From an optimization exercise on the open Yosys and OpenROAD flow, aimed at small area; shortcuts taken in it are not production practice. At most, simulation tests tie the RTL to the original design; equivalence was not proved. Not every run is shown, and edits may drop behaviour that the tests do not exercise. Only the layout flow was run in runs 6 and 9 to 11; the RTL was not checked for function there. No activity file was given, so power comes from the tool's default toggle rates.

==> run_1/closeup.png <==
Window x 58 to 83, y 58 to 83 microns. Cells in grey, sequential cells in the stronger grey; small squares are vias.
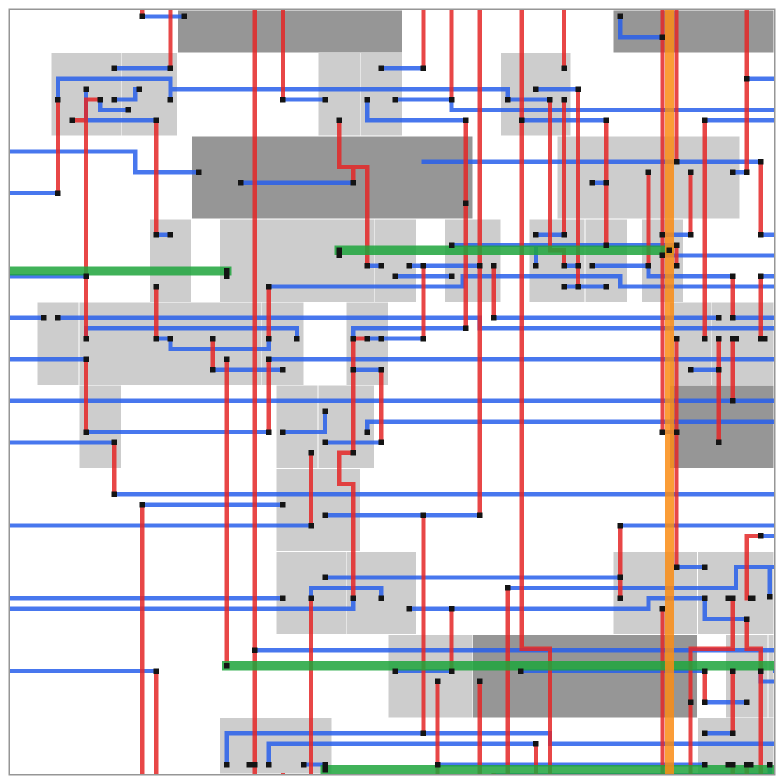
==> run_1/m2.png <==
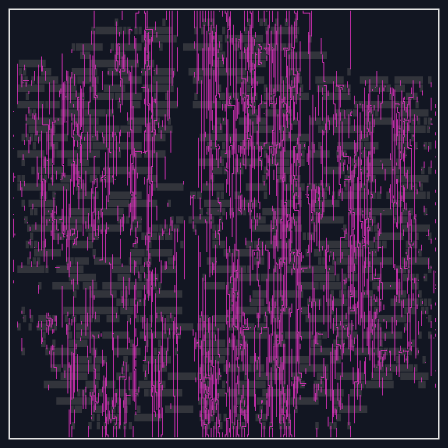
==> run_1/routed.png <==
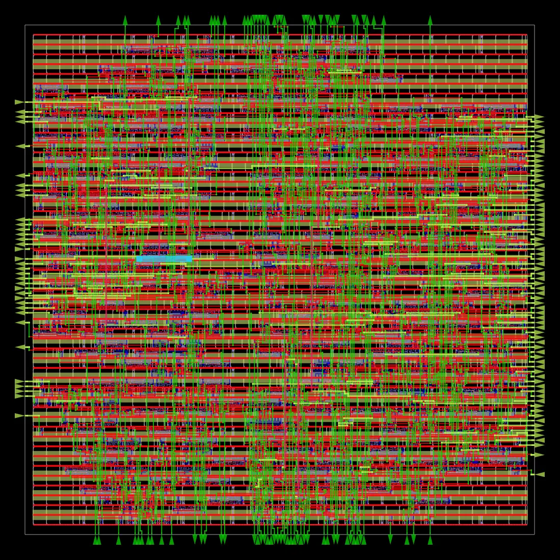
==> flow/design.v <==
module spi_crc_bit (
    input  wire init,
    input  wire ld,
    input  wire hold,
    input  wire prev,
    input  wire self,
    input  wire poly,
    input  wire fb,
    output wire d
);
assign d = init | (ld & (prev ^ (poly & fb))) | (hold & self);
endmodule
module spi_ao3 (
    input  wire a, sa,
    input  wire b, sb,
    input  wire c, sc,
    output wire y
);
assign y = (a & sa) | (b & sb) | (c & sc);
endmodule
module spi_ao4 (
    input  wire a, sa,
    input  wire b, sb,
    input  wire c, sc,
    input  wire d, sd,
    output wire y
);
assign y = (a & sa) | (b & sb) | (c & sc) | (d & sd);
endmodule
module spi_ao5 (
    input  wire a, sa,
    input  wire b, sb,
    input  wire c, sc,
    input  wire d, sd,
    input  wire e, se,
    output wire y
);
assign y = (a & sa) | (b & sb) | (c & sc) | (d & sd) | (e & se);
endmodule
module spi_trx (
    input  wire        clk,
    input  wire        rst_n,
    input  wire [1:0]  df,
    input  wire [12:0] spi_tnum_max,
    input  wire        lsbf,
    input  wire        crc_en,
    input  wire        rxonly,
    input  wire [31:0] crc_poly,
    input  wire [31:0] spi_tx_data,
    output reg  [31:0] tx_crc_data_out,
    output wire        tx_start,
    output reg         tx_num_max_en,
    output reg         tx_crc_en,
    output wire        shift_out,
    input  wire        shift_in,
    output reg  [31:0] rx_crc_data_out,
    output reg  [31:0] spi_rx_data,
    output reg         rx_num_max_en,
    output reg         rx_crc_en,
    output wire        rx_busy
);
genvar g;
wire w8  = (df == 2'b00);
wire w16 = (df == 2'b01);
wire w32 = df[1];
reg  [4:0] cnt;
wire       cnt0 = (cnt == 5'd0);
wire       last = (&cnt[2:0]) & (w8 | (cnt[3] & (w16 | cnt[4])));
wire [4:0] cnt_c = {&cnt[3:0], &cnt[2:0], &cnt[1:0], cnt[0], 1'b1};
wire [4:0] cnt_inc = cnt ^ cnt_c;
wire [4:0] cnt_nx = {cnt_inc[4] & w32, cnt_inc[3] & ~w8, cnt_inc[2:0]};
always @(posedge clk or negedge rst_n) begin
    if (!rst_n)
        cnt <= 5'd0;
    else
        cnt <= cnt_nx;
end
assign rx_busy  = ~cnt0;
assign tx_start = ~rxonly & (cnt == 5'd2);
wire tcnt0 = cnt0 | rxonly;
reg  [12:0] ncnt;
wire        nclr = ~rxonly & ~crc_en;
wire        ninc = cnt0 & ~rx_num_max_en;
wire [13:0] ncy;
wire [12:0] ncnt_pre;
wire [13:0] gcy;
assign ncy[0] = ninc;
assign gcy[0] = 1'b0;
generate
    for (g = 0; g < 13; g = g + 1) begin : ncnt_bit
        assign ncy[g + 1]  = ncy[g] & ncnt[g];
        assign ncnt_pre[g] = ~nclr & (ncnt[g] ^ ncy[g]);
        assign gcy[g + 1]  = (~ncnt_pre[g] & spi_tnum_max[g]) |
                             ((~ncnt_pre[g] | spi_tnum_max[g]) & gcy[g]);
    end
endgenerate
always @(posedge clk or negedge rst_n) begin
    if (!rst_n)
        ncnt <= 13'h0;
    else
        ncnt <= ncnt_pre;
end
wire max0 = (spi_tnum_max == 13'h0);
wire rx_max_pre = ~gcy[13];
wire tx_max_pre = rxonly ? max0 : rx_max_pre;
wire rx_crc_pre = crc_en & ((rx_num_max_en & cnt0) | rx_crc_en);
wire tx_crc_pre = crc_en & ((tx_num_max_en & tcnt0) | tx_crc_en);
always @(posedge clk or negedge rst_n) begin
    if (!rst_n) begin
        rx_num_max_en <= 1'b0;
        tx_num_max_en <= 1'b0;
        rx_crc_en     <= 1'b0;
        tx_crc_en     <= 1'b0;
    end
    else begin
        rx_num_max_en <= rx_max_pre;
        tx_num_max_en <= tx_max_pre;
        rx_crc_en     <= rx_crc_pre;
        tx_crc_en     <= tx_crc_pre;
    end
end
wire [31:0] tsr;
wire        tx_on = ~rxonly;
wire        ld_c  = tx_on & cnt0 & crc_en & tx_num_max_en;
wire        ld_d  = tx_on & cnt0 & ~(crc_en & tx_num_max_en);
wire        sh_r  = tx_on & ~cnt0 & lsbf;
wire        sh_l  = tx_on & ~cnt0 & ~lsbf;
wire [31:0] tsr_pre;
generate
    for (g = 0; g < 32; g = g + 1) begin : tx_next
        if (g == 0)
            spi_ao3 u_sel (.a(tx_crc_data_out[g]), .sa(ld_c), .b(spi_tx_data[g]), .sb(ld_d),
                           .c(tsr[g + 1]), .sc(sh_r), .y(tsr_pre[g]));
        else if (g == 31)
            spi_ao3 u_sel (.a(tx_crc_data_out[g]), .sa(ld_c), .b(spi_tx_data[g]), .sb(ld_d),
                           .c(tsr[g - 1]), .sc(sh_l), .y(tsr_pre[g]));
        else
            spi_ao4 u_sel (.a(tx_crc_data_out[g]), .sa(ld_c), .b(spi_tx_data[g]), .sb(ld_d),
                           .c(tsr[g + 1]), .sc(sh_r), .d(tsr[g - 1]), .sd(sh_l), .y(tsr_pre[g]));
    end
endgenerate
reg        ts0, ts7, ts15, ts31;
reg [5:0]  ts1_6;
reg [6:0]  ts8_14;
reg [14:0] ts16_30;
assign tsr = {ts31, ts16_30, ts15, ts8_14, ts7, ts1_6, ts0};
always @(posedge clk or negedge rst_n) begin
    if (!rst_n) begin
        ts0  <= 1'b0;
        ts7  <= 1'b0;
        ts15 <= 1'b0;
        ts31 <= 1'b0;
    end
    else begin
        ts0  <= tsr_pre[0];
        ts7  <= tsr_pre[7];
        ts15 <= tsr_pre[15];
        ts31 <= tsr_pre[31];
    end
end
always @(posedge clk) begin
    ts1_6   <= tsr_pre[6:1];
    ts8_14  <= tsr_pre[14:8];
    ts16_30 <= tsr_pre[30:16];
end
assign shift_out = lsbf ? tsr[0] : w8 ? tsr[7] : w16 ? tsr[15] : tsr[31];
wire   tx_bit    = lsbf ? tsr_pre[0] : w8 ? tsr_pre[7] : w16 ? tsr_pre[15] : tsr_pre[31];
reg  [31:1] rsr;
wire [31:0] din = {shift_in, rsr[31:1]};
always @(posedge clk)
    rsr <= din[31:1];
wire [31:0] rdata;
wire r_l8  = last & lsbf & w8;
wire r_l16 = last & lsbf & w16;
wire r_l32 = last & lsbf & w32;
wire r_m8  = last & ~lsbf;
wire r_m16 = last & ~lsbf & ~w8;
wire r_m32 = last & ~lsbf & w32;
wire r_h   = ~last;
generate
    for (g = 0; g < 32; g = g + 1) begin : rx_next
        if (g < 8)
            spi_ao5 u_sel (.a(din[g + 24]), .sa(r_l8), .b(din[g + 16]), .sb(r_l16),
                           .c(din[g]), .sc(r_l32), .d(din[31 - g]), .sd(r_m8),
                           .e(spi_rx_data[g]), .se(r_h), .y(rdata[g]));
        else if (g < 16)
            spi_ao4 u_sel (.a(din[g + 16]), .sa(r_l16), .b(din[g]), .sb(r_l32),
                           .c(din[31 - g]), .sc(r_m16), .d(spi_rx_data[g]), .sd(r_h),
                           .y(rdata[g]));
        else
            spi_ao3 u_sel (.a(din[g]), .sa(r_l32), .b(din[31 - g]), .sb(r_m32),
                           .c(spi_rx_data[g]), .sc(r_h), .y(rdata[g]));
    end
endgenerate
always @(posedge clk or negedge rst_n) begin
    if (!rst_n)
        spi_rx_data <= 32'h0;
    else
        spi_rx_data <= rdata;
end
wire init    = ~crc_en;
wire tx_v    = crc_en & ~tx_crc_pre;
wire rx_v    = crc_en & ~rx_crc_pre;
wire [31:0] tx_ld = {{16{tx_v & w32}}, {8{tx_v & ~w8}}, {8{tx_v}}};
wire [31:0] rx_ld = {{16{rx_v & w32}}, {8{rx_v & ~w8}}, {8{rx_v}}};
wire tx_top = w8 ? tx_crc_data_out[7] : w16 ? tx_crc_data_out[15] : tx_crc_data_out[31];
wire rx_top = w8 ? rx_crc_data_out[7] : w16 ? rx_crc_data_out[15] : rx_crc_data_out[31];
wire tx_fb  = tx_top ^ tx_bit;
wire rx_fb  = rx_top ^ shift_in;
wire [31:0] tx_crc_nx, rx_crc_nx;
wire [31:0] tx_prev = {tx_crc_data_out[30:0], tx_bit};
wire [31:0] rx_prev = {rx_crc_data_out[30:0], shift_in};
generate
    for (g = 0; g < 32; g = g + 1) begin : crc_next
        spi_crc_bit u_tx (.init(init), .ld(tx_ld[g]), .hold(~tx_v), .prev(tx_prev[g]),
                          .self(tx_crc_data_out[g]), .poly(crc_poly[g]),
                          .fb(g == 0 ? tx_top : tx_fb), .d(tx_crc_nx[g]));
        spi_crc_bit u_rx (.init(init), .ld(rx_ld[g]), .hold(~rx_v), .prev(rx_prev[g]),
                          .self(rx_crc_data_out[g]), .poly(crc_poly[g]),
                          .fb(g == 0 ? rx_top : rx_fb), .d(rx_crc_nx[g]));
    end
endgenerate
always @(posedge clk or negedge rst_n) begin
    if (!rst_n) begin
        tx_crc_data_out <= 32'hffff_ffff;
        rx_crc_data_out <= 32'hffff_ffff;
    end
    else begin
        tx_crc_data_out <= tx_crc_nx;
        rx_crc_data_out <= rx_crc_nx;
    end
end
endmodule
==> flow/flow/run.sh <==
#!/bin/bash
# Standard ORFS flow with these layout choices changed:
#  - synthesis keeps the (combinational) submodules apart while ABC maps
#    them, then flattens as usual; all registers are in the top module, and
#    flip-flops are mapped before ABC runs, so the registers are the standard
#    synthesis's;
#  - ABC maps with an area-oriented script (flow/abc_area.script);
#  - ports are buffered with the smallest buffer, sky130_fd_sc_hd__buf_1;
#  - the clock tree uses small clock buffers and no dummy loads.
set -euo pipefail
W=$PWD
rm -rf "$W/scripts_area"
cp -r "$FLOW_HOME/scripts" "$W/scripts_area"
cp "$W/flow/abc_area.script" "$W/scripts_area/abc_area.script"
ARGS=(
  "SCRIPTS_DIR=$W/scripts_area"
  "ABC_AREA=1"
  "SYNTH_HIERARCHICAL=1"
  "SYNTH_MINIMUM_KEEP_SIZE=0"
  "BUFFER_PORTS_ARGS=-buffer_cell sky130_fd_sc_hd__buf_1"
  "CTS_ARGS=-sink_clustering_enable -repair_clock_nets -buf_list {sky130_fd_sc_hd__clkbuf_4 sky130_fd_sc_hd__clkbuf_8} -dont_use_dummy_load"
)
bash standard.sh "${ARGS[@]}" synth > "$W/synth.log" 2>&1
bash standard.sh "${ARGS[@]}" finish > "$W/layout.log" 2>&1
==> flow/flow/abc_area.script <==
strash
dch
amap
strash
dch
amap
strash
dch
amap
==> flow/standard.sh <==
#!/bin/bash
# synth_recipe.tcl (not shown) runs the flow's synth.tcl, then flattens the netlist and writes it again
# the make line also repeats each setting of config.mk as NAME=value (left out here)
make -C /OpenROAD-flow-scripts/flow DESIGN_CONFIG=/design/flow/config.mk WORK_HOME=/design/flow/orfs CLKGATE_MAP_FILE= SYNTH_SCRIPT=/design/flow/synth_recipe.tcl "${@:-finish}"
==> flow/config.mk <==
export PLATFORM = sky130hd
export DESIGN_NAME = spi_trx
export DESIGN_NICKNAME = spi_trx
export VERILOG_FILES = /design/flow/design.v
export SDC_FILE = /design/flow/constraint.sdc
export NUM_CORES = 4
export LEC_CHECK = 0
export CAP_MARGIN = 20
export CORE_MARGIN = 2
export CORE_UTILIZATION = 40
export SLEW_MARGIN = 20
==> flow/constraint.sdc <==
create_clock -name core_clock -period 5.0 [get_ports {clk}]
set_input_delay 1.0000 -clock core_clock [delete_from_list [all_inputs] [get_ports {clk}]]
set_output_delay 1.0000 -clock core_clock [all_outputs]
set_load 0.01 [all_outputs]
==> results.ini, run 1 <==
[yosys]
netlist_instances = 687
synth.largest_area_cell = dfstp_2
synth_compound_area_share_pct = 30.6
synth-simple-area-share_pct = 7.30
synth.mux.area_fraction_pct = 0
synth.area.top_cells = dfstp_2, dfrtp_1, dfxtp_1
synth_seq_cells = 181
synth_top_cells_by_count = nand2_1, a21oi_1, a222oi_1
synth_cell_types = 25
yosysWarnings = 7
synth-seq-area-share_pct = 57.1
synth.cell_area_sq_mm = 0.00755
synth_fp_nets = 788
syn_avg_cell_area_sq_um = 11.0
synth_edf_count = 0
synth_top_family_by_area = compound AO/OA/AOI/OAI gates
yosys.area.top_type_share_pct = 22.3
synthArstFlopShare_pct = 67.4
synth_flop_cell = dfstp_2
synth_xor_area_share_pct = 0
yosys.area_share.adder_pct = 2.65
yosysMostFrequentCell = nand2_1

[clock_tree]
clk_latency_ns = 0.47
cts_max_level = 4
holdBufCountCts = 0
cts_tree = yes
cts.path.max_buffers = 2
cts_made_buffers = 17
cts_resized = 0
clk_pin_slew_ns = 0.11
cts_num_sinks = 181
cts-root-buf = clkbuf_8
post_cts_buffers = 0

[cells_and_area]
fin_area_sq_mm = 0.00904
syn_to_final_growth_pct = 19.7
drive_above_1_share_pct = 12.3
sh_seq_area_pct = 47.7
inv_count = 47
final_cell_mix = buf_1, nand2_1, a21oi_1
fillers = 1785
nNetsFinal = 1017
clk_share_pct = 2.59
multi_input_area_share_pct = 34.4
n_clock_buffer = 17
final_util_pct = 48.5
mostFrequentLayoutCell = buf_1
dominant_cells = sequential cells
multi_input_area_sq_mm = 0.00311
register_area_sq_mm = 0.00431
nMultiInputCombCells = 459
signal_buffers = 210
nFlopsAndLatches = 181
n_antenna_cell = 0

[route]
drc = 0
routed_wl_microns = 22600
ant_nets = 0
detail_route.first_pass.iterations = 9
wl_per_cell_microns = 19.7
drt_iter0_drc = 754
avgViaCountPerCell = 5.98

[timing]
setup_slack_ns = 0.706
whs_ns = 0.367
finalCriticalPeriod_ns = 4.29
setup_viol = 0
finalHoldViolCount = 0
setup_tns_ns = 0
slew_viol_final = 0
post-route-period-util_pct = 85.9
fin_worst_skew_ns = 0.0400
worst-slew-pin-transition_ns = 1.06
rsz0062_at_grt = false
fmax_mhz = 233
slew_headroom_pct = 28.9

[floorplan]
io_pins = 188
die_w_microns = 141
die_h_microns = 141
core_area_sq_mm = 0.0186
well_tap_count = 234
die_area_sq_mm = 0.0200
rows = 50
start_util_pct = 40.5

[critical_path]
critPathTopFamily = adder cells
crit_fanout = 5
cp.required_ns = 5.38
crit_slowest_cell = a222oi_1
cp_num_buf_inv = 1
slowest_delay_ns = 0.40
cp.arrival_ns = 4.68
crit_type = register to register
worst_setup_path_start_kind = register
end_kind = register
cp_common_cell = ha_1

[placed_design]
portBuffers = 187
globalplace.congestion = 0.791
placed_cell_area_sq_mm = 0.00878
post-place-ws_ns = 0.553
dp_hpwl_microns = 15400
dp.cells = 1130

[power]
p_seq_share_pct = 58.4
irDropWorstVdd_uv = 224
p_leak_nw = 3.68
clock_power_share_pct = 26.5
p_sw_uw = 840
pg_seq_mw = 1.69
power_leader = sequential cells
powerClk_uw = 768
finalPower_mw = 2.90
p_comb_share_pct = 15.0
p_int_mw = 2.06
pg_comb_uw = 436
sw_frac_of_total_pct = 29.0
powerDensity_mw_per_mm2 = 320

[run]
cap_violations = 0

[grt]
antenna_found_initial = 1
grt_max_degree = 66
overflow = 0
grt_pass1_wl_microns = 35500
grt_pass1_vias = 6296

[run_status]
status = complete, no violations

## Picture notes: closeup.png
Key: M3 = green; M2 = red; M1 = blue; M4 = orange
Most frequent: clkinv_1 (5), nand2_1 (5), a21oi_1 (4). Sequential cells in the window: 4. 35 logic cells have their middle in the window. Netlist names of flops here include ts1_6 (2).

## Picture notes: m2.png
831 nets have wire on it. The layer holds 46% of the routed length.

## Picture notes: routed.png
vias after detailed routing: 6869
gr usage total: 22.6%
met3 wire length: 1660 microns
Met2 Wirelength: 10500 microns
wl on met1: 10200 microns

-- run 1: worst paths after layout --
check,start,endpoint,slack [ns],depth (start not counted)
setup / recovery,cnt[0]$_DFF_PN0_,tx_num_max_en$_DFF_PN0_,0.71,25
setup reg to reg,cnt[0]$_DFF_PN0_,tx_num_max_en$_DFF_PN0_,0.71,25
hold reg to reg,rsr[6]$_DFF_P_,rsr[5]$_DFF_P_,0.37,0
hold / removal,rsr[6]$_DFF_P_,rsr[5]$_DFF_P_,0.37,0
min in group asynchronous,rst_n,spi_rx_data[2]$_DFF_PN0_,0.69,1
max in group asynchronous,rst_n,rx_crc_data_out[8]$_DFF_PN1_,3.44,2
-- run 1: modules after synthesis, one instance, submodules excluded --
module,cells,cell area [sq um]
spi_crc_bit,3,21.3
spi_ao4,3,17.5
spi_ao5,3,21.3
spi_ao3,2,13.8
spi_trx,321,5110
-- run 1: routing by layer --
layer | global-route usage [%] | share of wire [%] | vias up
met2 | 35.1 | 46 | 270
met3 | 4.62 | 7.3 | 20
met1 | 32.6 | 45 | 3322
met4 | 5.26 | 1.1 | 2
met5 | 0 | 0.057 | -
li1 | - | - | 3255
==> run_1/route_heat.png <==
Bar = 50 microns. 28 x 28 tiles, from dark blue (low) to red (high), scaled to the fullest tile. Values are wire area over tile area, all layers added.
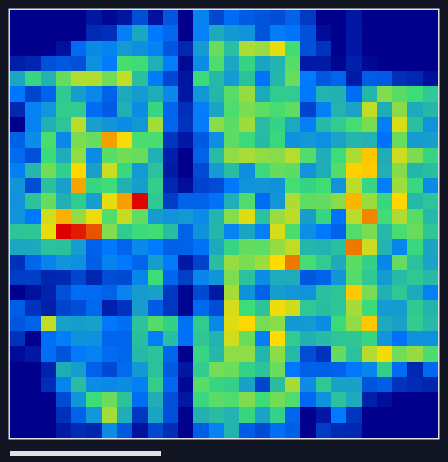

==> run 2: changes to the inputs <==
--- a/flow/design.v
+++ b/flow/design.v
@@ -50,5 +50,5 @@
     output reg  [31:0] tx_crc_data_out,
     output wire        tx_start,
-    output reg         tx_num_max_en,
+    output wire        tx_num_max_en,
     output reg         tx_crc_en,
     output wire        shift_out,
@@ -103,5 +103,5 @@
 wire max0 = (spi_tnum_max == 13'h0);
 wire rx_max_pre = ~gcy[13];
-wire tx_max_pre = rxonly ? max0 : rx_max_pre;
+assign tx_num_max_en = rx_num_max_en & (~rxonly | max0);
 wire rx_crc_pre = crc_en & ((rx_num_max_en & cnt0) | rx_crc_en);
 wire tx_crc_pre = crc_en & ((tx_num_max_en & tcnt0) | tx_crc_en);
@@ -109,5 +109,4 @@
     if (!rst_n) begin
         rx_num_max_en <= 1'b0;
-        tx_num_max_en <= 1'b0;
         rx_crc_en     <= 1'b0;
         tx_crc_en     <= 1'b0;
@@ -115,5 +114,4 @@
     else begin
         rx_num_max_en <= rx_max_pre;
-        tx_num_max_en <= tx_max_pre;
         rx_crc_en     <= rx_crc_pre;
         tx_crc_en     <= tx_crc_pre;
--- a/flow/config.mk
+++ b/flow/config.mk
@@ -6,6 +6,6 @@
 export NUM_CORES = 4
 export LEC_CHECK = 0
-export CAP_MARGIN = 20
+export CAP_MARGIN = 5
 export CORE_MARGIN = 2
-export CORE_UTILIZATION = 40
-export SLEW_MARGIN = 20
+export CORE_UTILIZATION = 60
+export SLEW_MARGIN = 5
==> run_2/route_heat.png <==
Bar = 20 microns. 23 x 23 tiles, from dark blue (low) to red (high), scaled to the fullest tile. Values are wire area over tile area, all layers added.
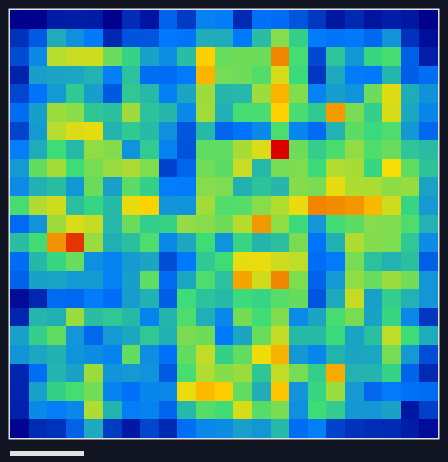
The mean over all tiles is 0.26. 0.90% of the tiles are nearly empty. 35% of the tiles are over half the peak. The fullest tile reaches 0.63.
gr usage total: 32.2%
vias after detailed routing: 7110
drt total wl: 21600 microns

==> run 2 against run 1 <==
  * Still clean on timing, DRC and antenna
  * Global-route usage is 9.6 points higher
  * Worst setup slack worse by 0.027 ns
  * Synthesized cell count is 0.15% lower
  * Sequential share of layout area is 0.56 points higher
  * Clock power is 3.0% lower
  * Sequential cell count is 1 lower
  * Cell count is 6.0% lower
  * First-iteration DRC count is 27% higher
  * Maximum frequency is 0.63% lower
  * Critical endpoint is now tx_crc_data_out[20]$_DFF_PN1_
==> results.ini, run 2 <==
[cells_and_area]
nNetsFinal = 1014
drive_above_1_share_pct = 12.2
multi_input_area_sq_mm = 0.00311
fin_area_sq_mm = 0.00888
register_area_sq_mm = 0.00429
syn_to_final_growth_pct = 18.0
n_antenna_cell = 0
mostFrequentLayoutCell = buf_1
final_util_pct = 73.3
final_cell_mix = buf_1, nand2_1, a21oi_1
fin_cells = 1079
reg.largest.list = rx_crc_data_out: 32 flops, spi_rx_data: 32 flops, tx_crc_data_out: 32 flops
fillers = 961

[power]
p_leak_nw = 3.64
finalPower_mw = 2.86
powerDensity_mw_per_mm2 = 322
irDropWorstVdd_uv = 251

[timing]
rsz0062_at_grt = false
finalHoldViolCount = 0
slew_headroom_pct = 12.7
finalCriticalPeriod_ns = 4.32
fin_worst_skew_ns = 0.0208
setup_tns_ns = 0
worst-slew-pin-transition_ns = 1.30
post-route-period-util_pct = 86.4
fmax_mhz = 231
setup_viol = 0
setup_slack_ns = 0.679
slew_viol_final = 0
whs_ns = 0.377

[route]
wl_per_cell_microns = 20.0
detail_route.first_pass.iterations = 9
drt_iter0_drc = 954
avgViaCountPerCell = 6.59
ant_nets = 0
drc = 0

[placed_design]
post-place-ws_ns = 0.342
dp.cells = 1062
dp_hpwl_microns = 14600
globalplace.congestion = 0.832
portBuffers = 187
placed_cell_area_sq_mm = 0.00865

[floorplan]
rows = 40
io_pins = 188
core_area_sq_mm = 0.0121
start_util_pct = 62.1
die_area_sq_mm = 0.0135
die_w_microns = 116
die_h_microns = 116

[grt]
grt_max_degree = 75
grt_busiest_layer = met2
antenna_found_initial = 0
met3_usage_pct = 6.17
grt_pass1_wl_microns = 33600
use_met1_pct = 42.0
grt_pass1_vias = 6572
overflow = 0

[critical_path]
cp_cell_sequence = buf_1, or4_1, nor4_1, o21ai_0, clkinv_1, a21oi_2, a222oi_1, clkinv_1, a222oi_1, a21oi_1, nand2_1, o21ai_4, buf_4, a21oi_1, a31oi_1, a221o_1
r2r_cells = 24
crit_slowest_cell = or4_1
cp_num_buf_inv = 4
cp.arrival_ns = 4.70
worst_setup_path_start_kind = primary input
worstSetupPathDepth = 16
crit_type = primary input to register
end_kind = register
slowest_delay_ns = 0.52
crit_fanout = 38
crit_start = spi_tnum_max[2]
critPathCapture = tx_crc_data_out[20]$_DFF_PN1_
r2r_start = cnt[0]$_DFF_PN0_
r2r_slack_ns = 0.84
r2r-end = rx_num_max_en$_DFF_PN0_
cp.required_ns = 5.38
critPathTopFamily = compound AO/OA/AOI/OAI gates

[run]
cap_violations = 0

[yosys]
synth_edf_count = 0
synth_cell_types = 24
yosysMostFrequentCell = nand2_1
yosys.area.top_type_share_pct = 22.3
synth.area.top_cells = dfstp_2, dfrtp_1, dfxtp_1
synth.largest_area_cell = dfstp_2
syn_avg_cell_area_sq_um = 11.0
synth_seq_cells = 180
synth.cell_area_sq_mm = 0.00753
synth-seq-area-share_pct = 57.0
yosysWarnings = 7
netlist_instances = 686
synth_flop_cell = dfstp_2
synthArstFlopShare_pct = 67.2
synth_fp_nets = 787
synth_top_cells_by_count = nand2_1, a21oi_1, a222oi_1

[clock_tree]
cts.path.max_buffers = 2
post_cts_buffers = 0
cts_tree = yes
cts_max_level = 4
clk_pin_slew_ns = 0.09
cts_made_buffers = 17
cts_resized = 0
cts_num_sinks = 180
cts-root-buf = clkbuf_8
holdBufCountCts = 0
clk_latency_ns = 0.47

[run_status]
status = complete, no violations

[hold_path]
whs_path_depth = 0
holdCritStartpoint = rsr[2]$_DFF_P_
worstHoldPathType = register to register
hold_path_end = rsr[1]$_DFF_P_

==> run_2/m2.png <==
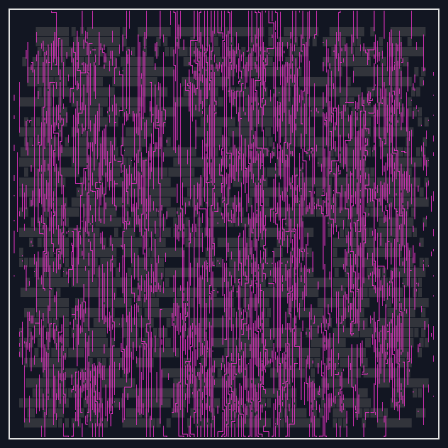
The longest straight run is 60.9 microns. The layer holds 50% of the routed length. The wires run mostly vertical. 883 nets have wire on it.
GR Util met2: 54.4%

==> run 2: power breakdown <==
group          leakage [nW]  internal, mW  total [mW]  switching, mW
combinational          1.59         0.159       0.433          0.274
clock                 0.122         0.300       0.745          0.445
sequential             1.93          1.58        1.68         0.0994
total                  3.64          2.04        2.86          0.818
==> run 2: final cells by class <==
cell class              instances  share of cell area, %
multi-input cells             458                   35.0
clock buffers                  17                   2.63
inverters                      48                   2.03
repair buffers                208                   9.72
flip-flops and latches        180                   48.3
well taps                     168                   2.37
==> run 2: layer usage <==
layer / share of wire (%) / routed length (microns)
met5: 0 / 0
met4: 1.5 / 315
met3: 7.7 / 1660
met2: 50 / 10900
met1: 40 / 8730
==> run 2: modules after synthesis, one instance, submodules excluded <==
| module | cell area (sq um) | cells |
|---|---|---|
| spi_crc_bit | 21.3 | 3 |
| spi_ao5 | 21.3 | 3 |
| spi_ao4 | 17.5 | 3 |
| spi_ao3 | 13.8 | 2 |
| spi_trx | 5080 | 320 |
==> run 2: cells by family (layout without fill, tap and decap cells) <==
family          after synthesis  in the layout  synth area share (%)
flops                       180            180                  57.0
buf+inv                      48            273                  2.39
simple gates                138            138                  7.25
fa+ha+maj                    16             16                  2.66
compound gates              304            304                  30.7
==> run_2/closeup.png <==
Window x 46 to 71, y 46 to 71 microns. Cells in grey, sequential cells in the stronger grey; small squares are vias.
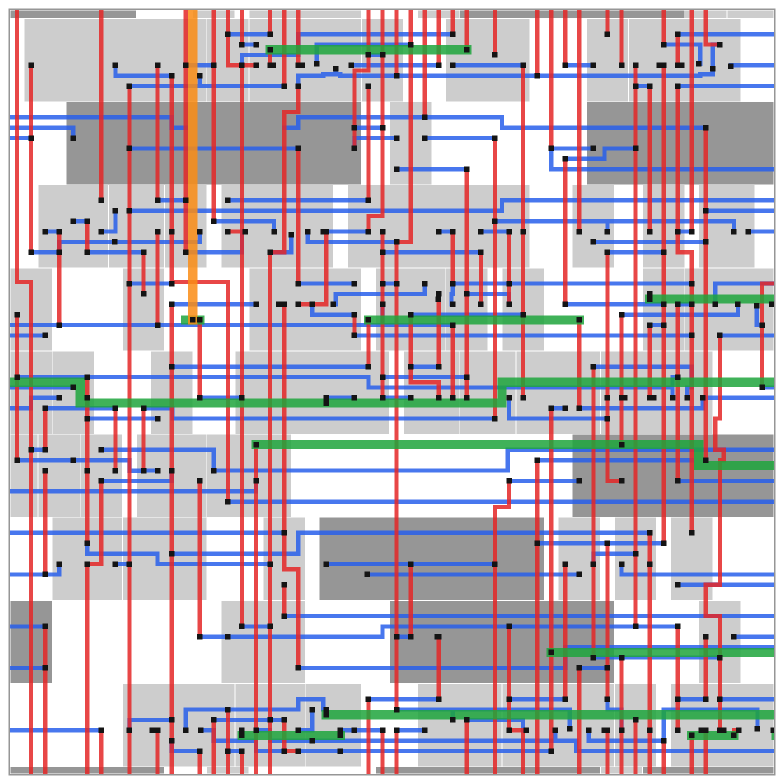

==> run 3: changes to the inputs <==
--- a/flow/config.mk
+++ b/flow/config.mk
@@ -8,4 +8,4 @@
 export CAP_MARGIN = 5
 export CORE_MARGIN = 2
-export CORE_UTILIZATION = 60
+export CORE_UTILIZATION = 40
 export SLEW_MARGIN = 5
==> run_3/closeup.png <==
Window x 58 to 83, y 58 to 83 microns. Cells in grey, sequential cells in the stronger grey; small squares are vias.
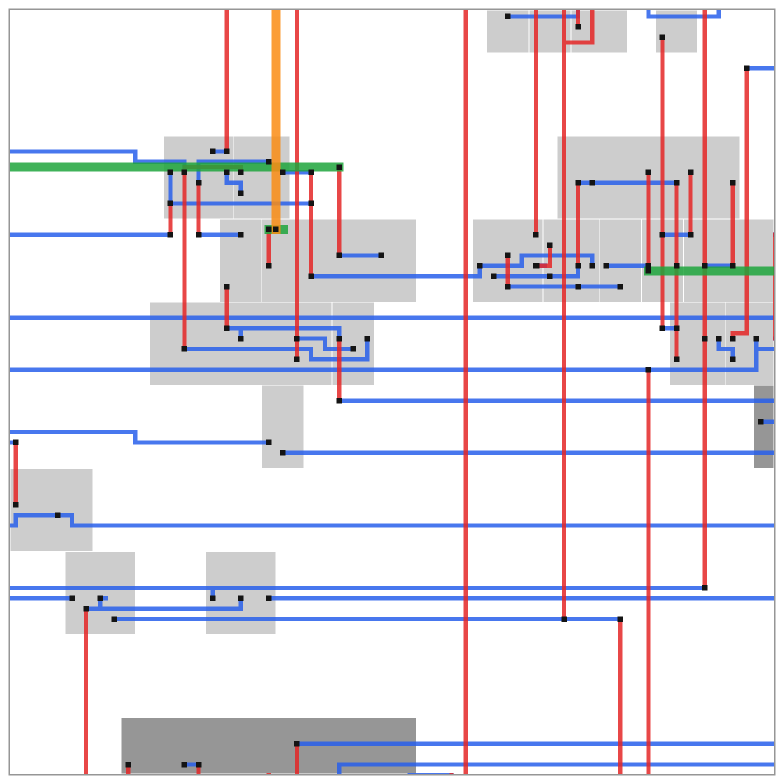
Key: M2 = red; M1 = blue; M3 = green; M4 = orange
21 logic cells have their middle in the window. Most frequent: a21oi_1 (4), clkinv_1 (3), nand2_1 (3). Sequential cells in the window: 1. Netlist names of flops here include tx_crc_data_out (1).

==> run_3/ir_map.png <==
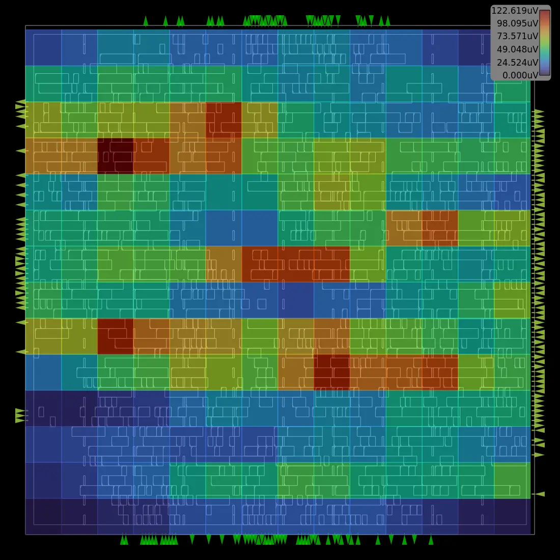
internal power: 2.05 mW
Total Power: 2.87 mW

==> run 3 against run 2 <==
  * Still clean on timing, DRC and antenna
  * First-iteration DRC count shrank 27%
  * Total power grew 0.23%
  * Critical path depth is the same
  * Wire length grew 3.0%
  * Cell area grew 1.3%
  * Via count shrank 3.2%
  * Sequential share of layout area shrank 0.63 points
  * Worst setup slack gained 0.096 ns
  * Combinational power is essentially flat
  * Register-to-register slack gained 0.07 ns
  * Critical endpoint is now tx_crc_data_out[9]$_DFF_PN1_
  * Largest power group unchanged
==> results.ini, run 3 <==
[route]
vias = 6884
wl_per_cell_microns = 19.4
ant_nets = 0
routed_wl_microns = 22300
avgViaCountPerCell = 5.99
drc = 0
drt_iter0_drc = 698
detail_route.first_pass.iterations = 9

[cells_and_area]
final_util_pct = 48.4
fin_cells = 1149
syn_to_final_growth_pct = 19.6
drive_above_1_share_pct = 12.5
nNetsFinal = 1016
mostFrequentLayoutCell = buf_1
final_cell_mix = buf_1, nand2_1, a21oi_1
reg.largest.list = rx_crc_data_out: 32 flops, spi_rx_data: 32 flops, tx_crc_data_out: 32 flops
fin_area_sq_mm = 0.00900

[floorplan]
rows = 50
die_h_microns = 141
start_util_pct = 40.5
core_area_sq_mm = 0.0186
die_w_microns = 141
die_area_sq_mm = 0.0199
io_pins = 188

[power]
irDropWorstVdd_uv = 252
pg_comb_uw = 430
powerClk_uw = 750
p_comb_share_pct = 15.0
powerDensity_mw_per_mm2 = 319
pg_seq_mw = 1.69
p_leak_nw = 3.65
p_sw_uw = 821
sw_frac_of_total_pct = 28.6
p_seq_share_pct = 58.9
power_leader = sequential cells
clock_power_share_pct = 26.2

[timing]
setup_slack_ns = 0.776
finalCriticalPeriod_ns = 4.22
fin_worst_skew_ns = 0.0485
setup_viol = 0
rsz0062_at_grt = false
post-route-period-util_pct = 84.5
worst-slew-pin-transition_ns = 1.12
slew_viol_final = 0
whs_ns = 0.356
finalHoldViolCount = 0
slew_headroom_pct = 25.1
setup_tns_ns = 0
fmax_mhz = 237

[yosys]
synth_edf_count = 0
synth-seq-area-share_pct = 57.0
yosysMostFrequentCell = nand2_1
syn_avg_cell_area_sq_um = 11.0
synth_top_cells_by_count = nand2_1, a21oi_1, a222oi_1
netlist_instances = 686
synth_fp_nets = 787
yosys.area.top_type_share_pct = 22.3
synth_cell_types = 24
synth.area.top_cells = dfstp_2, dfrtp_1, dfxtp_1
synth.largest_area_cell = dfstp_2
synthArstFlopShare_pct = 67.2
synth_seq_cells = 180
synth_flop_cell = dfstp_2
synth.cell_area_sq_mm = 0.00753
yosysWarnings = 7

[critical_path]
cp_cell_sequence = buf_1, nor4_1, nand2_1, nor4_1, o21ai_0, clkinv_1, a21oi_2, a222oi_1, nand2_1, a222oi_1, a21oi_1, nand2_1, o21ai_4, buf_12, a31oi_1, a221o_1
worst_setup_path_start_kind = primary input
cp_num_buf_inv = 3
cp.required_ns = 5.34
r2r_slack_ns = 0.91
crit_slowest_cell = a21oi_2
crit_fanout = 62
r2r_start = cnt[0]$_DFF_PN0_
slowest_delay_ns = 0.71
cp_common_cell = nand2_1
end_kind = register
critPathTopFamily = compound AO/OA/AOI/OAI gates
crit_type = primary input to register
r2r_cells = 24
crit_start = spi_tnum_max[7]
r2r-end = rx_num_max_en$_DFF_PN0_
cp.arrival_ns = 4.56

[placed_design]
post-place-ws_ns = 0.361
globalplace.congestion = 0.789
dp_hpwl_microns = 15500
placed_cell_area_sq_mm = 0.00876
dp.cells = 1130
portBuffers = 187

[hold_path]
holdCritStartpoint = rsr[15]$_DFF_P_
hold_path_end = rsr[14]$_DFF_P_
worstHoldPathType = register to register
whs_path_depth = 0

[clock_tree]
cts_tree = yes
cts_resized = 0
post_cts_buffers = 0
holdBufCountCts = 0
cts_made_buffers = 17
cts_num_sinks = 180
cts.path.max_buffers = 2
clk_latency_ns = 0.46
cts_max_level = 4
cts-root-buf = clkbuf_8
clk_pin_slew_ns = 0.10

[grt]
grt_max_degree = 67
grt_pass1_vias = 6360
grtUsageTotal_pct = 22.1
overflow = 0
grt_pass1_wl_microns = 34900
antenna_found_initial = 2

[run_status]
status = complete, no violations

[run]
cap_violations = 0

-- run 3: cell types whose count changed in the layout (fill, tap and decap cells not counted), sizes merged --
cell / change
diode: +2
buf: +2
-- run 3: how the worst max path moves through the flow --
stage,endpoint,cells after the start
floorplan,tx_crc_data_out[10]$_DFF_PN1_,14
global placement,tx_crc_data_out[11]$_DFF_PN1_,16
detailed placement,tx_crc_data_out[13]$_DFF_PN1_,16
CTS,tx_crc_data_out[9]$_DFF_PN1_,16
global route,rx_num_max_en$_DFF_PN0_,24
finish,tx_crc_data_out[9]$_DFF_PN1_,16
-- run 3: area by class of cell --
type                            instances  area, sq um
Fill cell                            1762         9580
Sequential cell                       180         4290
Multi-Input combinational cell        458         3110
Timing Repair Buffer                  210          891
Tap cell                              234          293
Clock buffer                           17          234
Inverter                               48          180
Antenna cell                            2         5.00
-- run 3: logic make-up after synthesis --
group           Yosys count  synth area share, %
flops                   180                 57.0
compound gates          304                 30.7
simple gates            138                 7.25
buf+inv                  48                 2.39
fa+ha+maj                16                 2.66
-- run 3: layer usage --
metal,GRT usage (%),up-vias,wire length [microns]
met1,30.5,3335,9880
met4,4.95,0,235
met5,0,-,0
li1,-,3253,-
met2,35.3,279,10400
met3,5.47,17,1710
==> run_3/floorplan.png <==
Pins as bars on the die edge. Tap cells in grey.
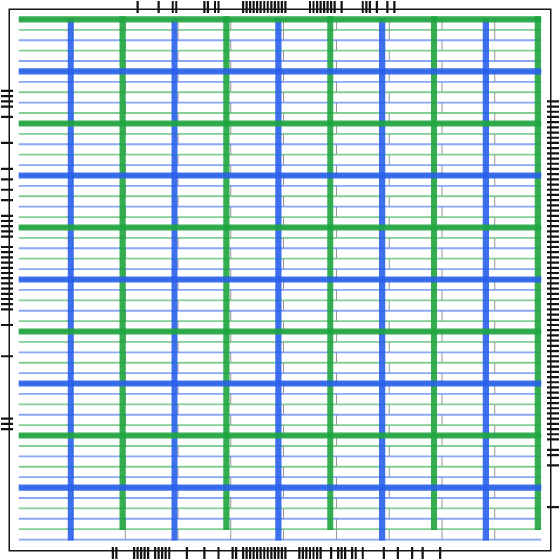

==> run 4: changes to the inputs <==
--- a/flow/config.mk
+++ b/flow/config.mk
@@ -6,6 +6,6 @@
 export NUM_CORES = 4
 export LEC_CHECK = 0
-export CAP_MARGIN = 5
+export CAP_MARGIN = 0
 export CORE_MARGIN = 2
-export CORE_UTILIZATION = 40
-export SLEW_MARGIN = 5
+export CORE_UTILIZATION = 60
+export SLEW_MARGIN = 0
==> run_4/floorplan.png <==
Pins as bars on the die edge. Tap cells in grey.
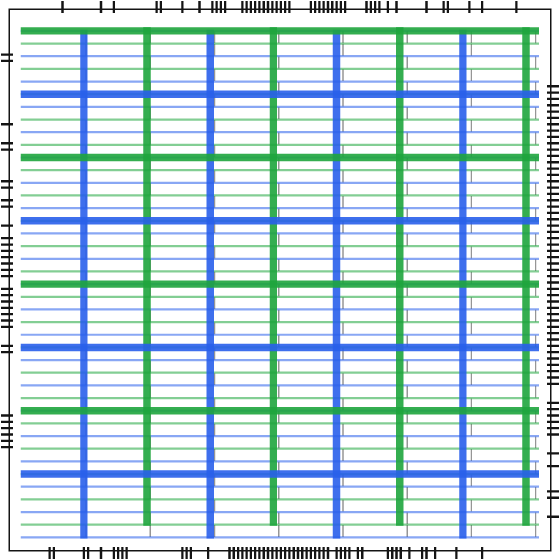
Key: VSS = blue; VDD = green
8 straps on met4. 41 met1 rails follow the rows.
die width: 116 microns
peak supply drop: 251 uV

==> run 4 against run 3 <==
  * Sequential power is essentially flat
  * Clock power shrank 0.7%
  * Hold slack gained 0.021 ns
  * Utilization grew 25 points
  * Critical path depth is the same
  * Sequential cell count is the same
  * Synthesized area is the same
  * Clock-buffer cell count is the same
  * First-iteration DRC count grew 37%
  * Maximum frequency shrank 2.2%
  * Critical endpoint is now tx_crc_data_out[20]$_DFF_PN1_
  * Largest power group unchanged
==> results.ini, run 4 <==
[run_status]
status = complete, no violations

[yosys]
synth_edf_count = 0
synthArstFlopShare_pct = 67.2
synth_top_cells_by_count = nand2_1, a21oi_1, a222oi_1
yosys.area.top_type_share_pct = 22.3
synth.cell_area_sq_mm = 0.00753
synth.mux.area_fraction_pct = 0
synth_compound_area_share_pct = 30.7
synth_seq_cells = 180
synth_fp_nets = 787
synth_top_family_by_area = compound AO/OA/AOI/OAI gates
yosysWarnings = 7
synth-simple-area-share_pct = 7.25
synth_flop_cell = dfstp_2
yosysMostFrequentCell = nand2_1
syn_avg_cell_area_sq_um = 11.0
yosys.area_share.adder_pct = 2.66
synth.area.top_cells = dfstp_2, dfrtp_1, dfxtp_1
synth-seq-area-share_pct = 57.0
synth.largest_area_cell = dfstp_2
synth_xor_area_share_pct = 0
synth_cell_types = 24
netlist_instances = 686

[clock_tree]
cts-root-buf = clkbuf_8
holdBufCountCts = 0
cts_tree = yes
cts_resized = 0
post_cts_buffers = 0
clk_latency_ns = 0.47
clk_pin_slew_ns = 0.09
cts_num_sinks = 180
cts.path.max_buffers = 2
cts_max_level = 4
cts_made_buffers = 17

[cells_and_area]
drive_above_1_share_pct = 12.2
syn_to_final_growth_pct = 18.0
fillers = 961
fin_area_sq_mm = 0.00888
nNetsFinal = 1014
final_cell_mix = buf_1, nand2_1, a21oi_1
n_antenna_cell = 0
reg.largest.list = rx_crc_data_out: 32 flops, spi_rx_data: 32 flops, tx_crc_data_out: 32 flops
mostFrequentLayoutCell = buf_1

[route]
detail_route.first_pass.iterations = 9
wl_per_cell_microns = 20.0
drc = 0
ant_nets = 0
routed_wl_microns = 21600
drt_iter0_drc = 954
vias = 7110
avgViaCountPerCell = 6.59

[grt]
use_met1_pct = 42.0
use_met2_pct = 54.4
grt_busiest_layer = met2
grt_max_degree = 75
antenna_found_initial = 0
grt_pass1_vias = 6572
grtUsageTotal_pct = 32.2
overflow = 0
met3_usage_pct = 6.17
grt_pass1_wl_microns = 33600

[floorplan]
die_area_sq_mm = 0.0135
rows = 40
io_pins = 188
start_util_pct = 62.1
core_area_sq_mm = 0.0121

[timing]
setup_viol = 0
setup_tns_ns = 0
rsz0062_at_grt = false
slew_viol_final = 0
post-route-period-util_pct = 86.4
whs_ns = 0.377
worst-slew-pin-transition_ns = 1.30
finalCriticalPeriod_ns = 4.32
finalHoldViolCount = 0
fmax_mhz = 231
fin_worst_skew_ns = 0.0208
slew_headroom_pct = 12.7

[placed_design]
globalplace.congestion = 0.832
placed_cell_area_sq_mm = 0.00865
portBuffers = 187
dp_hpwl_microns = 14600

[hold_path]
holdCritStartpoint = rsr[2]$_DFF_P_
worstHoldPathType = register to register
whs_path_depth = 0
hold_path_end = rsr[1]$_DFF_P_

[power]
pg_seq_mw = 1.68
sw_frac_of_total_pct = 28.6
pg_comb_uw = 433
p_seq_share_pct = 58.8
clock_power_share_pct = 26.0
p_leak_nw = 3.64
powerClk_uw = 745
power_leader = sequential cells
p_comb_share_pct = 15.1

[critical_path]
r2r_start = cnt[0]$_DFF_PN0_
critPathTopFamily = compound AO/OA/AOI/OAI gates
cp_num_buf_inv = 4
worst_setup_path_start_kind = primary input
crit_type = primary input to register
critPathCapture = tx_crc_data_out[20]$_DFF_PN1_
slowest_delay_ns = 0.52
cp_cell_sequence = buf_1, or4_1, nor4_1, o21ai_0, clkinv_1, a21oi_2, a222oi_1, clkinv_1, a222oi_1, a21oi_1, nand2_1, o21ai_4, buf_4, a21oi_1, a31oi_1, a221o_1
r2r_slack_ns = 0.84
r2r_cells = 24
cp.required_ns = 5.38
crit_fanout = 38
crit_slowest_cell = or4_1
crit_start = spi_tnum_max[2]
worstSetupPathDepth = 16
cp.arrival_ns = 4.70
end_kind = register
r2r-end = rx_num_max_en$_DFF_PN0_

[run]
cap_violations = 0

==> run_4/ir_map.png <==
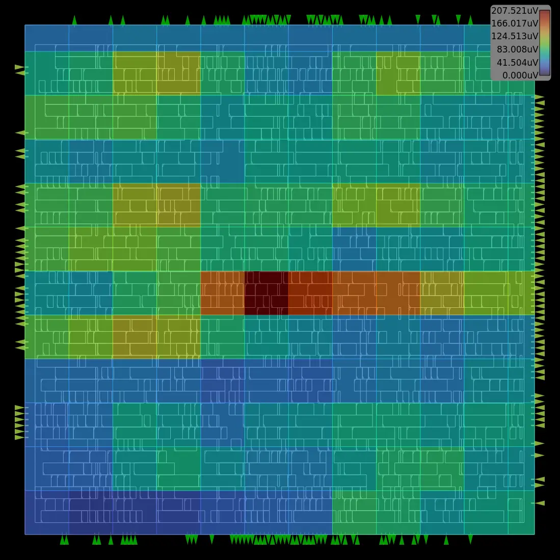
pwr dens: 322 mW/mm^2
internal power: 2.04 mW
Sw Pwr: 818 uW
Total Power: 2.86 mW

[run 4: cell counts after synthesis]
Identical to the previous run, type by type.
[run 4: Yosys stat by module (local to each module, per instance)]
module / flops+latches / cells inside
spi_ao3: 0 / 2
spi_crc_bit: 0 / 3
spi_ao4: 0 / 3
spi_ao5: 0 / 3
spi_trx: 180 / 320
[run 4: layer usage]
metal  routed length [microns]  vias to the layer above
met5                         0                        -
met1                      8730                     3521
met2                     10900                      322
met4                       315                        0
li1                          -                     3243
met3                      1660                       24
[run 4: metrics by stage]
step	std cells	worst slack, ns	utilization (%)	total power, mW
2_1_floorplan	686	0.108	-	1.93
6_report	1079	0.679	73.3	2.86
3_3_place_gp	1062	0.490	71.4	2.12
3_5_place_dp	1062	0.342	71.4	2.14
4_1_cts	1079	0.821	73.3	2.87
5_1_grt	1079	0.477	73.3	2.99
[run 4: cell type report]
cell class	count	area (sq um)	area share (%)
clock buffer	17	234	2.63
inverter	48	180	2.03
sequential	180	4290	48.3
multi-input combinational	458	3110	35.0
tap	168	210	2.37
timing repair buffer	208	863	9.72
[run 4: cell families after synthesis]
kind of cell | Yosys count
compound gates | 304
flops | 180
simple gates | 138
buf+inv | 48
fa+ha+maj | 16
==> run_4/routed.png <==
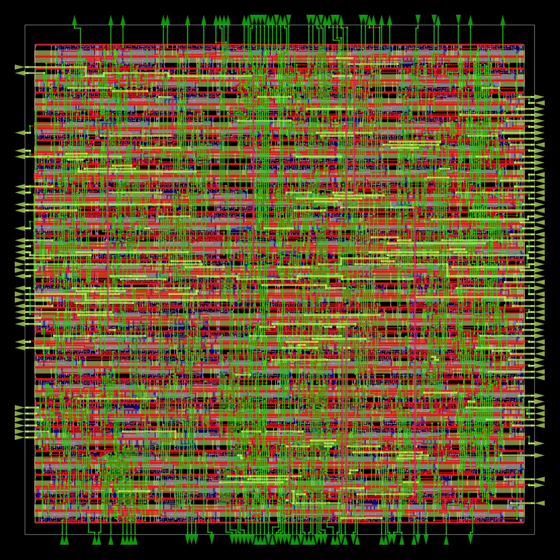

==> run 5: changes to the inputs <==
--- a/flow/design.v
+++ b/flow/design.v
@@ -138,37 +138,30 @@
     end
 endgenerate
-reg        ts0, ts7, ts15, ts31;
-reg [5:0]  ts1_6;
-reg [6:0]  ts8_14;
-reg [14:0] ts16_30;
-assign tsr = {ts31, ts16_30, ts15, ts8_14, ts7, ts1_6, ts0};
-always @(posedge clk or negedge rst_n) begin
-    if (!rst_n) begin
-        ts0  <= 1'b0;
-        ts7  <= 1'b0;
-        ts15 <= 1'b0;
-        ts31 <= 1'b0;
-    end
-    else begin
-        ts0  <= tsr_pre[0];
-        ts7  <= tsr_pre[7];
-        ts15 <= tsr_pre[15];
-        ts31 <= tsr_pre[31];
-    end
-end
-always @(posedge clk) begin
-    ts1_6   <= tsr_pre[6:1];
-    ts8_14  <= tsr_pre[14:8];
-    ts16_30 <= tsr_pre[30:16];
-end
-assign shift_out = lsbf ? tsr[0] : w8 ? tsr[7] : w16 ? tsr[15] : tsr[31];
-wire   tx_bit    = lsbf ? tsr_pre[0] : w8 ? tsr_pre[7] : w16 ? tsr_pre[15] : tsr_pre[31];
+reg [31:0] tsr_q;
+assign tsr = tsr_q;
+always @(posedge clk)
+    tsr_q <= tsr_pre;
+wire tx_bit = lsbf ? tsr_pre[0] : w8 ? tsr_pre[7] : w16 ? tsr_pre[15] : tsr_pre[31];
+reg so;
+always @(posedge clk or negedge rst_n) begin
+    if (!rst_n)
+        so <= 1'b0;
+    else
+        so <= tx_bit;
+end
+assign shift_out = so;
 reg  [31:1] rsr;
-wire [31:0] din = {shift_in, rsr[31:1]};
+wire [31:0] din;
+assign din[31]    = shift_in;
+assign din[30:16] = rsr[31:17];
+assign din[15]    = (lsbf & w16) ? shift_in : rsr[16];
+assign din[14:8]  = rsr[15:9];
+assign din[7]     = (lsbf & w8) ? shift_in : rsr[8];
+assign din[6:0]   = rsr[7:1];
 always @(posedge clk)
     rsr <= din[31:1];
 wire [31:0] rdata;
-wire r_l8  = last & lsbf & w8;
-wire r_l16 = last & lsbf & w16;
+wire r_l   = last & lsbf;
+wire r_l16 = last & lsbf & ~w8;
 wire r_l32 = last & lsbf & w32;
 wire r_m8  = last & ~lsbf;
@@ -179,11 +172,9 @@
     for (g = 0; g < 32; g = g + 1) begin : rx_next
         if (g < 8)
-            spi_ao5 u_sel (.a(din[g + 24]), .sa(r_l8), .b(din[g + 16]), .sb(r_l16),
-                           .c(din[g]), .sc(r_l32), .d(din[31 - g]), .sd(r_m8),
-                           .e(spi_rx_data[g]), .se(r_h), .y(rdata[g]));
+            spi_ao3 u_sel (.a(din[g]), .sa(r_l), .b(din[31 - g]), .sb(r_m8),
+                           .c(spi_rx_data[g]), .sc(r_h), .y(rdata[g]));
         else if (g < 16)
-            spi_ao4 u_sel (.a(din[g + 16]), .sa(r_l16), .b(din[g]), .sb(r_l32),
-                           .c(din[31 - g]), .sc(r_m16), .d(spi_rx_data[g]), .sd(r_h),
-                           .y(rdata[g]));
+            spi_ao3 u_sel (.a(din[g]), .sa(r_l16), .b(din[31 - g]), .sb(r_m16),
+                           .c(spi_rx_data[g]), .sc(r_h), .y(rdata[g]));
         else
             spi_ao3 u_sel (.a(din[g]), .sa(r_l32), .b(din[31 - g]), .sb(r_m32),
--- a/flow/config.mk
+++ b/flow/config.mk
@@ -6,6 +6,6 @@
 export NUM_CORES = 4
 export LEC_CHECK = 0
-export CAP_MARGIN = 0
+export CAP_MARGIN = 5
 export CORE_MARGIN = 2
 export CORE_UTILIZATION = 60
-export SLEW_MARGIN = 0
+export SLEW_MARGIN = 5
==> run_5/routed.png <==
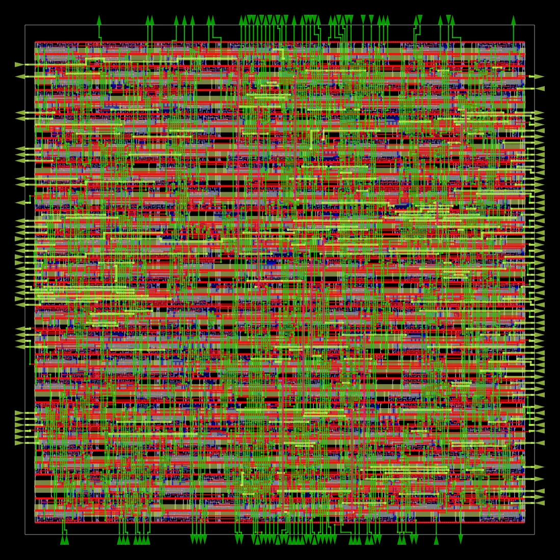
drt total wl: 20300 microns
routed len/inst: 19.1 microns
wl on met1: 8310 microns
met3 wire length: 1720 microns

==> run 5 against run 4 <==
  * Still clean on timing, DRC and antenna
  * Die area decreased by 1.1%
  * Clock power decreased by 0.7%
  * Combinational power about the same
  * Cell count decreased by 1.7%
  * Synthesized cell count decreased by 1.7%
  * Cell area decreased by 1.2%
  * Critical path type unchanged
==> results.ini, run 5 <==
[yosys]
netlist_instances = 674
synth_edf_count = 0
synth_compound_area_share_pct = 30.1
synth_flop_cell = dfstp_2
synth_xor_area_share_pct = 0
synth_seq_cells = 181
yosys.area.top_type_share_pct = 22.6
synth.cell_area_sq_mm = 0.00744
synth.largest_area_cell = dfstp_2
yosysWarnings = 7
yosysMostFrequentCell = a21oi_1
synthArstFlopShare_pct = 65.2
synth_top_family_by_area = compound AO/OA/AOI/OAI gates
synth_fp_nets = 775
synth-simple-area-share_pct = 6.20
synth_top_cells_by_count = a21oi_1, a222oi_1, clkinv_1, nand2_1, a221o_1
yosys.area_share.adder_pct = 2.69
synth_cell_types = 21
synth.area.top_cells = dfstp_2, dfrtp_1, dfxtp_1
synth.mux.area_fraction_pct = 0
syn_avg_cell_area_sq_um = 11.0
synth-seq-area-share_pct = 57.7

[run]
cap_violations = 0

[power]
irDropWorstVdd_uv = 257
p_comb_share_pct = 15.1
power_leader = sequential cells
powerClk_uw = 740
sw_frac_of_total_pct = 28.3
pg_comb_uw = 435
pg_seq_mw = 1.70
p_leak_nw = 3.56
p_int_mw = 2.06
p_sw_uw = 814
p_seq_share_pct = 59.1
clock_power_share_pct = 25.8
powerDensity_mw_per_mm2 = 327
finalPower_mw = 2.87

[run_status]
status = complete, no violations

[cells_and_area]
register_area_sq_mm = 0.00429
drive_above_1_share_pct = 11.9
dominant_cells = sequential cells
multi_input_area_sq_mm = 0.00296
nFlopsAndLatches = 181
final_util_pct = 72.7
fin_area_sq_mm = 0.00877
inv_count = 66
sh_seq_area_pct = 48.9
fillers = 941
signal_buffers = 202
mostFrequentLayoutCell = buf_1
nNetsFinal = 996
multi_input_area_share_pct = 33.7
nMultiInputCombCells = 427
fin_cells = 1061
n_clock_buffer = 17
final_cell_mix = buf_1, a21oi_1, a222oi_1
n_antenna_cell = 0
buf_share_pct = 9.47
syn_to_final_growth_pct = 17.8
clk_share_pct = 2.67

[timing]
finalHoldViolCount = 0
setup_slack_ns = 0.855
rsz0062_at_grt = false
slew_viol_final = 0
worst-slew-pin-transition_ns = 1.29
fmax_mhz = 241
finalCriticalPeriod_ns = 4.14
setup_tns_ns = 0
slew_headroom_pct = 13.6
whs_ns = 0.360
post-route-period-util_pct = 82.9
fin_worst_skew_ns = 0.0251
setup_viol = 0

[route]
drc = 0
detail_route.first_pass.iterations = 13
drt_iter0_drc = 826
vias = 6850
avgViaCountPerCell = 6.46
ant_nets = 0

[clock_tree]
cts_tree = yes
clk_latency_ns = 0.45
holdBufCountCts = 0
cts.path.max_buffers = 2
clk_pin_slew_ns = 0.10
cts-root-buf = clkbuf_8
cts_resized = 0
cts_num_sinks = 181
cts_max_level = 4
post_cts_buffers = 0
cts_made_buffers = 17

[floorplan]
rows = 40
die_h_microns = 115
io_pins = 188
die_area_sq_mm = 0.0133
die_w_microns = 115
well_tap_count = 168
core_area_sq_mm = 0.0121
start_util_pct = 61.7

[critical_path]
cp.arrival_ns = 4.51
crit_type = primary input to register
slowest_delay_ns = 0.45
cp_num_buf_inv = 3
worst_setup_path_start_kind = primary input
cp.required_ns = 5.36
cp_cell_sequence = buf_1, nor4_1, nand3_1, nor3_1, o21ai_0, nor3_4, buf_4, a222oi_1, nand2_1, a222oi_1, a21oi_1, nand2_1, o21ai_4, buf_12, a31oi_1, a221o_1
critPathTopFamily = compound AO/OA/AOI/OAI gates
crit_fanout = 62
crit_slowest_cell = a21oi_1
end_kind = register

[grt]
grtUsageTotal_pct = 30.9
antenna_found_initial = 0
overflow = 0
grt_pass1_vias = 6313
grt_max_degree = 74
grt_pass1_wl_microns = 32200

[placed_design]
placed_cell_area_sq_mm = 0.00854
dp.cells = 1044
portBuffers = 187
globalplace.congestion = 0.882
post-place-ws_ns = 0.470
dp_hpwl_microns = 13700

[hold_path]
worstHoldPathType = register to register

==> run_5/closeup.png <==
Window x 45 to 70, y 45 to 70 microns. Cells in grey, sequential cells in the stronger grey; small squares are vias.
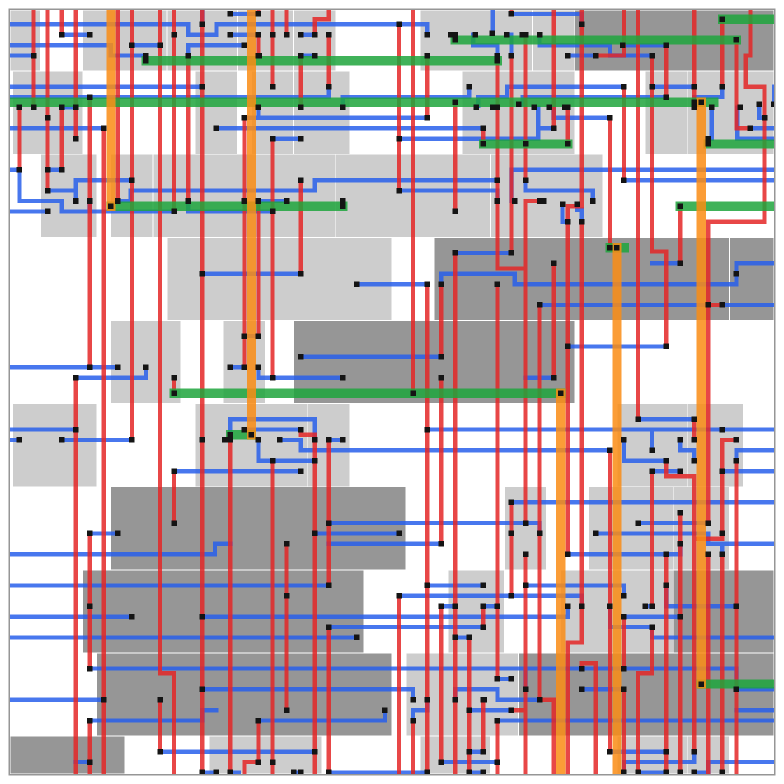
Key: M4 = orange; M3 = green; M1 = blue; M2 = red
Sequential cells in the window: 7. 40 logic cells have their middle in the window. Netlist names of flops here include rx_crc_data_out (2), tx_crc_data_out (2). Most frequent: a21oi_1 (6), clkinv_1 (5).

run 5: cell families after synthesis:
| group | Yosys count |
|---|---|
| AOI/OAI and AO/OA | 295 |
| DFF | 181 |
| and+or+nand+nor | 116 |
| buffers and inverters | 66 |
| adders and majority gates | 16 |
run 5: per-layer routing:
metal	GRT usage [%]	vias up	wire, microns
met5	0	-	0
met4	9.88	0	286
met3	6.54	25	1720
met2	50.4	352	9990
met1	41.5	3315	8310
li1	-	3158	-
run 5: worst paths after layout:
path / start / to / slack, ns / cells after the start
max: spi_tnum_max[1] / tx_crc_data_out[24]$_DFF_PN1_ / 0.86 / 16
min: rsr[24]$_DFF_P_ / rsr[23]$_DFF_P_ / 0.36 / 0
max reg2reg: cnt[0]$_DFF_PN0_ / rx_num_max_en$_DFF_PN0_ / 0.88 / 24
min reg2reg: rsr[24]$_DFF_P_ / rsr[23]$_DFF_P_ / 0.36 / 0
max in group asynchronous: rst_n / tx_crc_data_out[3]$_DFF_PN1_ / 3.06 / 2
min in group asynchronous: rst_n / spi_rx_data[1]$_DFF_PN0_ / 0.77 / 1
==> run_5/floorplan.png <==
Pins as bars on the die edge. Tap cells in grey.
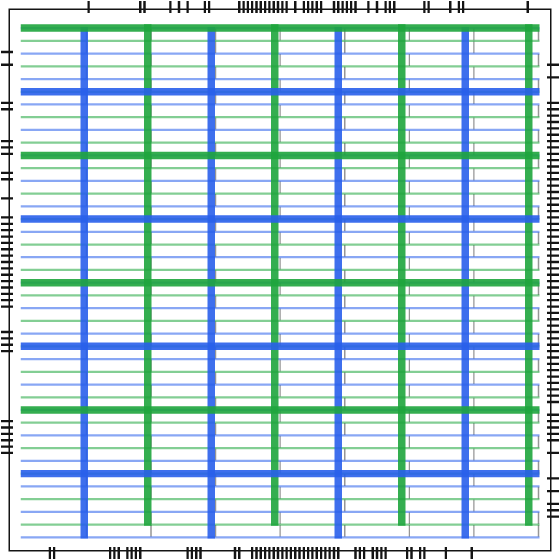

==> run 6: changes to the inputs <==
--- a/flow/design.v
+++ b/flow/design.v
@@ -79,28 +79,30 @@
 assign tx_start = ~rxonly & (cnt == 5'd2);
 wire tcnt0 = cnt0 | rxonly;
-reg  [12:0] ncnt;
+reg         started;
+reg  [12:0] rem;
 wire        nclr = ~rxonly & ~crc_en;
 wire        ninc = cnt0 & ~rx_num_max_en;
-wire [13:0] ncy;
-wire [12:0] ncnt_pre;
-wire [13:0] gcy;
-assign ncy[0] = ninc;
-assign gcy[0] = 1'b0;
-generate
-    for (g = 0; g < 13; g = g + 1) begin : ncnt_bit
-        assign ncy[g + 1]  = ncy[g] & ncnt[g];
-        assign ncnt_pre[g] = ~nclr & (ncnt[g] ^ ncy[g]);
-        assign gcy[g + 1]  = (~ncnt_pre[g] & spi_tnum_max[g]) |
-                             ((~ncnt_pre[g] | spi_tnum_max[g]) & gcy[g]);
-    end
-endgenerate
-always @(posedge clk or negedge rst_n) begin
-    if (!rst_n)
-        ncnt <= 13'h0;
-    else
-        ncnt <= ncnt_pre;
-end
+wire        rload = nclr | ~started;
+wire        rdec = ninc & ~nclr;
+wire [12:0] rsrc = rload ? spi_tnum_max : rem;
+wire [13:0] rby;
+wire [12:0] rem_pre;
+assign rby[0] = rdec;
+generate
+    for (g = 0; g < 13; g = g + 1) begin : rem_bit
+        assign rby[g + 1] = rby[g] & ~rsrc[g];
+        assign rem_pre[g] = rsrc[g] ^ rby[g];
+    end
+endgenerate
+always @(posedge clk or negedge rst_n) begin
+    if (!rst_n)
+        started <= 1'b0;
+    else
+        started <= 1'b1;
+end
+always @(posedge clk)
+    rem <= rem_pre;
 wire max0 = (spi_tnum_max == 13'h0);
-wire rx_max_pre = ~gcy[13];
+wire rx_max_pre = max0 | (rem_pre == 13'h0);
 assign tx_num_max_en = rx_num_max_en & (~rxonly | max0);
 wire rx_crc_pre = crc_en & ((rx_num_max_en & cnt0) | rx_crc_en);
==> run_6/floorplan.png <==
Pins as bars on the die edge. Tap cells in grey.
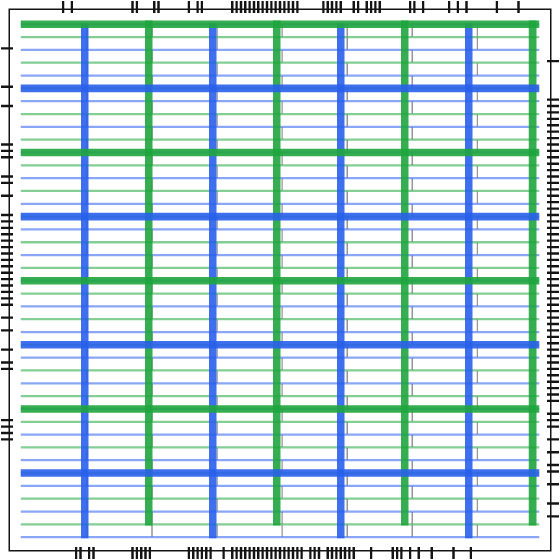
Key: VDD = green; VSS = blue
147 tap cells. 188 signal pins sit on the boundary. 41 met1 rails follow the rows. 8 straps on met4. 8 straps on met5.

==> run_6/routed.png <==
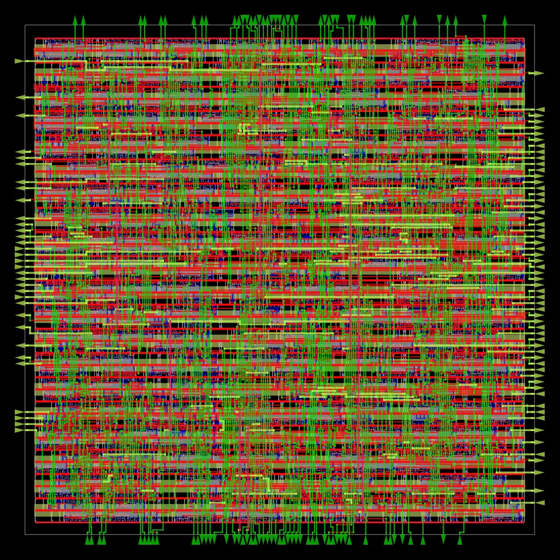
routed len/inst: 19.7 microns
met3 wire length: 1430 microns
drt total wl: 20100 microns
gr usage total: 30.7%
vias after detailed routing: 6765

==> run 6 against run 5 <==
  * Sequential share of layout area rose by 0.25 points
  * Total power grew 1.3%
  * Sequential cell count increased by 1
  * Still clean
  * Critical path depth is the same
  * Highest routed layer unchanged
  * Largest cell class unchanged
==> results.ini, run 6 <==
[cells_and_area]
n_antenna_cell = 0
multi_input_area_sq_mm = 0.00288
register_area_sq_mm = 0.00425
final_util_pct = 72.3
fillers = 957
final_cell_mix = buf_1, dfxtp_1, a21oi_1
syn_to_final_growth_pct = 17.9
drive_above_1_share_pct = 12.2
mostFrequentLayoutCell = buf_1
nNetsFinal = 981

[placed_design]
globalplace.congestion = 0.836
dp_hpwl_microns = 13500
portBuffers = 187
post-place-ws_ns = 0.132

[critical_path]
crit_start = spi_tnum_max[2]
crit_fanout = 62
critPathTopFamily = compound AO/OA/AOI/OAI gates
worstSetupPathDepth = 16
critPathCapture = tx_crc_data_out[14]$_DFF_PN1_
crit_type = primary input to register
worst_setup_path_start_kind = primary input
r2r_cells = 19
r2r_slack_ns = 0.83
crit_slowest_cell = or4_1
cp_num_buf_inv = 4
r2r-end = rx_num_max_en$_DFF_PN0_
cp_cell_sequence = buf_1, or4_1, nor4_1, o21ai_0, clkinv_1, a21oi_2, a222oi_1, clkinv_1, a222oi_1, a21oi_1, nand2_1, o21ai_4, buf_12, a21oi_1, a31oi_1, a221o_1

[timing]
setup_slack_ns = 0.510
slew_viol_final = 0
post-route-period-util_pct = 89.8
setup_tns_ns = 0
slew_headroom_pct = 18.9
whs_ns = 0.343
setup_viol = 0
fmax_mhz = 223
finalCriticalPeriod_ns = 4.49
rsz0062_at_grt = false
fin_worst_skew_ns = 0.0308

[clock_tree]
holdBufCountCts = 0
cts_num_sinks = 182
cts_made_buffers = 17
cts.path.max_buffers = 2
post_cts_buffers = 0
cts-root-buf = clkbuf_8

[grt]
grt_pass1_vias = 6332
antenna_found_initial = 0

[run_status]
status = complete, no violations

[floorplan]
die_w_microns = 115
rows = 40
core_area_sq_mm = 0.0120
io_pins = 188

[yosys]
synth.mux.area_fraction_pct = 0
yosys.area_share.adder_pct = 2.73
synth_top_cells_by_count = dfxtp_1, a21oi_1, a222oi_1, clkinv_1, nand2_1
yosysMostFrequentCell = dfxtp_1
synth.largest_area_cell = dfstp_2
synth_xor_area_share_pct = 0
yosys.area.top_type_share_pct = 22.9
synthArstFlopShare_pct = 58.2
synth_top_family_by_area = compound AO/OA/AOI/OAI gates
synth.cell_area_sq_mm = 0.00733
synth_compound_area_share_pct = 30.2

[hold_path]
hold_path_end = rsr[2]$_DFF_P_
holdCritStartpoint = rsr[3]$_DFF_P_
worstHoldPathType = register to register

[power]
irDropWorstVdd_uv = 255
finalPower_mw = 2.91

[route]
detail_route.first_pass.iterations = 10
avgViaCountPerCell = 6.60
ant_nets = 0
drt_iter0_drc = 859

[run]
cap_violations = 0

-- run 6: cell count changes after synthesis, sizes merged, moves of 6 or more --
| cell | before | now |
|---|---|---|
| dfxtp | 63 | 76 |
| nor2 | 35 | 22 |
| dfrtp | 54 | 42 |
| o22ai | 2 | 14 |
| o21ai | 14 | 3 |
| a21oi | 77 | 71 |
-- run 6: per-layer routing --
layer / track usage, % / routed length (microns) / up-vias
met5: 0 / 0 / -
met4: 10.5 / 292 / 0
met3: 6.25 / 1430 / 25
met2: 50.7 / 9920 / 297
met1: 40.6 / 8510 / 3322
li1: - / - / 3121
-- run 6: Yosys stat by module, one instance, submodules excluded --
module       flops+latches  times used  area, sq um  cells inside
spi_ao4                  0          30         17.5             3
spi_ao3                  0          34         13.8             2
spi_trx                182           1         4980           307
spi_crc_bit              0          64         21.3             3
-- run 6: area by class of cell --
cell class,count,area share (%)
well taps,147,2.13
inverters,67,2.91
flip-flops and latches,182,49.2
multi-input cells,408,33.3
clock buffers,17,2.71
repair buffers,204,9.78
-- run 6: power breakdown --
group	switching [mW]	internal [mW]	leakage [nW]	total, mW
Sequential	0.101	1.62	1.86	1.72
Combinational	0.286	0.170	1.47	0.457
Clock	0.435	0.301	0.122	0.736
==> run_6/closeup.png <==
Window x 45 to 70, y 45 to 70 microns. Cells in grey, sequential cells in the stronger grey; small squares are vias.
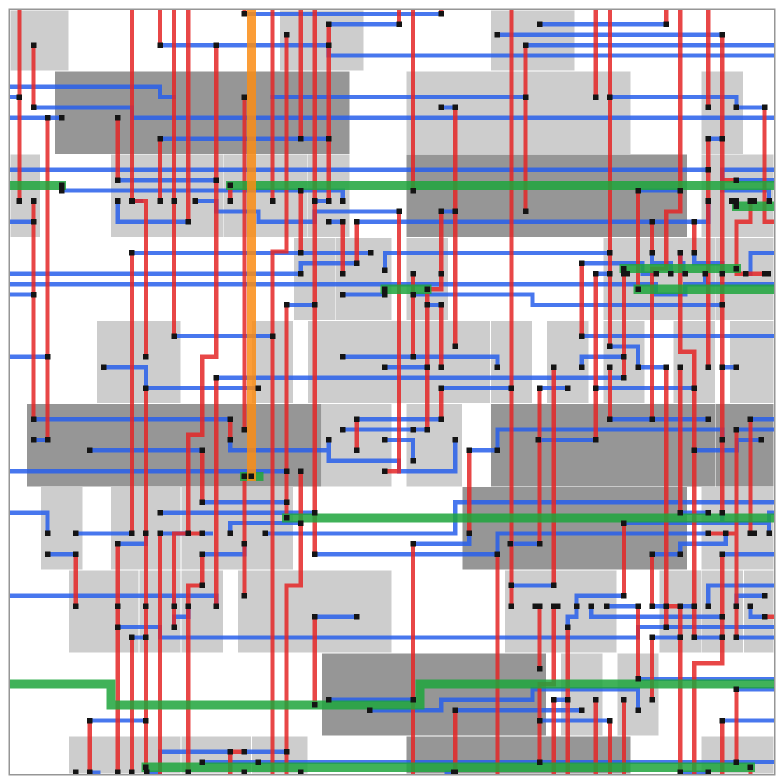

==> run 7: changes to the inputs <==
--- a/flow/design.v
+++ b/flow/design.v
@@ -37,4 +37,12 @@
 );
 assign y = (a & sa) | (b & sb) | (c & sc) | (d & sd) | (e & se);
+endmodule
+module spi_rx_sel (
+    input  wire na, nsa,
+    input  wire nb, nsb,
+    input  wire c, sc,
+    output wire y
+);
+assign y = (~na & ~nsa) | (~nb & ~nsb) | (c & sc);
 endmodule
 module spi_trx (
@@ -80,5 +88,6 @@
 wire tcnt0 = cnt0 | rxonly;
 reg         started;
-reg  [12:0] rem;
+reg  [12:0] nrem;    
+wire [12:0] rem = ~nrem;
 wire        nclr = ~rxonly & ~crc_en;
 wire        ninc = cnt0 & ~rx_num_max_en;
@@ -102,5 +111,5 @@
 end
 always @(posedge clk)
-    rem <= rem_pre;
+    nrem <= ~rem_pre;
 wire max0 = (spi_tnum_max == 13'h0);
 wire rx_max_pre = max0 | (rem_pre == 13'h0);
@@ -153,33 +162,34 @@
 end
 assign shift_out = so;
-reg  [31:1] rsr;
-wire [31:0] din;
-assign din[31]    = shift_in;
-assign din[30:16] = rsr[31:17];
-assign din[15]    = (lsbf & w16) ? shift_in : rsr[16];
-assign din[14:8]  = rsr[15:9];
-assign din[7]     = (lsbf & w8) ? shift_in : rsr[8];
-assign din[6:0]   = rsr[7:1];
+reg  [31:1] nrsr;
+wire [31:0] ndin;
+wire        nshift_in = ~shift_in;
+assign ndin[31]    = nshift_in;
+assign ndin[30:16] = nrsr[31:17];
+assign ndin[15]    = (lsbf & w16) ? nshift_in : nrsr[16];
+assign ndin[14:8]  = nrsr[15:9];
+assign ndin[7]     = (lsbf & w8) ? nshift_in : nrsr[8];
+assign ndin[6:0]   = nrsr[7:1];
 always @(posedge clk)
-    rsr <= din[31:1];
+    nrsr <= ndin[31:1];
 wire [31:0] rdata;
-wire r_l   = last & lsbf;
-wire r_l16 = last & lsbf & ~w8;
-wire r_l32 = last & lsbf & w32;
-wire r_m8  = last & ~lsbf;
-wire r_m16 = last & ~lsbf & ~w8;
-wire r_m32 = last & ~lsbf & w32;
+wire n_l   = ~(last & lsbf);
+wire n_l16 = ~(last & lsbf & ~w8);
+wire n_l32 = ~(last & lsbf & w32);
+wire n_m8  = ~(last & ~lsbf);
+wire n_m16 = ~(last & ~lsbf & ~w8);
+wire n_m32 = ~(last & ~lsbf & w32);
 wire r_h   = ~last;
 generate
     for (g = 0; g < 32; g = g + 1) begin : rx_next
         if (g < 8)
-            spi_ao3 u_sel (.a(din[g]), .sa(r_l), .b(din[31 - g]), .sb(r_m8),
-                           .c(spi_rx_data[g]), .sc(r_h), .y(rdata[g]));
+            spi_rx_sel u_sel (.na(ndin[g]), .nsa(n_l), .nb(ndin[31 - g]), .nsb(n_m8),
+                              .c(spi_rx_data[g]), .sc(r_h), .y(rdata[g]));
         else if (g < 16)
-            spi_ao3 u_sel (.a(din[g]), .sa(r_l16), .b(din[31 - g]), .sb(r_m16),
-                           .c(spi_rx_data[g]), .sc(r_h), .y(rdata[g]));
+            spi_rx_sel u_sel (.na(ndin[g]), .nsa(n_l16), .nb(ndin[31 - g]), .nsb(n_m16),
+                              .c(spi_rx_data[g]), .sc(r_h), .y(rdata[g]));
         else
-            spi_ao3 u_sel (.a(din[g]), .sa(r_l32), .b(din[31 - g]), .sb(r_m32),
-                           .c(spi_rx_data[g]), .sc(r_h), .y(rdata[g]));
+            spi_rx_sel u_sel (.na(ndin[g]), .nsa(n_l32), .nb(ndin[31 - g]), .nsb(n_m32),
+                              .c(spi_rx_data[g]), .sc(r_h), .y(rdata[g]));
     end
 endgenerate
==> run_7/closeup.png <==
Window x 45 to 70, y 45 to 70 microns. Cells in grey, sequential cells in the stronger grey; small squares are vias.
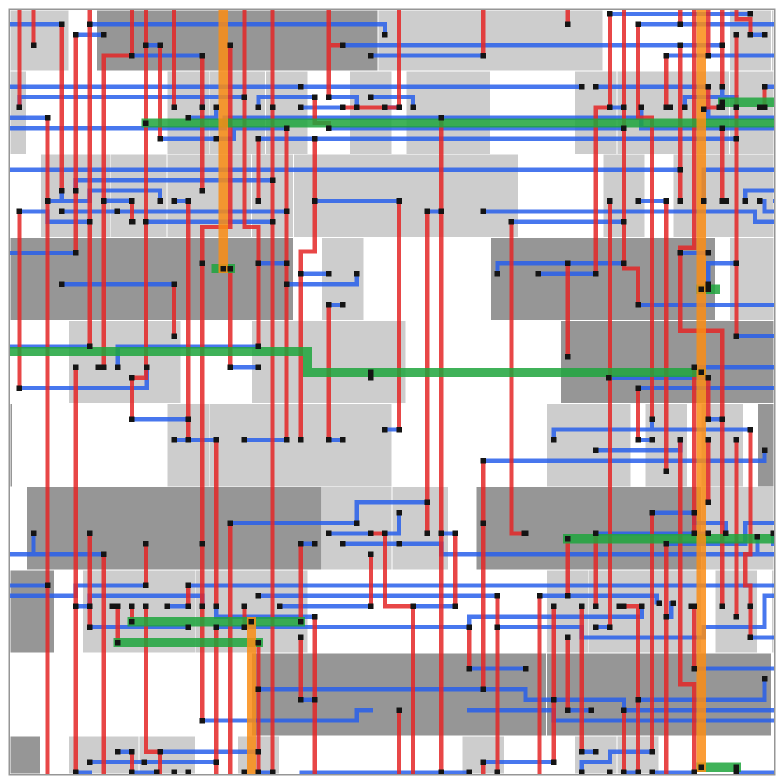
Key: M1 = blue; M4 = orange; M2 = red; M3 = green
Sequential cells in the window: 8. Most frequent: nand2_1 (8). 41 logic cells have their middle in the window. Netlist names of flops here include tsr_q (4), tx_crc_data_out (2).

==> run 7 against run 6 <==
  * Register-to-register slack improved by 0.26 ns
  * Sequential share of layout area increased by 0.28 points
  * Still clean
  * Critical path type unchanged
  * Cell count decreased by 0.49%
  * Clock-buffer cell count unchanged
  * Highest routed layer unchanged
==> results.ini, run 7 <==
[hold_path]
holdCritStartpoint = nrsr[13]$_DFF_P_
hold_path_end = nrsr[12]$_DFF_P_
whs_path_depth = 0
worstHoldPathType = register to register

[yosys]
synth_top_cells_by_count = nand2_1, a21oi_1, dfxtp_1
synth_compound_area_share_pct = 29.6
syn_avg_cell_area_sq_um = 11.1
synth-simple-area-share_pct = 8.25
synth_edf_count = 0
synth_fp_nets = 755
yosys.area_share.adder_pct = 2.75
yosysMostFrequentCell = nand2_1
yosysWarnings = 7
synth_flop_cell = dfxtp_1
synth.area.top_cells = dfstp_2, dfxtp_1, dfrtp_1
yosys.area.top_type_share_pct = 23.1
netlist_instances = 654
synth_xor_area_share_pct = 0
synthArstFlopShare_pct = 58.2
synth.cell_area_sq_mm = 0.00728
synth.mux.area_fraction_pct = 0
synth_seq_cells = 182
synth-seq-area-share_pct = 58.4
synth_top_family_by_area = compound AO/OA/AOI/OAI gates
synth.largest_area_cell = dfstp_2
synth_cell_types = 25

[critical_path]
cp_num_buf_inv = 3
r2r_slack_ns = 1.09
crit_start = spi_tnum_max[1]
cp.required_ns = 5.37
critPathCapture = tx_crc_data_out[1]$_DFF_PN1_
cp_common_cell = nand2_1
r2r_cells = 19
crit_fanout = 62
end_kind = register
slowest_delay_ns = 0.39
cp_cell_sequence = buf_1, nor4_1, nand2_1, nor4b_1, o21ai_0, clkinv_1, a21oi_2, a222oi_1, nand2_1, a222oi_1, a21oi_1, nand2_1, o21ai_4, buf_12, a21oi_1, a31oi_1, a221o_1
crit_type = primary input to register
cp.arrival_ns = 4.67
r2r_start = cnt[0]$_DFF_PN0_
worstSetupPathDepth = 17
worst_setup_path_start_kind = primary input
crit_slowest_cell = nor4b_1
r2r-end = rx_num_max_en$_DFF_PN0_
critPathTopFamily = compound AO/OA/AOI/OAI gates

[cells_and_area]
final_cell_mix = buf_1, nand2_1, a21oi_1
n_antenna_cell = 0
syn_to_final_growth_pct = 18.1
fin_cells = 1020
final_util_pct = 72.2
mostFrequentLayoutCell = buf_1
fin_area_sq_mm = 0.00860
drive_above_1_share_pct = 12.1
nNetsFinal = 976

[route]
drc = 0
detail_route.first_pass.iterations = 8
avgViaCountPerCell = 6.57
wl_per_cell_microns = 19.9
drt_iter0_drc = 874
ant_nets = 0
routed_wl_microns = 20300
vias = 6706

[floorplan]
die_h_microns = 114
die_area_sq_mm = 0.0130
die_w_microns = 114
core_area_sq_mm = 0.0119
io_pins = 188
rows = 40
start_util_pct = 61.1

[clock_tree]
cts-root-buf = clkbuf_8
cts.path.max_buffers = 2
post_cts_buffers = 0
cts_made_buffers = 17
cts_resized = 0
cts_num_sinks = 182
cts_tree = yes
clk_latency_ns = 0.46
clk_pin_slew_ns = 0.09
holdBufCountCts = 0
cts_max_level = 4

[timing]
fmax_mhz = 233
rsz0062_at_grt = false
slew_headroom_pct = 19.1
finalCriticalPeriod_ns = 4.30
slew_viol_final = 0
setup_tns_ns = 0
fin_worst_skew_ns = 0.0239
setup_viol = 0
whs_ns = 0.372
finalHoldViolCount = 0
worst-slew-pin-transition_ns = 1.21
post-route-period-util_pct = 86.0
setup_slack_ns = 0.701

[power]
sw_frac_of_total_pct = 28.7
p_seq_share_pct = 58.7
irDropWorstVdd_uv = 273
finalPower_mw = 2.95
powerDensity_mw_per_mm2 = 343
p_int_mw = 2.10
clock_power_share_pct = 25.3
p_comb_share_pct = 16.0
p_sw_uw = 844
p_leak_nw = 3.39

[grt]
antenna_found_initial = 0
grtUsageTotal_pct = 31.1
grt_pass1_vias = 6174
grt_max_degree = 71
overflow = 0
grt_pass1_wl_microns = 31900

[placed_design]
placed_cell_area_sq_mm = 0.00836
dp_hpwl_microns = 13700
globalplace.congestion = 0.852
post-place-ws_ns = 0.344
dp.cells = 1003
portBuffers = 187

[run_status]
status = complete, no violations

[run]
cap_violations = 0

==> run_7/route_heat.png <==
Bar = 20 microns. 23 x 23 tiles, from dark blue (low) to red (high), scaled to the fullest tile. Values are wire area over tile area, all layers added.
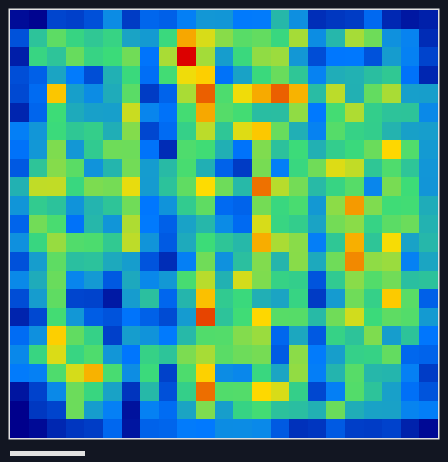
32% of the tiles are over half the peak. The fullest tile reaches 0.62. The emptiest ninth of the die: lower left. 0.80% of the tiles are nearly empty. The mean over all tiles is 0.25.

## run 7: cell types whose count changed after synthesis, moves of 4 or more
cell	before	now
nand2_1	67	99
o22ai_1	14	1
a21oi_1	71	84
or3_1	0	4
nor2_1	22	30
a222oi_1	67	35
o221ai_1	1	33
clkinv_1	67	19
## run 7: power groups by stage
stage	registers [mW]	clock network [mW]	logic [mW]
after floorplan	1.77	0	0.229
after global placement	1.75	0	0.452
after detailed placement	1.75	0	0.468
after CTS	1.73	0.762	0.471
after global routing	1.74	0.810	0.525
final	1.73	0.745	0.472
## run 7: logic make-up after synthesis
logic type	Yosys count
AOI/OAI and AO/OA	288
adders and majority gates	16
buffers and inverters	19
DFF	182
other	1
and+or+nand+nor	148
## run 7: layout make-up
type                    count  area, sq um
well taps                 147          184
repair buffers            202          843
clock buffers              17          234
inverters                  19         71.3
fillers                   938         3310
multi-input cells         453         3010
flip-flops and latches    182         4250
## run 7: layer usage
layer / GRT usage [%] / share of wire [%] / wire length (microns) / up-vias
li1: - / - / - / 3102
met1: 42.2 / 42 / 8440 / 3277
met2: 50.4 / 49 / 9960 / 299
met3: 6.46 / 7.6 / 1550 / 28
met4: 10.3 / 1.7 / 340 / 0
met5: 0 / 0 / 0 / -
==> run_7/ir_map.png <==
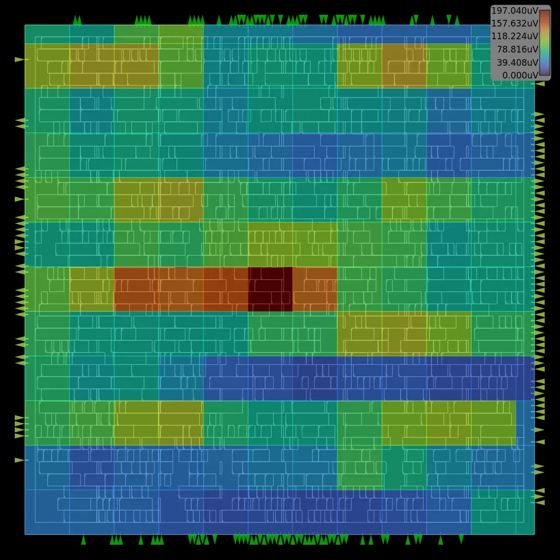

==> run 8: changes to the inputs <==
--- a/flow/config.mk
+++ b/flow/config.mk
@@ -8,4 +8,4 @@
 export CAP_MARGIN = 5
 export CORE_MARGIN = 2
-export CORE_UTILIZATION = 60
+export CORE_UTILIZATION = 65
 export SLEW_MARGIN = 5
==> run_8/ir_map.png <==
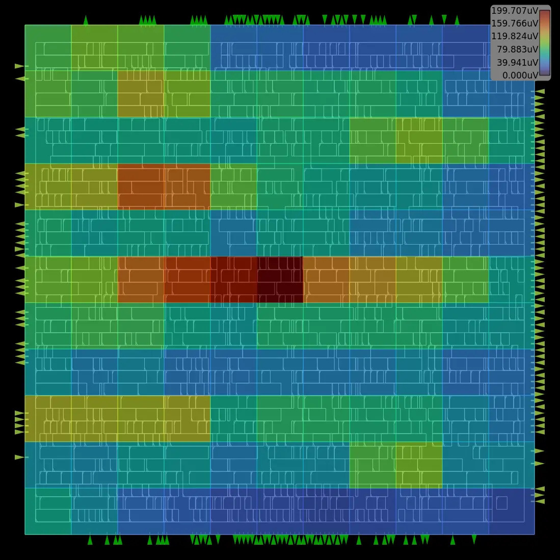
Total Power: 2.94 mW
Sw Pwr: 839 uW
pwr dens: 343 mW/mm^2
internal power: 2.10 mW

==> run 8 against run 7 <==
  * Clock skew decreased by 0.0041 ns
  * Sequential power about the same
  * Total power decreased by 0.27%
  * Sequential cell count unchanged
  * Maximum frequency decreased by 3.4%
  * Cell count decreased by 0.88%
  * Wire length increased by 1.1%
  * Via count increased by 1.8%
  * Critical path type unchanged
  * Critical endpoint is now tx_crc_data_out[12]$_DFF_PN1_
  * Largest cell class unchanged
==> results.ini, run 8 <==
[run_status]
status = complete, no violations

[timing]
rsz0062_at_grt = false
setup_tns_ns = 0
fin_worst_skew_ns = 0.0198
setup_slack_ns = 0.548
slew_headroom_pct = 11.4
finalHoldViolCount = 0
slew_viol_final = 0
whs_ns = 0.367
worst-slew-pin-transition_ns = 1.32
post-route-period-util_pct = 89.0
finalCriticalPeriod_ns = 4.45
setup_viol = 0
fmax_mhz = 225

[cells_and_area]
n_antenna_cell = 0
final_util_pct = 78.6
mostFrequentLayoutCell = buf_1
final_cell_mix = buf_1, nand2_1, a21oi_1
register_area_sq_mm = 0.00425
multi_input_area_share_pct = 35.2
nNetsFinal = 974
fin_cells = 1011
fin_area_sq_mm = 0.00856
nFlopsAndLatches = 182
clk_share_pct = 2.73
signal_buffers = 200
n_clock_buffer = 17
syn_to_final_growth_pct = 17.5
nMultiInputCombCells = 453
sh_seq_area_pct = 49.7
buf_share_pct = 9.53
fillers = 763
inv_count = 19
multi_input_area_sq_mm = 0.00301
drive_above_1_share_pct = 11.8
dominant_cells = sequential cells

[floorplan]
rows = 38
well_tap_count = 140
die_h_microns = 110
io_pins = 188
start_util_pct = 66.9
die_area_sq_mm = 0.0121
core_area_sq_mm = 0.0109
die_w_microns = 110

[yosys]
synth_top_cells_by_count = nand2_1, a21oi_1, dfxtp_1
synth_flop_cell = dfxtp_1
yosysMostFrequentCell = nand2_1
synth_cell_types = 25
synth_edf_count = 0
synthArstFlopShare_pct = 58.2
synth-seq-area-share_pct = 58.4
synth_fp_nets = 755
syn_avg_cell_area_sq_um = 11.1
yosys.area.top_type_share_pct = 23.1
synth.cell_area_sq_mm = 0.00728
synth_seq_cells = 182
yosysWarnings = 7
synth.area.top_cells = dfstp_2, dfxtp_1, dfrtp_1
netlist_instances = 654
synth.largest_area_cell = dfstp_2

[clock_tree]
cts_made_buffers = 17
post_cts_buffers = 0
clk_latency_ns = 0.46
cts_max_level = 4
cts_resized = 0
cts_num_sinks = 182
clk_pin_slew_ns = 0.08
cts-root-buf = clkbuf_8
cts.path.max_buffers = 2
holdBufCountCts = 0
cts_tree = yes

[critical_path]
r2r_cells = 19
r2r_slack_ns = 1.08
cp.arrival_ns = 4.83
end_kind = register
r2r_start = cnt[0]$_DFF_PN0_
critPathCapture = tx_crc_data_out[12]$_DFF_PN1_
cp.required_ns = 5.38
worst_setup_path_start_kind = primary input
crit_type = primary input to register
crit_start = spi_tnum_max[9]
r2r-end = rx_num_max_en$_DFF_PN0_
critPathTopFamily = simple AND/OR/NAND/NOR gates
cp_cell_sequence = buf_1, nor4_1, nor4b_1, o21ai_0, nor3_4, a222oi_1, nand2_1, a222oi_1, a21oi_1, nand2_1, o21ai_4, buf_12, a31oi_1, a221o_1
crit_slowest_cell = nor4b_1
cp_num_buf_inv = 2
crit_fanout = 62
worstSetupPathDepth = 14
slowest_delay_ns = 0.55

[grt]
overflow = 0
grt_pass1_vias = 6385
grt_max_degree = 68
antenna_found_initial = 0
grt_pass1_wl_microns = 31600
grtUsageTotal_pct = 34.1

[hold_path]
holdCritStartpoint = nrsr[18]$_DFF_P_
whs_path_depth = 0
worstHoldPathType = register to register
hold_path_end = nrsr[17]$_DFF_P_

[route]
vias = 6827
routed_wl_microns = 20500
drt_iter0_drc = 912
ant_nets = 0
detail_route.first_pass.iterations = 12
avgViaCountPerCell = 6.75
drc = 0
wl_per_cell_microns = 20.3

[placed_design]
portBuffers = 187
post-place-ws_ns = 0.244
dp_hpwl_microns = 13800
dp.cells = 994
placed_cell_area_sq_mm = 0.00833
globalplace.congestion = 0.857

[power]
irDropWorstVdd_uv = 291
p_leak_nw = 3.37

[run]
cap_violations = 0

==> run_8/closeup.png <==
Window x 42 to 67, y 42 to 67 microns. Cells in grey, sequential cells in the stronger grey; small squares are vias.
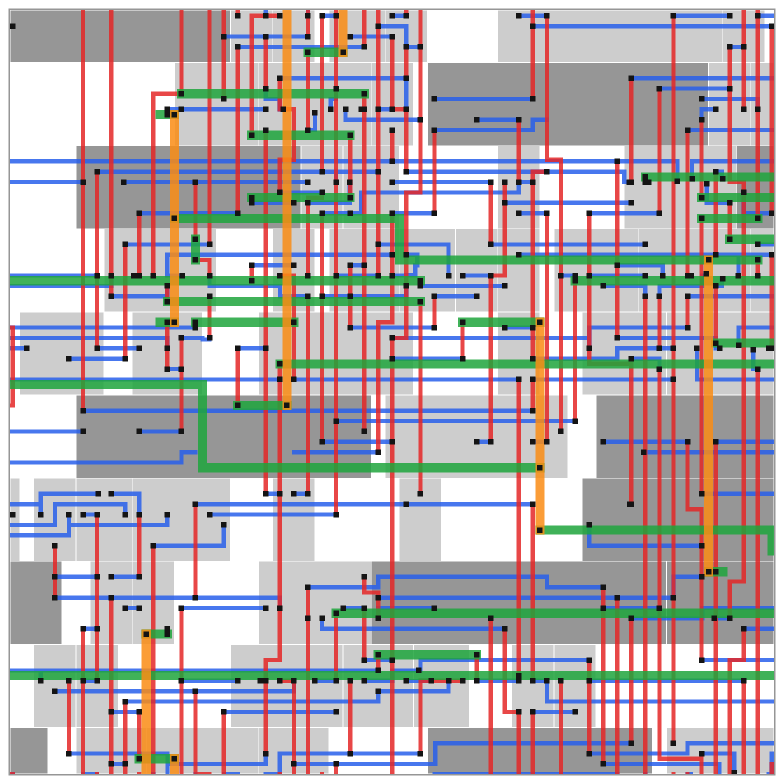
Key: M3 = green; M1 = blue; M4 = orange; M2 = red
Sequential cells in the window: 8. Netlist names of flops here include tsr_q (5), tx_crc_data_out (2). 57 logic cells have their middle in the window. Most frequent: nand2_1 (8), clkinv_1 (6).

run 8: cell counts after synthesis:
No cell type changed its count.
run 8: per-module statistics from Yosys (local to each module, per instance):
module       times used  cell area (sq um)  flops+latches  cells
spi_trx               1               4970            182    304
spi_crc_bit          64               21.3              0      3
spi_ao4              30               17.5              0      3
spi_ao3               2               13.8              0      2
spi_rx_sel           32               12.5              0      2
run 8: cells by family (layout without fill, tap and decap cells):
kind of cell / Yosys count / in the layout / share of synthesized area (%)
AOI/OAI and AO/OA: 288 / 288 / 29.6
DFF: 182 / 182 / 58.4
and+or+nand+nor: 148 / 148 / 8.25
buffers and inverters: 19 / 236 / 0.979
adders and majority gates: 16 / 16 / 2.75
other: 1 / 1 / 0.0515
run 8: per-layer routing:
| layer | global-route usage [%] | share of wire, % | vias to the layer above |
|---|---|---|---|
| met3 | 8.24 | 9.2 | 52 |
| met4 | 12.7 | 2.2 | 0 |
| met2 | 57.1 | 50 | 388 |
| met1 | 42.8 | 39 | 3291 |
| met5 | 0 | 0 | - |
| li1 | - | - | 3096 |
run 8: power by group:
part	total [mW]	switching, mW	internal, mW
Clock	0.741	0.440	0.301
Sequential	1.73	0.107	1.62
Combinational	0.467	0.292	0.175
==> run_8/floorplan.png <==
Pins as bars on the die edge. Tap cells in grey.
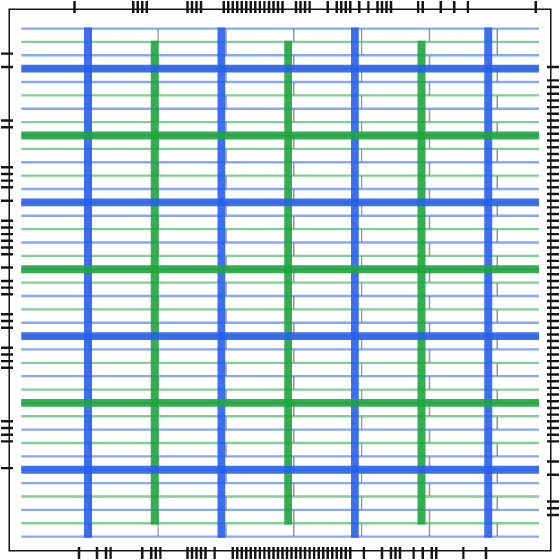

==> run 9: a larger rewrite; changed files in full <==
removed: flow/flow/run.sh
removed: flow/flow/abc_area.script
removed: flow/standard.sh
==> flow/design.v <==
module serial_crc_new (
    input  wire        clk,
    input  wire        rst_n,
    input  wire        din,
    input  wire        valid,
    input  wire        init,
    input  wire        w8,
    input  wire        w16,
    input  wire [31:0] poly,
    output reg  [31:0] crc
);
wire top = w8 ? crc[7] : w16 ? crc[15] : crc[31];
wire fb  = top ^ din;
wire [31:0] nx;
assign nx[0]    = din ^ (poly[0] & top);
assign nx[31:1] = crc[30:0] ^ (poly[31:1] & {31{fb}});
wire [31:0] mask = {{16{~w8 & ~w16}}, {8{~w8}}, 8'hff};
always @(posedge clk or negedge rst_n) begin
    if (!rst_n)
        crc <= 32'hffff_ffff;
    else if (init)
        crc <= 32'hffff_ffff;
    else if (valid)
        crc <= nx & mask;
end
endmodule
module spi_trx (
    input  wire        clk,
    input  wire        rst_n,
    input  wire [1:0]  df,
    input  wire [12:0] spi_tnum_max,
    input  wire        lsbf,
    input  wire        crc_en,
    input  wire        rxonly,
    input  wire [31:0] crc_poly,
    input  wire [31:0] spi_tx_data,
    output wire [31:0] tx_crc_data_out,
    output wire        tx_start,
    output reg         tx_num_max_en,
    output reg         tx_crc_en,
    output wire        shift_out,
    input  wire        shift_in,
    output wire [31:0] rx_crc_data_out,
    output reg  [31:0] spi_rx_data,
    output reg         rx_num_max_en,
    output reg         rx_crc_en,
    output wire        rx_busy
);
wire w8  = (df == 2'b00);
wire w16 = (df == 2'b01);
wire w32 = df[1];
reg  [4:0] cnt;
wire       cnt0 = (cnt == 5'd0);
wire       last = (&cnt[2:0]) & (w8 | (cnt[3] & (w16 | cnt[4])));
wire [4:0] cnt_inc = cnt + 1'b1;
wire [4:0] cnt_nx = {cnt_inc[4] & w32, cnt_inc[3] & ~w8, cnt_inc[2:0]};
always @(posedge clk or negedge rst_n) begin
    if (!rst_n)
        cnt <= 5'd0;
    else
        cnt <= cnt_nx;
end
assign rx_busy  = ~cnt0;
assign tx_start = ~rxonly & (cnt == 5'd2);
wire tcnt0 = cnt0 | rxonly;
reg  [12:0] ncnt;
wire        nclr = ~rxonly & ~crc_en;
wire [12:0] ncnt_pre = nclr ? 13'h0 :
                       (cnt0 & ~rx_num_max_en) ? (ncnt + 1'b1) : ncnt;
always @(posedge clk or negedge rst_n) begin
    if (!rst_n)
        ncnt <= 13'h0;
    else
        ncnt <= ncnt_pre;
end
wire max0 = (spi_tnum_max == 13'h0);
wire rx_max_pre = (ncnt_pre >= spi_tnum_max);
wire tx_max_pre = rxonly ? max0 : rx_max_pre;
wire rx_crc_pre = crc_en & ((rx_num_max_en & cnt0) | rx_crc_en);
wire tx_crc_pre = crc_en & ((tx_num_max_en & tcnt0) | tx_crc_en);
always @(posedge clk or negedge rst_n) begin
    if (!rst_n) begin
        rx_num_max_en <= 1'b0;
        tx_num_max_en <= 1'b0;
        rx_crc_en     <= 1'b0;
        tx_crc_en     <= 1'b0;
    end
    else begin
        rx_num_max_en <= rx_max_pre;
        tx_num_max_en <= tx_max_pre;
        rx_crc_en     <= rx_crc_pre;
        tx_crc_en     <= tx_crc_pre;
    end
end
wire [31:0] tsr;
wire [31:0] tsrc = (crc_en & tx_num_max_en) ? tx_crc_data_out : spi_tx_data;
wire [31:0] tsr_pre = rxonly ? 32'h0 :
                      cnt0   ? tsrc :
                      lsbf   ? {1'b0, tsr[31:1]} : {tsr[30:0], 1'b0};
reg        ts0, ts7, ts15, ts31;
reg [5:0]  ts1_6;
reg [6:0]  ts8_14;
reg [14:0] ts16_30;
assign tsr = {ts31, ts16_30, ts15, ts8_14, ts7, ts1_6, ts0};
always @(posedge clk or negedge rst_n) begin
    if (!rst_n) begin
        ts0  <= 1'b0;
        ts7  <= 1'b0;
        ts15 <= 1'b0;
        ts31 <= 1'b0;
    end
    else begin
        ts0  <= tsr_pre[0];
        ts7  <= tsr_pre[7];
        ts15 <= tsr_pre[15];
        ts31 <= tsr_pre[31];
    end
end
always @(posedge clk) begin
    ts1_6   <= tsr_pre[6:1];
    ts8_14  <= tsr_pre[14:8];
    ts16_30 <= tsr_pre[30:16];
end
assign shift_out = lsbf ? tsr[0] : w8 ? tsr[7] : w16 ? tsr[15] : tsr[31];
wire   tx_bit    = lsbf ? tsr_pre[0] : w8 ? tsr_pre[7] : w16 ? tsr_pre[15] : tsr_pre[31];
serial_crc_new u_tx_crc (
    .clk  (clk),
    .rst_n(rst_n),
    .din  (tx_bit),
    .valid(crc_en & ~tx_crc_pre),
    .init (~crc_en),
    .w8   (w8),
    .w16  (w16),
    .poly (crc_poly),
    .crc  (tx_crc_data_out)
);
reg  [31:1] rsr;
wire [31:0] din = {shift_in, rsr[31:1]};
always @(posedge clk)
    rsr <= din[31:1];
wire [31:0] rdata;
genvar g;
generate
    for (g = 0; g < 32; g = g + 1) begin : rsort
        if (g < 8)
            assign rdata[g] = lsbf ? (w8 ? din[g + 24] : w16 ? din[g + 16] : din[g]) : din[31 - g];
        else if (g < 16)
            assign rdata[g] = ~w8 & (lsbf ? (w16 ? din[g + 16] : din[g]) : din[31 - g]);
        else
            assign rdata[g] = w32 & (lsbf ? din[g] : din[31 - g]);
    end
endgenerate
always @(posedge clk or negedge rst_n) begin
    if (!rst_n)
        spi_rx_data <= 32'h0;
    else if (last)
        spi_rx_data <= rdata;
end
serial_crc_new u_rx_crc (
    .clk  (clk),
    .rst_n(rst_n),
    .din  (shift_in),
    .valid(crc_en & ~rx_crc_pre),
    .init (~crc_en),
    .w8   (w8),
    .w16  (w16),
    .poly (crc_poly),
    .crc  (rx_crc_data_out)
);
endmodule
==> flow/run.sh <==
#!/bin/bash
# synth_recipe.tcl (not shown) runs the flow's synth.tcl, then flattens the netlist and writes it again
# the make line also repeats each setting of config.mk as NAME=value (left out here)
make -C /OpenROAD-flow-scripts/flow DESIGN_CONFIG=/design/flow/config.mk WORK_HOME=/design/flow/orfs CLKGATE_MAP_FILE= SYNTH_SCRIPT=/design/flow/synth_recipe.tcl finish
==> flow/config.mk <==
export PLATFORM = sky130hd
export DESIGN_NAME = spi_trx
export DESIGN_NICKNAME = spi_trx
export VERILOG_FILES = /design/flow/design.v
export SDC_FILE = /design/flow/constraint.sdc
export NUM_CORES = 4
export LEC_CHECK = 0
export CAP_MARGIN = 20
export CORE_MARGIN = 2
export CORE_UTILIZATION = 40
export SLEW_MARGIN = 20
==> run_9/floorplan.png <==
Pins as bars on the die edge. Tap cells in grey.
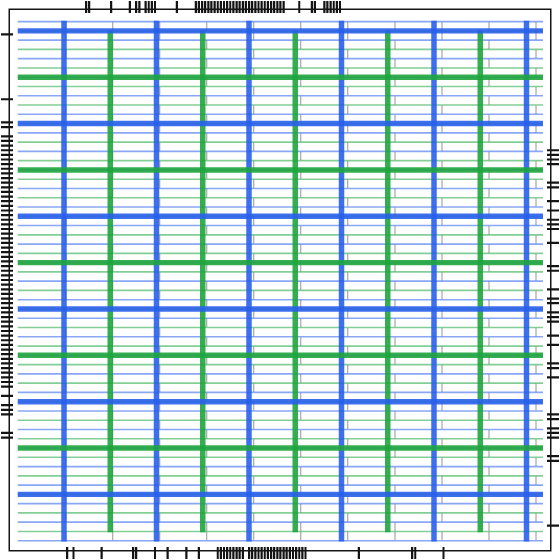
Key: VSS = blue; VDD = green
11 straps on met4. 11 straps on met5. 319 tap cells.
core area: 0.0235 sq mm
die width: 158 microns
peak supply drop: 209 uV
Die Ht: 158 microns

==> run_9/route_heat.png <==
Bar = 50 microns. 32 x 32 tiles, from dark blue (low) to red (high), scaled to the fullest tile. Values are wire area over tile area, all layers added.
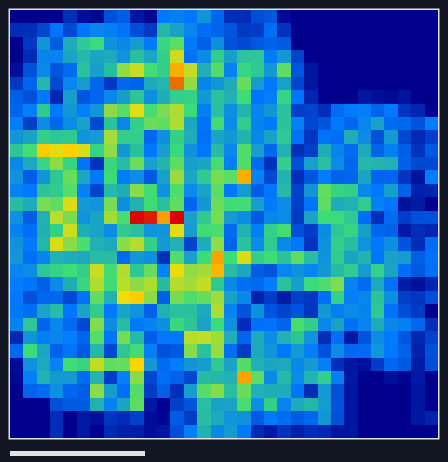
12% of the tiles are nearly empty. The emptiest ninth of the die: upper right. 13% of the tiles are over half the peak.
gr usage total: 22.7%
routed len/inst: 18.4 microns
vias after detailed routing: 8355

==> run 9 against run 8 <==
  * Still clean
  * Hold slack better by 0.00083 ns
  * Clock-buffer cell count increased by 4
  * Critical path depth shrank 6
  * Synthesized cell count rose by 59%
  * Worst setup slack improved by 0.55 ns
  * Combinational power rose by 87%
  * Register-to-register slack improved by 0.19 ns
  * Cell count up 51%
  * Critical endpoint is now u_tx_crc.crc[3]$_DFFE_PN1P_
  * Largest cell class is now multi-input combinational cells
  * Largest power group unchanged
  * Highest routed layer is now met5
==> results.ini, run 9 <==
[grt]
met3_usage_pct = 5.17
grt_pass1_vias = 8126
grt_busiest_layer = met2
use_met1_pct = 32.2

[cells_and_area]
mostFrequentLayoutCell = clkdlybuf4s50_1
fillers = 2182
drive_above_1_share_pct = 11.5
syn_to_final_growth_pct = 28.7
final_cell_mix = clkdlybuf4s50_1, nand2_1, dfstp_2

[clock_tree]
cts_made_buffers = 17
cts_num_sinks = 181
cts_max_level = 4
cts.path.max_buffers = 2
clk_latency_ns = 0.43
cts-root-buf = clkbuf_16
cts_tree = yes
cts_resized = 0
holdBufCountCts = 0
clk_pin_slew_ns = 0.08

[timing]
finalCriticalPeriod_ns = 3.90
fmax_mhz = 257
setup_viol = 0
post-route-period-util_pct = 78.0
worst-slew-pin-transition_ns = 0.996

[critical_path]
worstSetupPathDepth = 8
crit_slowest_cell = clkdlybuf4s50_1
cp.arrival_ns = 4.24
critPathTopFamily = multiplexers
r2r_start = cnt[0]$_DFF_PN0_
cp.required_ns = 5.34
slowest_delay_ns = 0.78
crit_start = crc_en
r2r_slack_ns = 1.27
r2r-end = tx_num_max_en$_DFF_PN0_
end_kind = register
critPathCapture = u_tx_crc.crc[3]$_DFFE_PN1P_
worst_setup_path_start_kind = primary input
r2r_cells = 16
crit_type = primary input to register

[yosys]
synth.largest_area_cell = dfstp_2
yosysMostFrequentCell = nand2_1
netlist_instances = 1043
syn_avg_cell_area_sq_um = 9.15
yosysWarnings = 2
synth_xor_area_share_pct = 3.76
yosys.area_share.adder_pct = 2.36
synth.cell_area_sq_mm = 0.00954
synth_cell_types = 56
synth_fp_nets = 1146
synthArstFlopShare_pct = 67.4
yosys.area.top_type_share_pct = 17.6
synth_compound_area_share_pct = 22.1
synth_edf_count = 0

[power]
pg_comb_uw = 873
power_leader = sequential cells
p_seq_share_pct = 44.9
p_int_mw = 2.88
sw_frac_of_total_pct = 29.5
clock_power_share_pct = 33.7
p_sw_mw = 1.21
p_comb_share_pct = 21.4
powerDensity_mw_per_mm2 = 333

[floorplan]
io_pins = 188
rows = 56

[route]
detail_route.first_pass.iterations = 5
highest_layer = met5
ant_nets = 0
wl_met2_microns = 12800

[placed_design]
dp_hpwl_microns = 19600
portBuffers = 187
globalplace.congestion = 0.823

[run_status]
status = complete, no violations

[run]
cap_violations = 0

[hold_path]
hold_path_end = rsr[5]$_DFF_P_
worstHoldPathType = register to register

-- run 9: cell types whose count changed after synthesis, moves of 35 or more --
| cell | change |
|---|---|
| a21oi_1 | -61 |
| clkbuf_1 | +60 |
| nand2_1 | +54 |
| o21ai_0 | +45 |
| a31oi_1 | -41 |
| inv_1 | +41 |
| a221o_1 | -40 |
| mux2i_1 | +38 |
| a222oi_1 | -35 |
| a311oi_1 | +35 |
| nand3_1 | +35 |
-- run 9: cell type report --
class                   instances  area, sq um  share of cell area (%)
clock buffers                  21          493                    4.02
multi-input cells             742         4780                    39.0
inverters                      43          161                    1.31
repair buffers                206         2010                    16.4
diodes                          2         5.00                  0.0408
clock inverters                11          110                   0.897
flip-flops and latches        181         4310                    35.1
well taps                     319          399                    3.25
-- run 9: per-stage QoR --
stage	area (sq um)	hold slack, ns	worst slack, ns	total power, mW	std cells
after global routing	12300	0.378	0.720	4.29	1524
final	12300	0.368	1.10	4.09	1525
after detailed placement	11700	0.360	0.733	2.73	1491
after CTS	12300	0.373	1.15	4.12	1523
after global placement	11700	0.356	0.801	2.72	1490
after floorplan	9540	0.350	1.51	2.26	1043
==> run 10: changes to the inputs <==
==> flow/flow/run.sh (new file) <==
#!/bin/bash
bash standard.sh > standard.log 2>&1
==> flow/standard.sh (new file) <==
#!/bin/bash
# synth_recipe.tcl (not shown) runs the flow's synth.tcl, then flattens the netlist and writes it again
# the make line also repeats each setting of config.mk as NAME=value (left out here)
make -C /OpenROAD-flow-scripts/flow DESIGN_CONFIG=/design/flow/config.mk WORK_HOME=/design/flow/orfs CLKGATE_MAP_FILE= SYNTH_SCRIPT=/design/flow/synth_recipe.tcl "${@:-finish}"
removed: flow/run.sh
==> run_10/routed.png <==
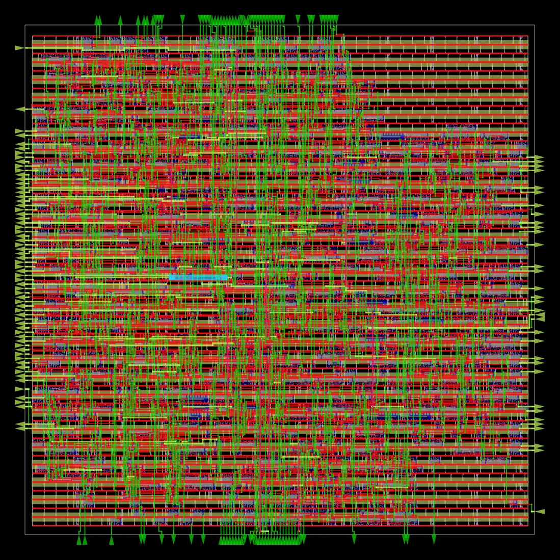
wl on met1: 13200 microns
Max Used Layer: met5

==> run 10 against run 9 <==
  * Clock-buffer cell count unchanged
  * Die area unchanged
  * Sequential share of layout area is the same
==> results.ini, run 10 <==
[floorplan]
well_tap_count = 319
die_w_microns = 158
die_area_sq_mm = 0.0251
core_area_sq_mm = 0.0235
rows = 56
die_h_microns = 158
start_util_pct = 40.7

[timing]
worst-slew-pin-transition_ns = 0.996
finalCriticalPeriod_ns = 3.90
fin_worst_skew_ns = 0.0154
setup_slack_ns = 1.10
post-route-period-util_pct = 78.0

[route]
wl_met3_microns = 1620
drc = 0
vias = 8355
routed_wl_microns = 28000
drt_iter0_drc = 606
avgViaCountPerCell = 5.48

[cells_and_area]
dominant_cells = multi-input combinational cells
reg.largest.list = spi_rx_data: 32 flops, u_rx_crc.crc: 32 flops, u_tx_crc.crc: 32 flops
clk_share_pct = 4.91
multi_input_area_share_pct = 39.0
syn_to_final_growth_pct = 28.7
nMultiInputCombCells = 742
buf_share_pct = 16.4
mostFrequentLayoutCell = clkdlybuf4s50_1
fillers = 2182
signal_buffers = 206
nFlopsAndLatches = 181
sh_seq_area_pct = 35.1

[critical_path]
crit_slowest_cell = clkdlybuf4s50_1
end_kind = register
crit_start = crc_en
critPathCapture = u_tx_crc.crc[3]$_DFFE_PN1P_
r2r-end = tx_num_max_en$_DFF_PN0_
crit_type = primary input to register
slowest_delay_ns = 0.78
worstSetupPathDepth = 8
r2r_start = cnt[0]$_DFF_PN0_
cp.required_ns = 5.34
r2r_slack_ns = 1.27

[yosys]
synth_flop_cell = dfstp_2
syn_avg_cell_area_sq_um = 9.15
synth.largest_area_cell = dfstp_2
synth-seq-area-share_pct = 45.2
synth.cell_area_sq_mm = 0.00954
synth_seq_cells = 181
synth_top_cells_by_count = nand2_1, dfstp_2, clkbuf_1

[power]
powerClk_mw = 1.38
irDropWorstVdd_uv = 209
p_int_mw = 2.88
power_leader = sequential cells
pg_seq_mw = 1.83
p_leak_nw = 4.97
sw_frac_of_total_pct = 29.5

[grt]
antenna_found_initial = 3
grtUsageTotal_pct = 22.7
grt_max_degree = 78
use_met1_pct = 32.2
grt_busiest_layer = met2
grt_pass1_vias = 8126

[run]
cap_violations = 0

[clock_tree]
clk_pin_slew_ns = 0.08
holdBufCountCts = 0
cts_max_level = 4
cts_num_sinks = 181
cts_resized = 0
cts_made_buffers = 17
post_cts_buffers = 0

[placed_design]
placed_cell_area_sq_mm = 0.0117
globalplace.congestion = 0.823

[run_status]
status = complete, no violations

[hold_path]
whs_path_depth = 0
worstHoldPathType = register to register

==> run_10/closeup.png <==
Window x 67 to 92, y 67 to 92 microns. Cells in grey, sequential cells in the stronger grey; small squares are vias.
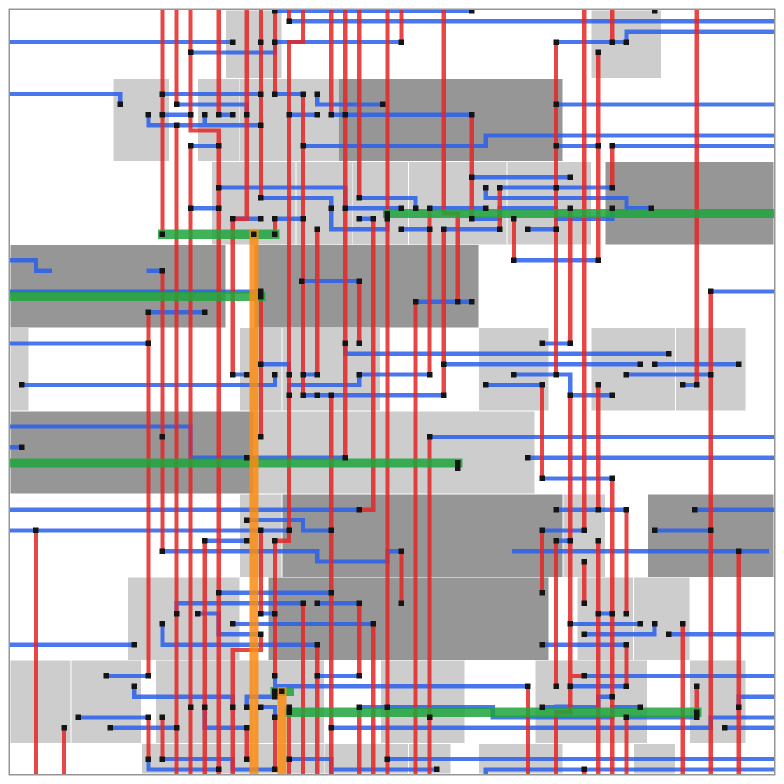
Key: M2 = red; M1 = blue; M4 = orange; M3 = green
Most frequent: nand3_1 (4). Netlist names of flops here include ts8_14 (2), u_tx_crc.crc (2). 35 logic cells have their middle in the window. Sequential cells in the window: 7.

[run 10: cell counts after synthesis]
Identical to the previous run, type by type.
[run 10: logic make-up after synthesis]
| logic type | synth area share [%] |
|---|---|
| xor gates and xnor gates | 3.76 |
| and+or+nand+nor | 17.1 |
| DFF | 45.2 |
| adders and majority gates | 2.36 |
| AOI/OAI and AO/OA | 22.1 |
| buffers and inverters | 4.90 |
| muxes | 4.60 |
[run 10: worst min path at each step]
stage	from	endpoint	slack, ns
global placement	rsr[14]$_DFF_P_	rsr[13]$_DFF_P_	0.36
detailed placement	rsr[4]$_DFF_P_	rsr[3]$_DFF_P_	0.36
CTS	rsr[6]$_DFF_P_	rsr[5]$_DFF_P_	0.37
finish	rsr[6]$_DFF_P_	rsr[5]$_DFF_P_	0.37
floorplan	rsr[2]$_DFF_P_	rsr[1]$_DFF_P_	0.35
global route	rsr[11]$_DFF_P_	rsr[10]$_DFF_P_	0.38
[run 10: metrics by stage]
step,instances,util (%)
after floorplan,1043,-
after global placement,1490,49.7
after detailed placement,1491,49.7
after CTS,1523,52.3
after global routing,1524,52.3
final,1525,52.3
==> run_10/ir_map.png <==
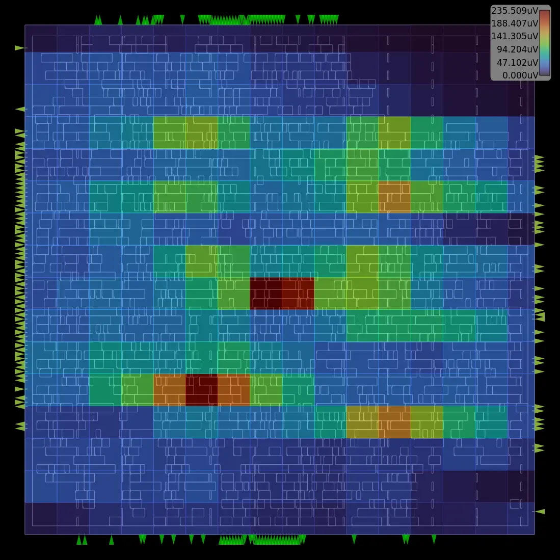

==> run 11: changes to the inputs <==
==> flow/flow/run.sh (replaced) <==
#!/bin/bash
# Standard ORFS flow with three layout choices changed:
#  - ABC maps the logic with an area-oriented script (flow/abc_area.script);
#    flip-flops are mapped before ABC runs, so the registers are the standard
#    synthesis's;
#  - ports are buffered with the smallest buffer, sky130_fd_sc_hd__buf_1;
#  - the clock tree uses small clock buffers and no dummy loads.
set -euo pipefail
W=$PWD
rm -rf "$W/scripts_area"
cp -r "$FLOW_HOME/scripts" "$W/scripts_area"
cp "$W/flow/abc_area.script" "$W/scripts_area/abc_area.script"
ARGS=(
  "SCRIPTS_DIR=$W/scripts_area"
  "ABC_AREA=1"
  "BUFFER_PORTS_ARGS=-buffer_cell sky130_fd_sc_hd__buf_1"
  "CTS_ARGS=-sink_clustering_enable -repair_clock_nets -buf_list {sky130_fd_sc_hd__clkbuf_4 sky130_fd_sc_hd__clkbuf_8} -dont_use_dummy_load"
)
bash standard.sh "${ARGS[@]}" synth > "$W/synth.log" 2>&1
bash standard.sh "${ARGS[@]}" finish > "$W/layout.log" 2>&1
==> flow/flow/abc_area.script (new file) <==
strash
dch
amap
strash
dch
amap
==> run_11/ir_map.png <==
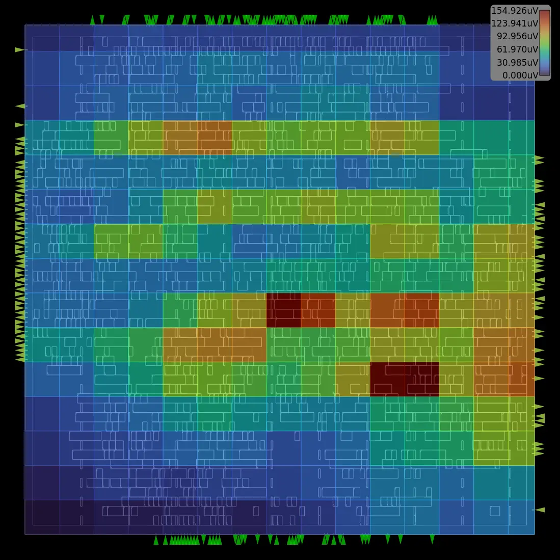
pwr dens: 310 mW/mm^2
Total Power: 3.02 mW
internal power: 2.11 mW

==> run_11/route_heat.png <==
Bar = 50 microns. 30 x 30 tiles, from dark blue (low) to red (high), scaled to the fullest tile. Values are wire area over tile area, all layers added.
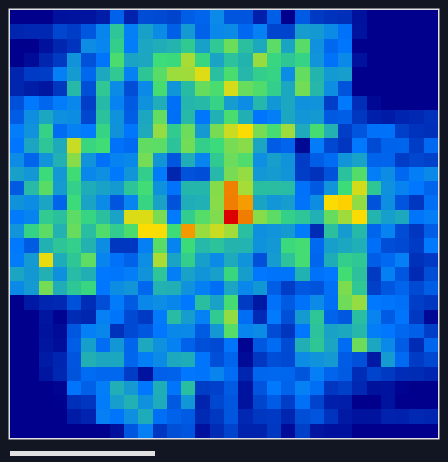
10% of the tiles are nearly empty. The mean over all tiles is 0.19. 11% of the tiles are over half the peak.

==> run 11 against run 10 <==
  * Global-route usage rose by 1.5 points
  * Synthesized cell count fell by 17%
  * Wire length fell by 6.5%
  * Clock skew rose by 0.016 ns
  * Via count fell by 6.6%
  * Highest routed layer is now met4
==> results.ini, run 11 <==
[run_status]
status = complete, no violations

[floorplan]
well_tap_count = 270
core_area_sq_mm = 0.0202
start_util_pct = 40.8
io_pins = 188
die_h_microns = 148
die_area_sq_mm = 0.0218
rows = 52

[placed_design]
portBuffers = 187
placed_cell_area_sq_mm = 0.00952
globalplace.congestion = 0.839
dp_hpwl_microns = 19000
post-place-ws_ns = 0.673

[timing]
slew_headroom_pct = 39.1
setup_tns_ns = 0
fmax_mhz = 235
slew_viol_final = 0
setup_viol = 0
finalHoldViolCount = 0
whs_ns = 0.360
setup_slack_ns = 0.753
rsz0062_at_grt = false

[critical_path]
crit_fanout = 29
cp.arrival_ns = 4.59
crit_type = register to register
worst_setup_path_start_kind = register
end_kind = register
cp.required_ns = 5.34

[cells_and_area]
mostFrequentLayoutCell = buf_1
signal_buffers = 212
n_clock_buffer = 17
sh_seq_area_pct = 44.2
nFlopsAndLatches = 181
n_antenna_cell = 1
multi_input_area_sq_mm = 0.00355
nMultiInputCombCells = 573
nNetsFinal = 1197
inv_count = 109
fillers = 2025
fin_area_sq_mm = 0.00976
syn_to_final_growth_pct = 18.3
clk_share_pct = 2.40

[yosys]
synth_edf_count = 0
synthArstFlopShare_pct = 67.4
synth_flop_cell = dfstp_2
synth_xor_area_share_pct = 0.106
synth_top_cells_by_count = clkinv_1, nor2_1, dfstp_2
syn_avg_cell_area_sq_um = 9.56
synth-simple-area-share_pct = 10.0
synth-seq-area-share_pct = 52.3
yosys.area_share.adder_pct = 2.73
synth_compound_area_share_pct = 29.9
synth_seq_cells = 181
yosysMostFrequentCell = clkinv_1
synth_cell_types = 38
synth.mux.area_fraction_pct = 0
synth_fp_nets = 966
synth.cell_area_sq_mm = 0.00825
netlist_instances = 863

[route]
wl_met3_microns = 1710
met1_length_microns = 11700
avgViaCountPerCell = 5.73
wl_per_cell_microns = 19.2
detail_route.first_pass.iterations = 5
drc = 0
routed_wl_microns = 26200

[clock_tree]
cts_max_level = 4
clk_latency_ns = 0.46
clk_pin_slew_ns = 0.10
post_cts_buffers = 0
cts.path.max_buffers = 2
cts_num_sinks = 181
cts-root-buf = clkbuf_8

[hold_path]
worstHoldPathType = register to register
whs_path_depth = 0

[grt]
use_met2_pct = 38.1
grt_busiest_layer = met2
grtUsageTotal_pct = 24.2
use_met1_pct = 32.9
overflow = 0
grt_pass1_wl_microns = 41500
met3_usage_pct = 5.12
antenna_found_initial = 1
grt_max_degree = 69

[run]
cap_violations = 0

[power]
p_leak_nw = 3.60

[run 11: final timing paths]
check / start / to / slack (ns)
max in group asynchronous: rst_n / u_rx_crc.crc[14]$_DFFE_PN1P_ / 3.46
hold / removal: rsr[7]$_DFF_P_ / rsr[6]$_DFF_P_ / 0.36
hold reg to reg: rsr[7]$_DFF_P_ / rsr[6]$_DFF_P_ / 0.36
setup / recovery: cnt[0]$_DFF_PN0_ / u_tx_crc.crc[27]$_DFFE_PN1P_ / 0.75
min in group asynchronous: rst_n / spi_rx_data[2]$_DFFE_PN0P_ / 0.63
setup reg to reg: cnt[0]$_DFF_PN0_ / u_tx_crc.crc[27]$_DFFE_PN1P_ / 0.75
[run 11: critical path, stage by stage, from the launching register on]
cell and delay, ns:
dfrtp_1 0.40, clkinv_1 0.10, ha_1 0.15, nand4_1 0.32
clkinv_1 0.30, or2_0 0.72, o22ai_1 0.25, a22o_1 0.25
o32ai_1 0.54, nand2_1 0.19, o21ai_4 0.14, buf_4 0.33
o311ai_0 0.17, a32oi_1 0.26
[run 11: power breakdown]
part,switching (mW),internal [mW],total (mW)
combinational,0.346,0.196,0.542
sequential,0.0996,1.61,1.71
clock,0.466,0.302,0.768

## Gallery

Wiring heat map.
panel A
Bar = 20 microns. 22 x 22 tiles, from dark blue (low) to red (high), scaled to the fullest tile. Values are wire area over tile area, all layers added.
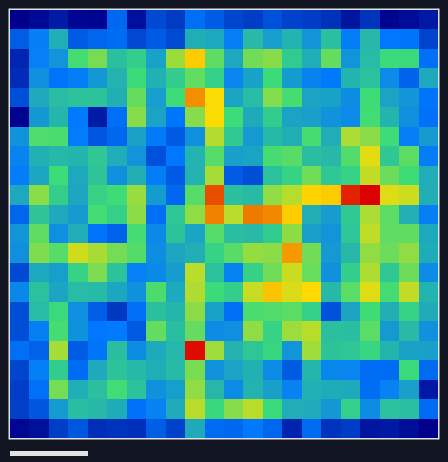
panel B
Bar = 20 microns. 23 x 23 tiles, from dark blue (low) to red (high), scaled to the fullest tile. Values are wire area over tile area, all layers added.
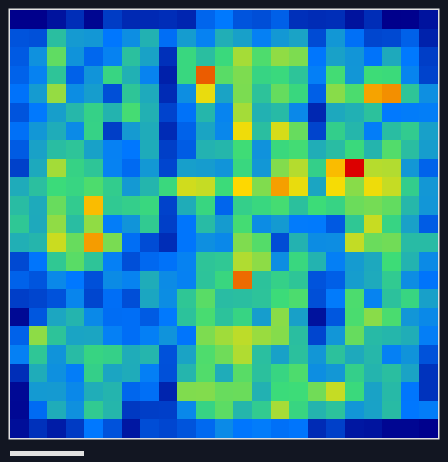
panel C
Bar = 50 microns. 28 x 28 tiles, from dark blue (low) to red (high), scaled to the fullest tile. Values are wire area over tile area, all layers added.
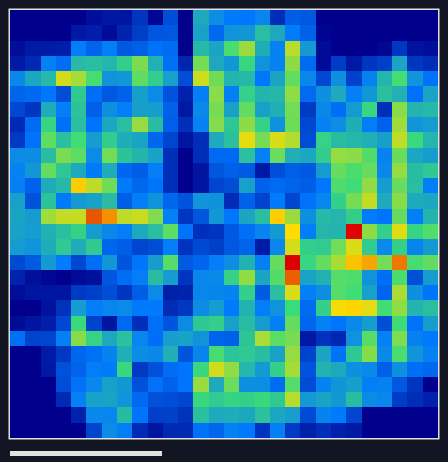
panel D
Bar = 20 microns. 23 x 23 tiles, from dark blue (low) to red (high), scaled to the fullest tile. Values are wire area over tile area, all layers added.
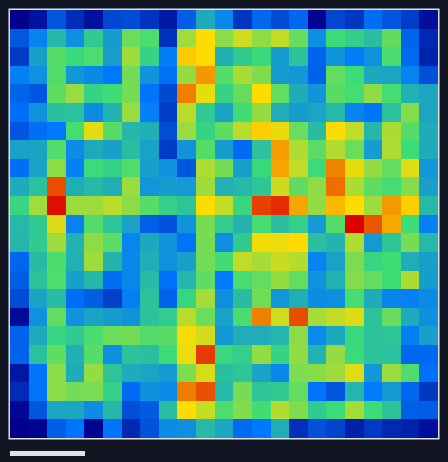
Panel B is run 5.
Panel C is run 3.
Panel D is run 6.
Panel A is run 8.
Of these, largest die: panel C

Key to panel D:
The mean over all tiles is 0.25. 1.1% of the tiles are nearly empty. The fullest tile reaches 0.58. 37% of the tiles are over half the peak.


==> notes/layouts.md <==
Pictures saved along the way, in no particular order.

IR drop over the die.
picture 1
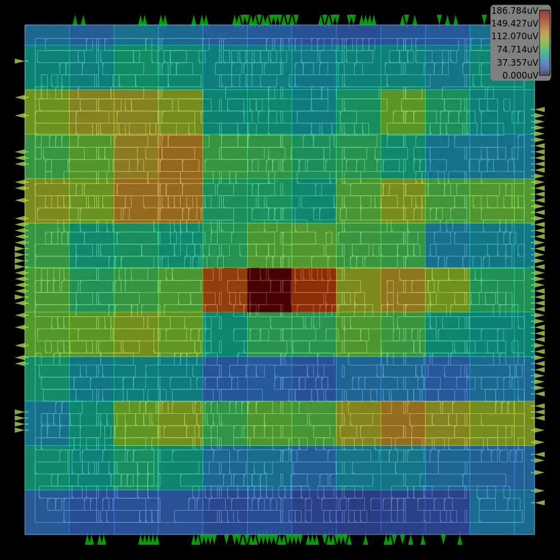
picture 2
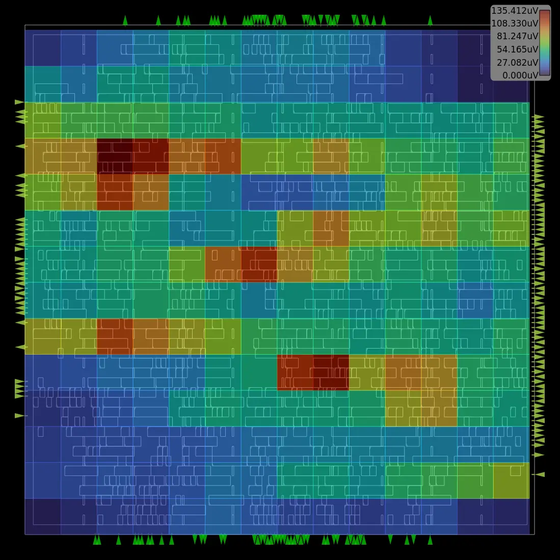
picture 3
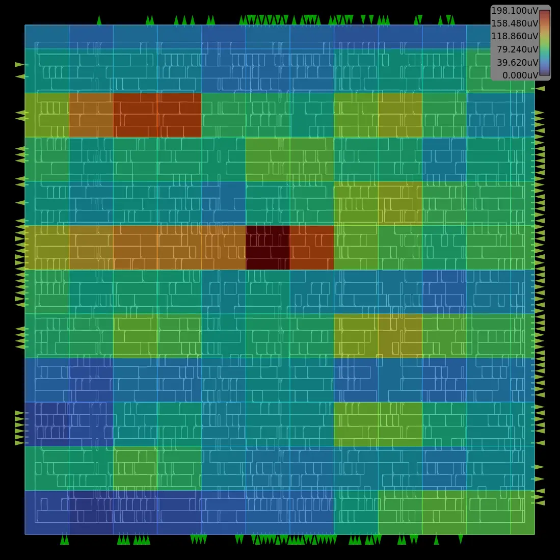
Picture 2 comes from run 1.
Picture 1 comes from run 6.
Picture 3 comes from run 5.

what the ideal ports hide:
How much do the figures lean on ideal ports? The routed layouts below were timed once more, with nothing changed but the port constraints. Step 1 sets driving cells, clkbuf_16 on the clock port and buf_2 on the other inputs (assumed; they add their load-dependent delay and slew). Step 2 also shifts input and output timing later by t, the mid clock arrival at the registers, as if the neighbouring blocks saw the same clock. Slacks: no drivers / after step 1 / after step 2; pairs: no drivers / after step 1.
| run | t, ns | setup slack, ns | pins driven straight from the clock port |
|---|---|---|---|
| run 1 | 0.484 | 0.706 / 0.706 / 0.477 | 1 |
| run 2 | 0.493 | 0.679 / 0.695 / 0.202 | 1 |
| run 3 | 0.476 | 0.776 / 0.791 / 0.316 | 1 |
| run 4 | 0.493 | 0.679 / 0.695 / 0.202 | 1 |
| run 5 | 0.475 | 0.855 / 0.871 / 0.397 | 1 |
| run 6 | 0.483 | 0.510 / 0.529 / 0.046 | 1 |
| run 7 | 0.490 | 0.701 / 0.720 / 0.230 | 1 |
| run 8 | 0.487 | 0.548 / 0.566 / 0.079 | 1 |
| run 9 | 0.473 | 1.102 / 1.097 / 0.650 | 1 |
| run 10 | 0.473 | 1.102 / 1.097 / 0.650 | 1 |
| run 11 | 0.486 | 0.753 / 0.753 / 0.633 | 1 |
After both steps every run listed still meets setup and hold.
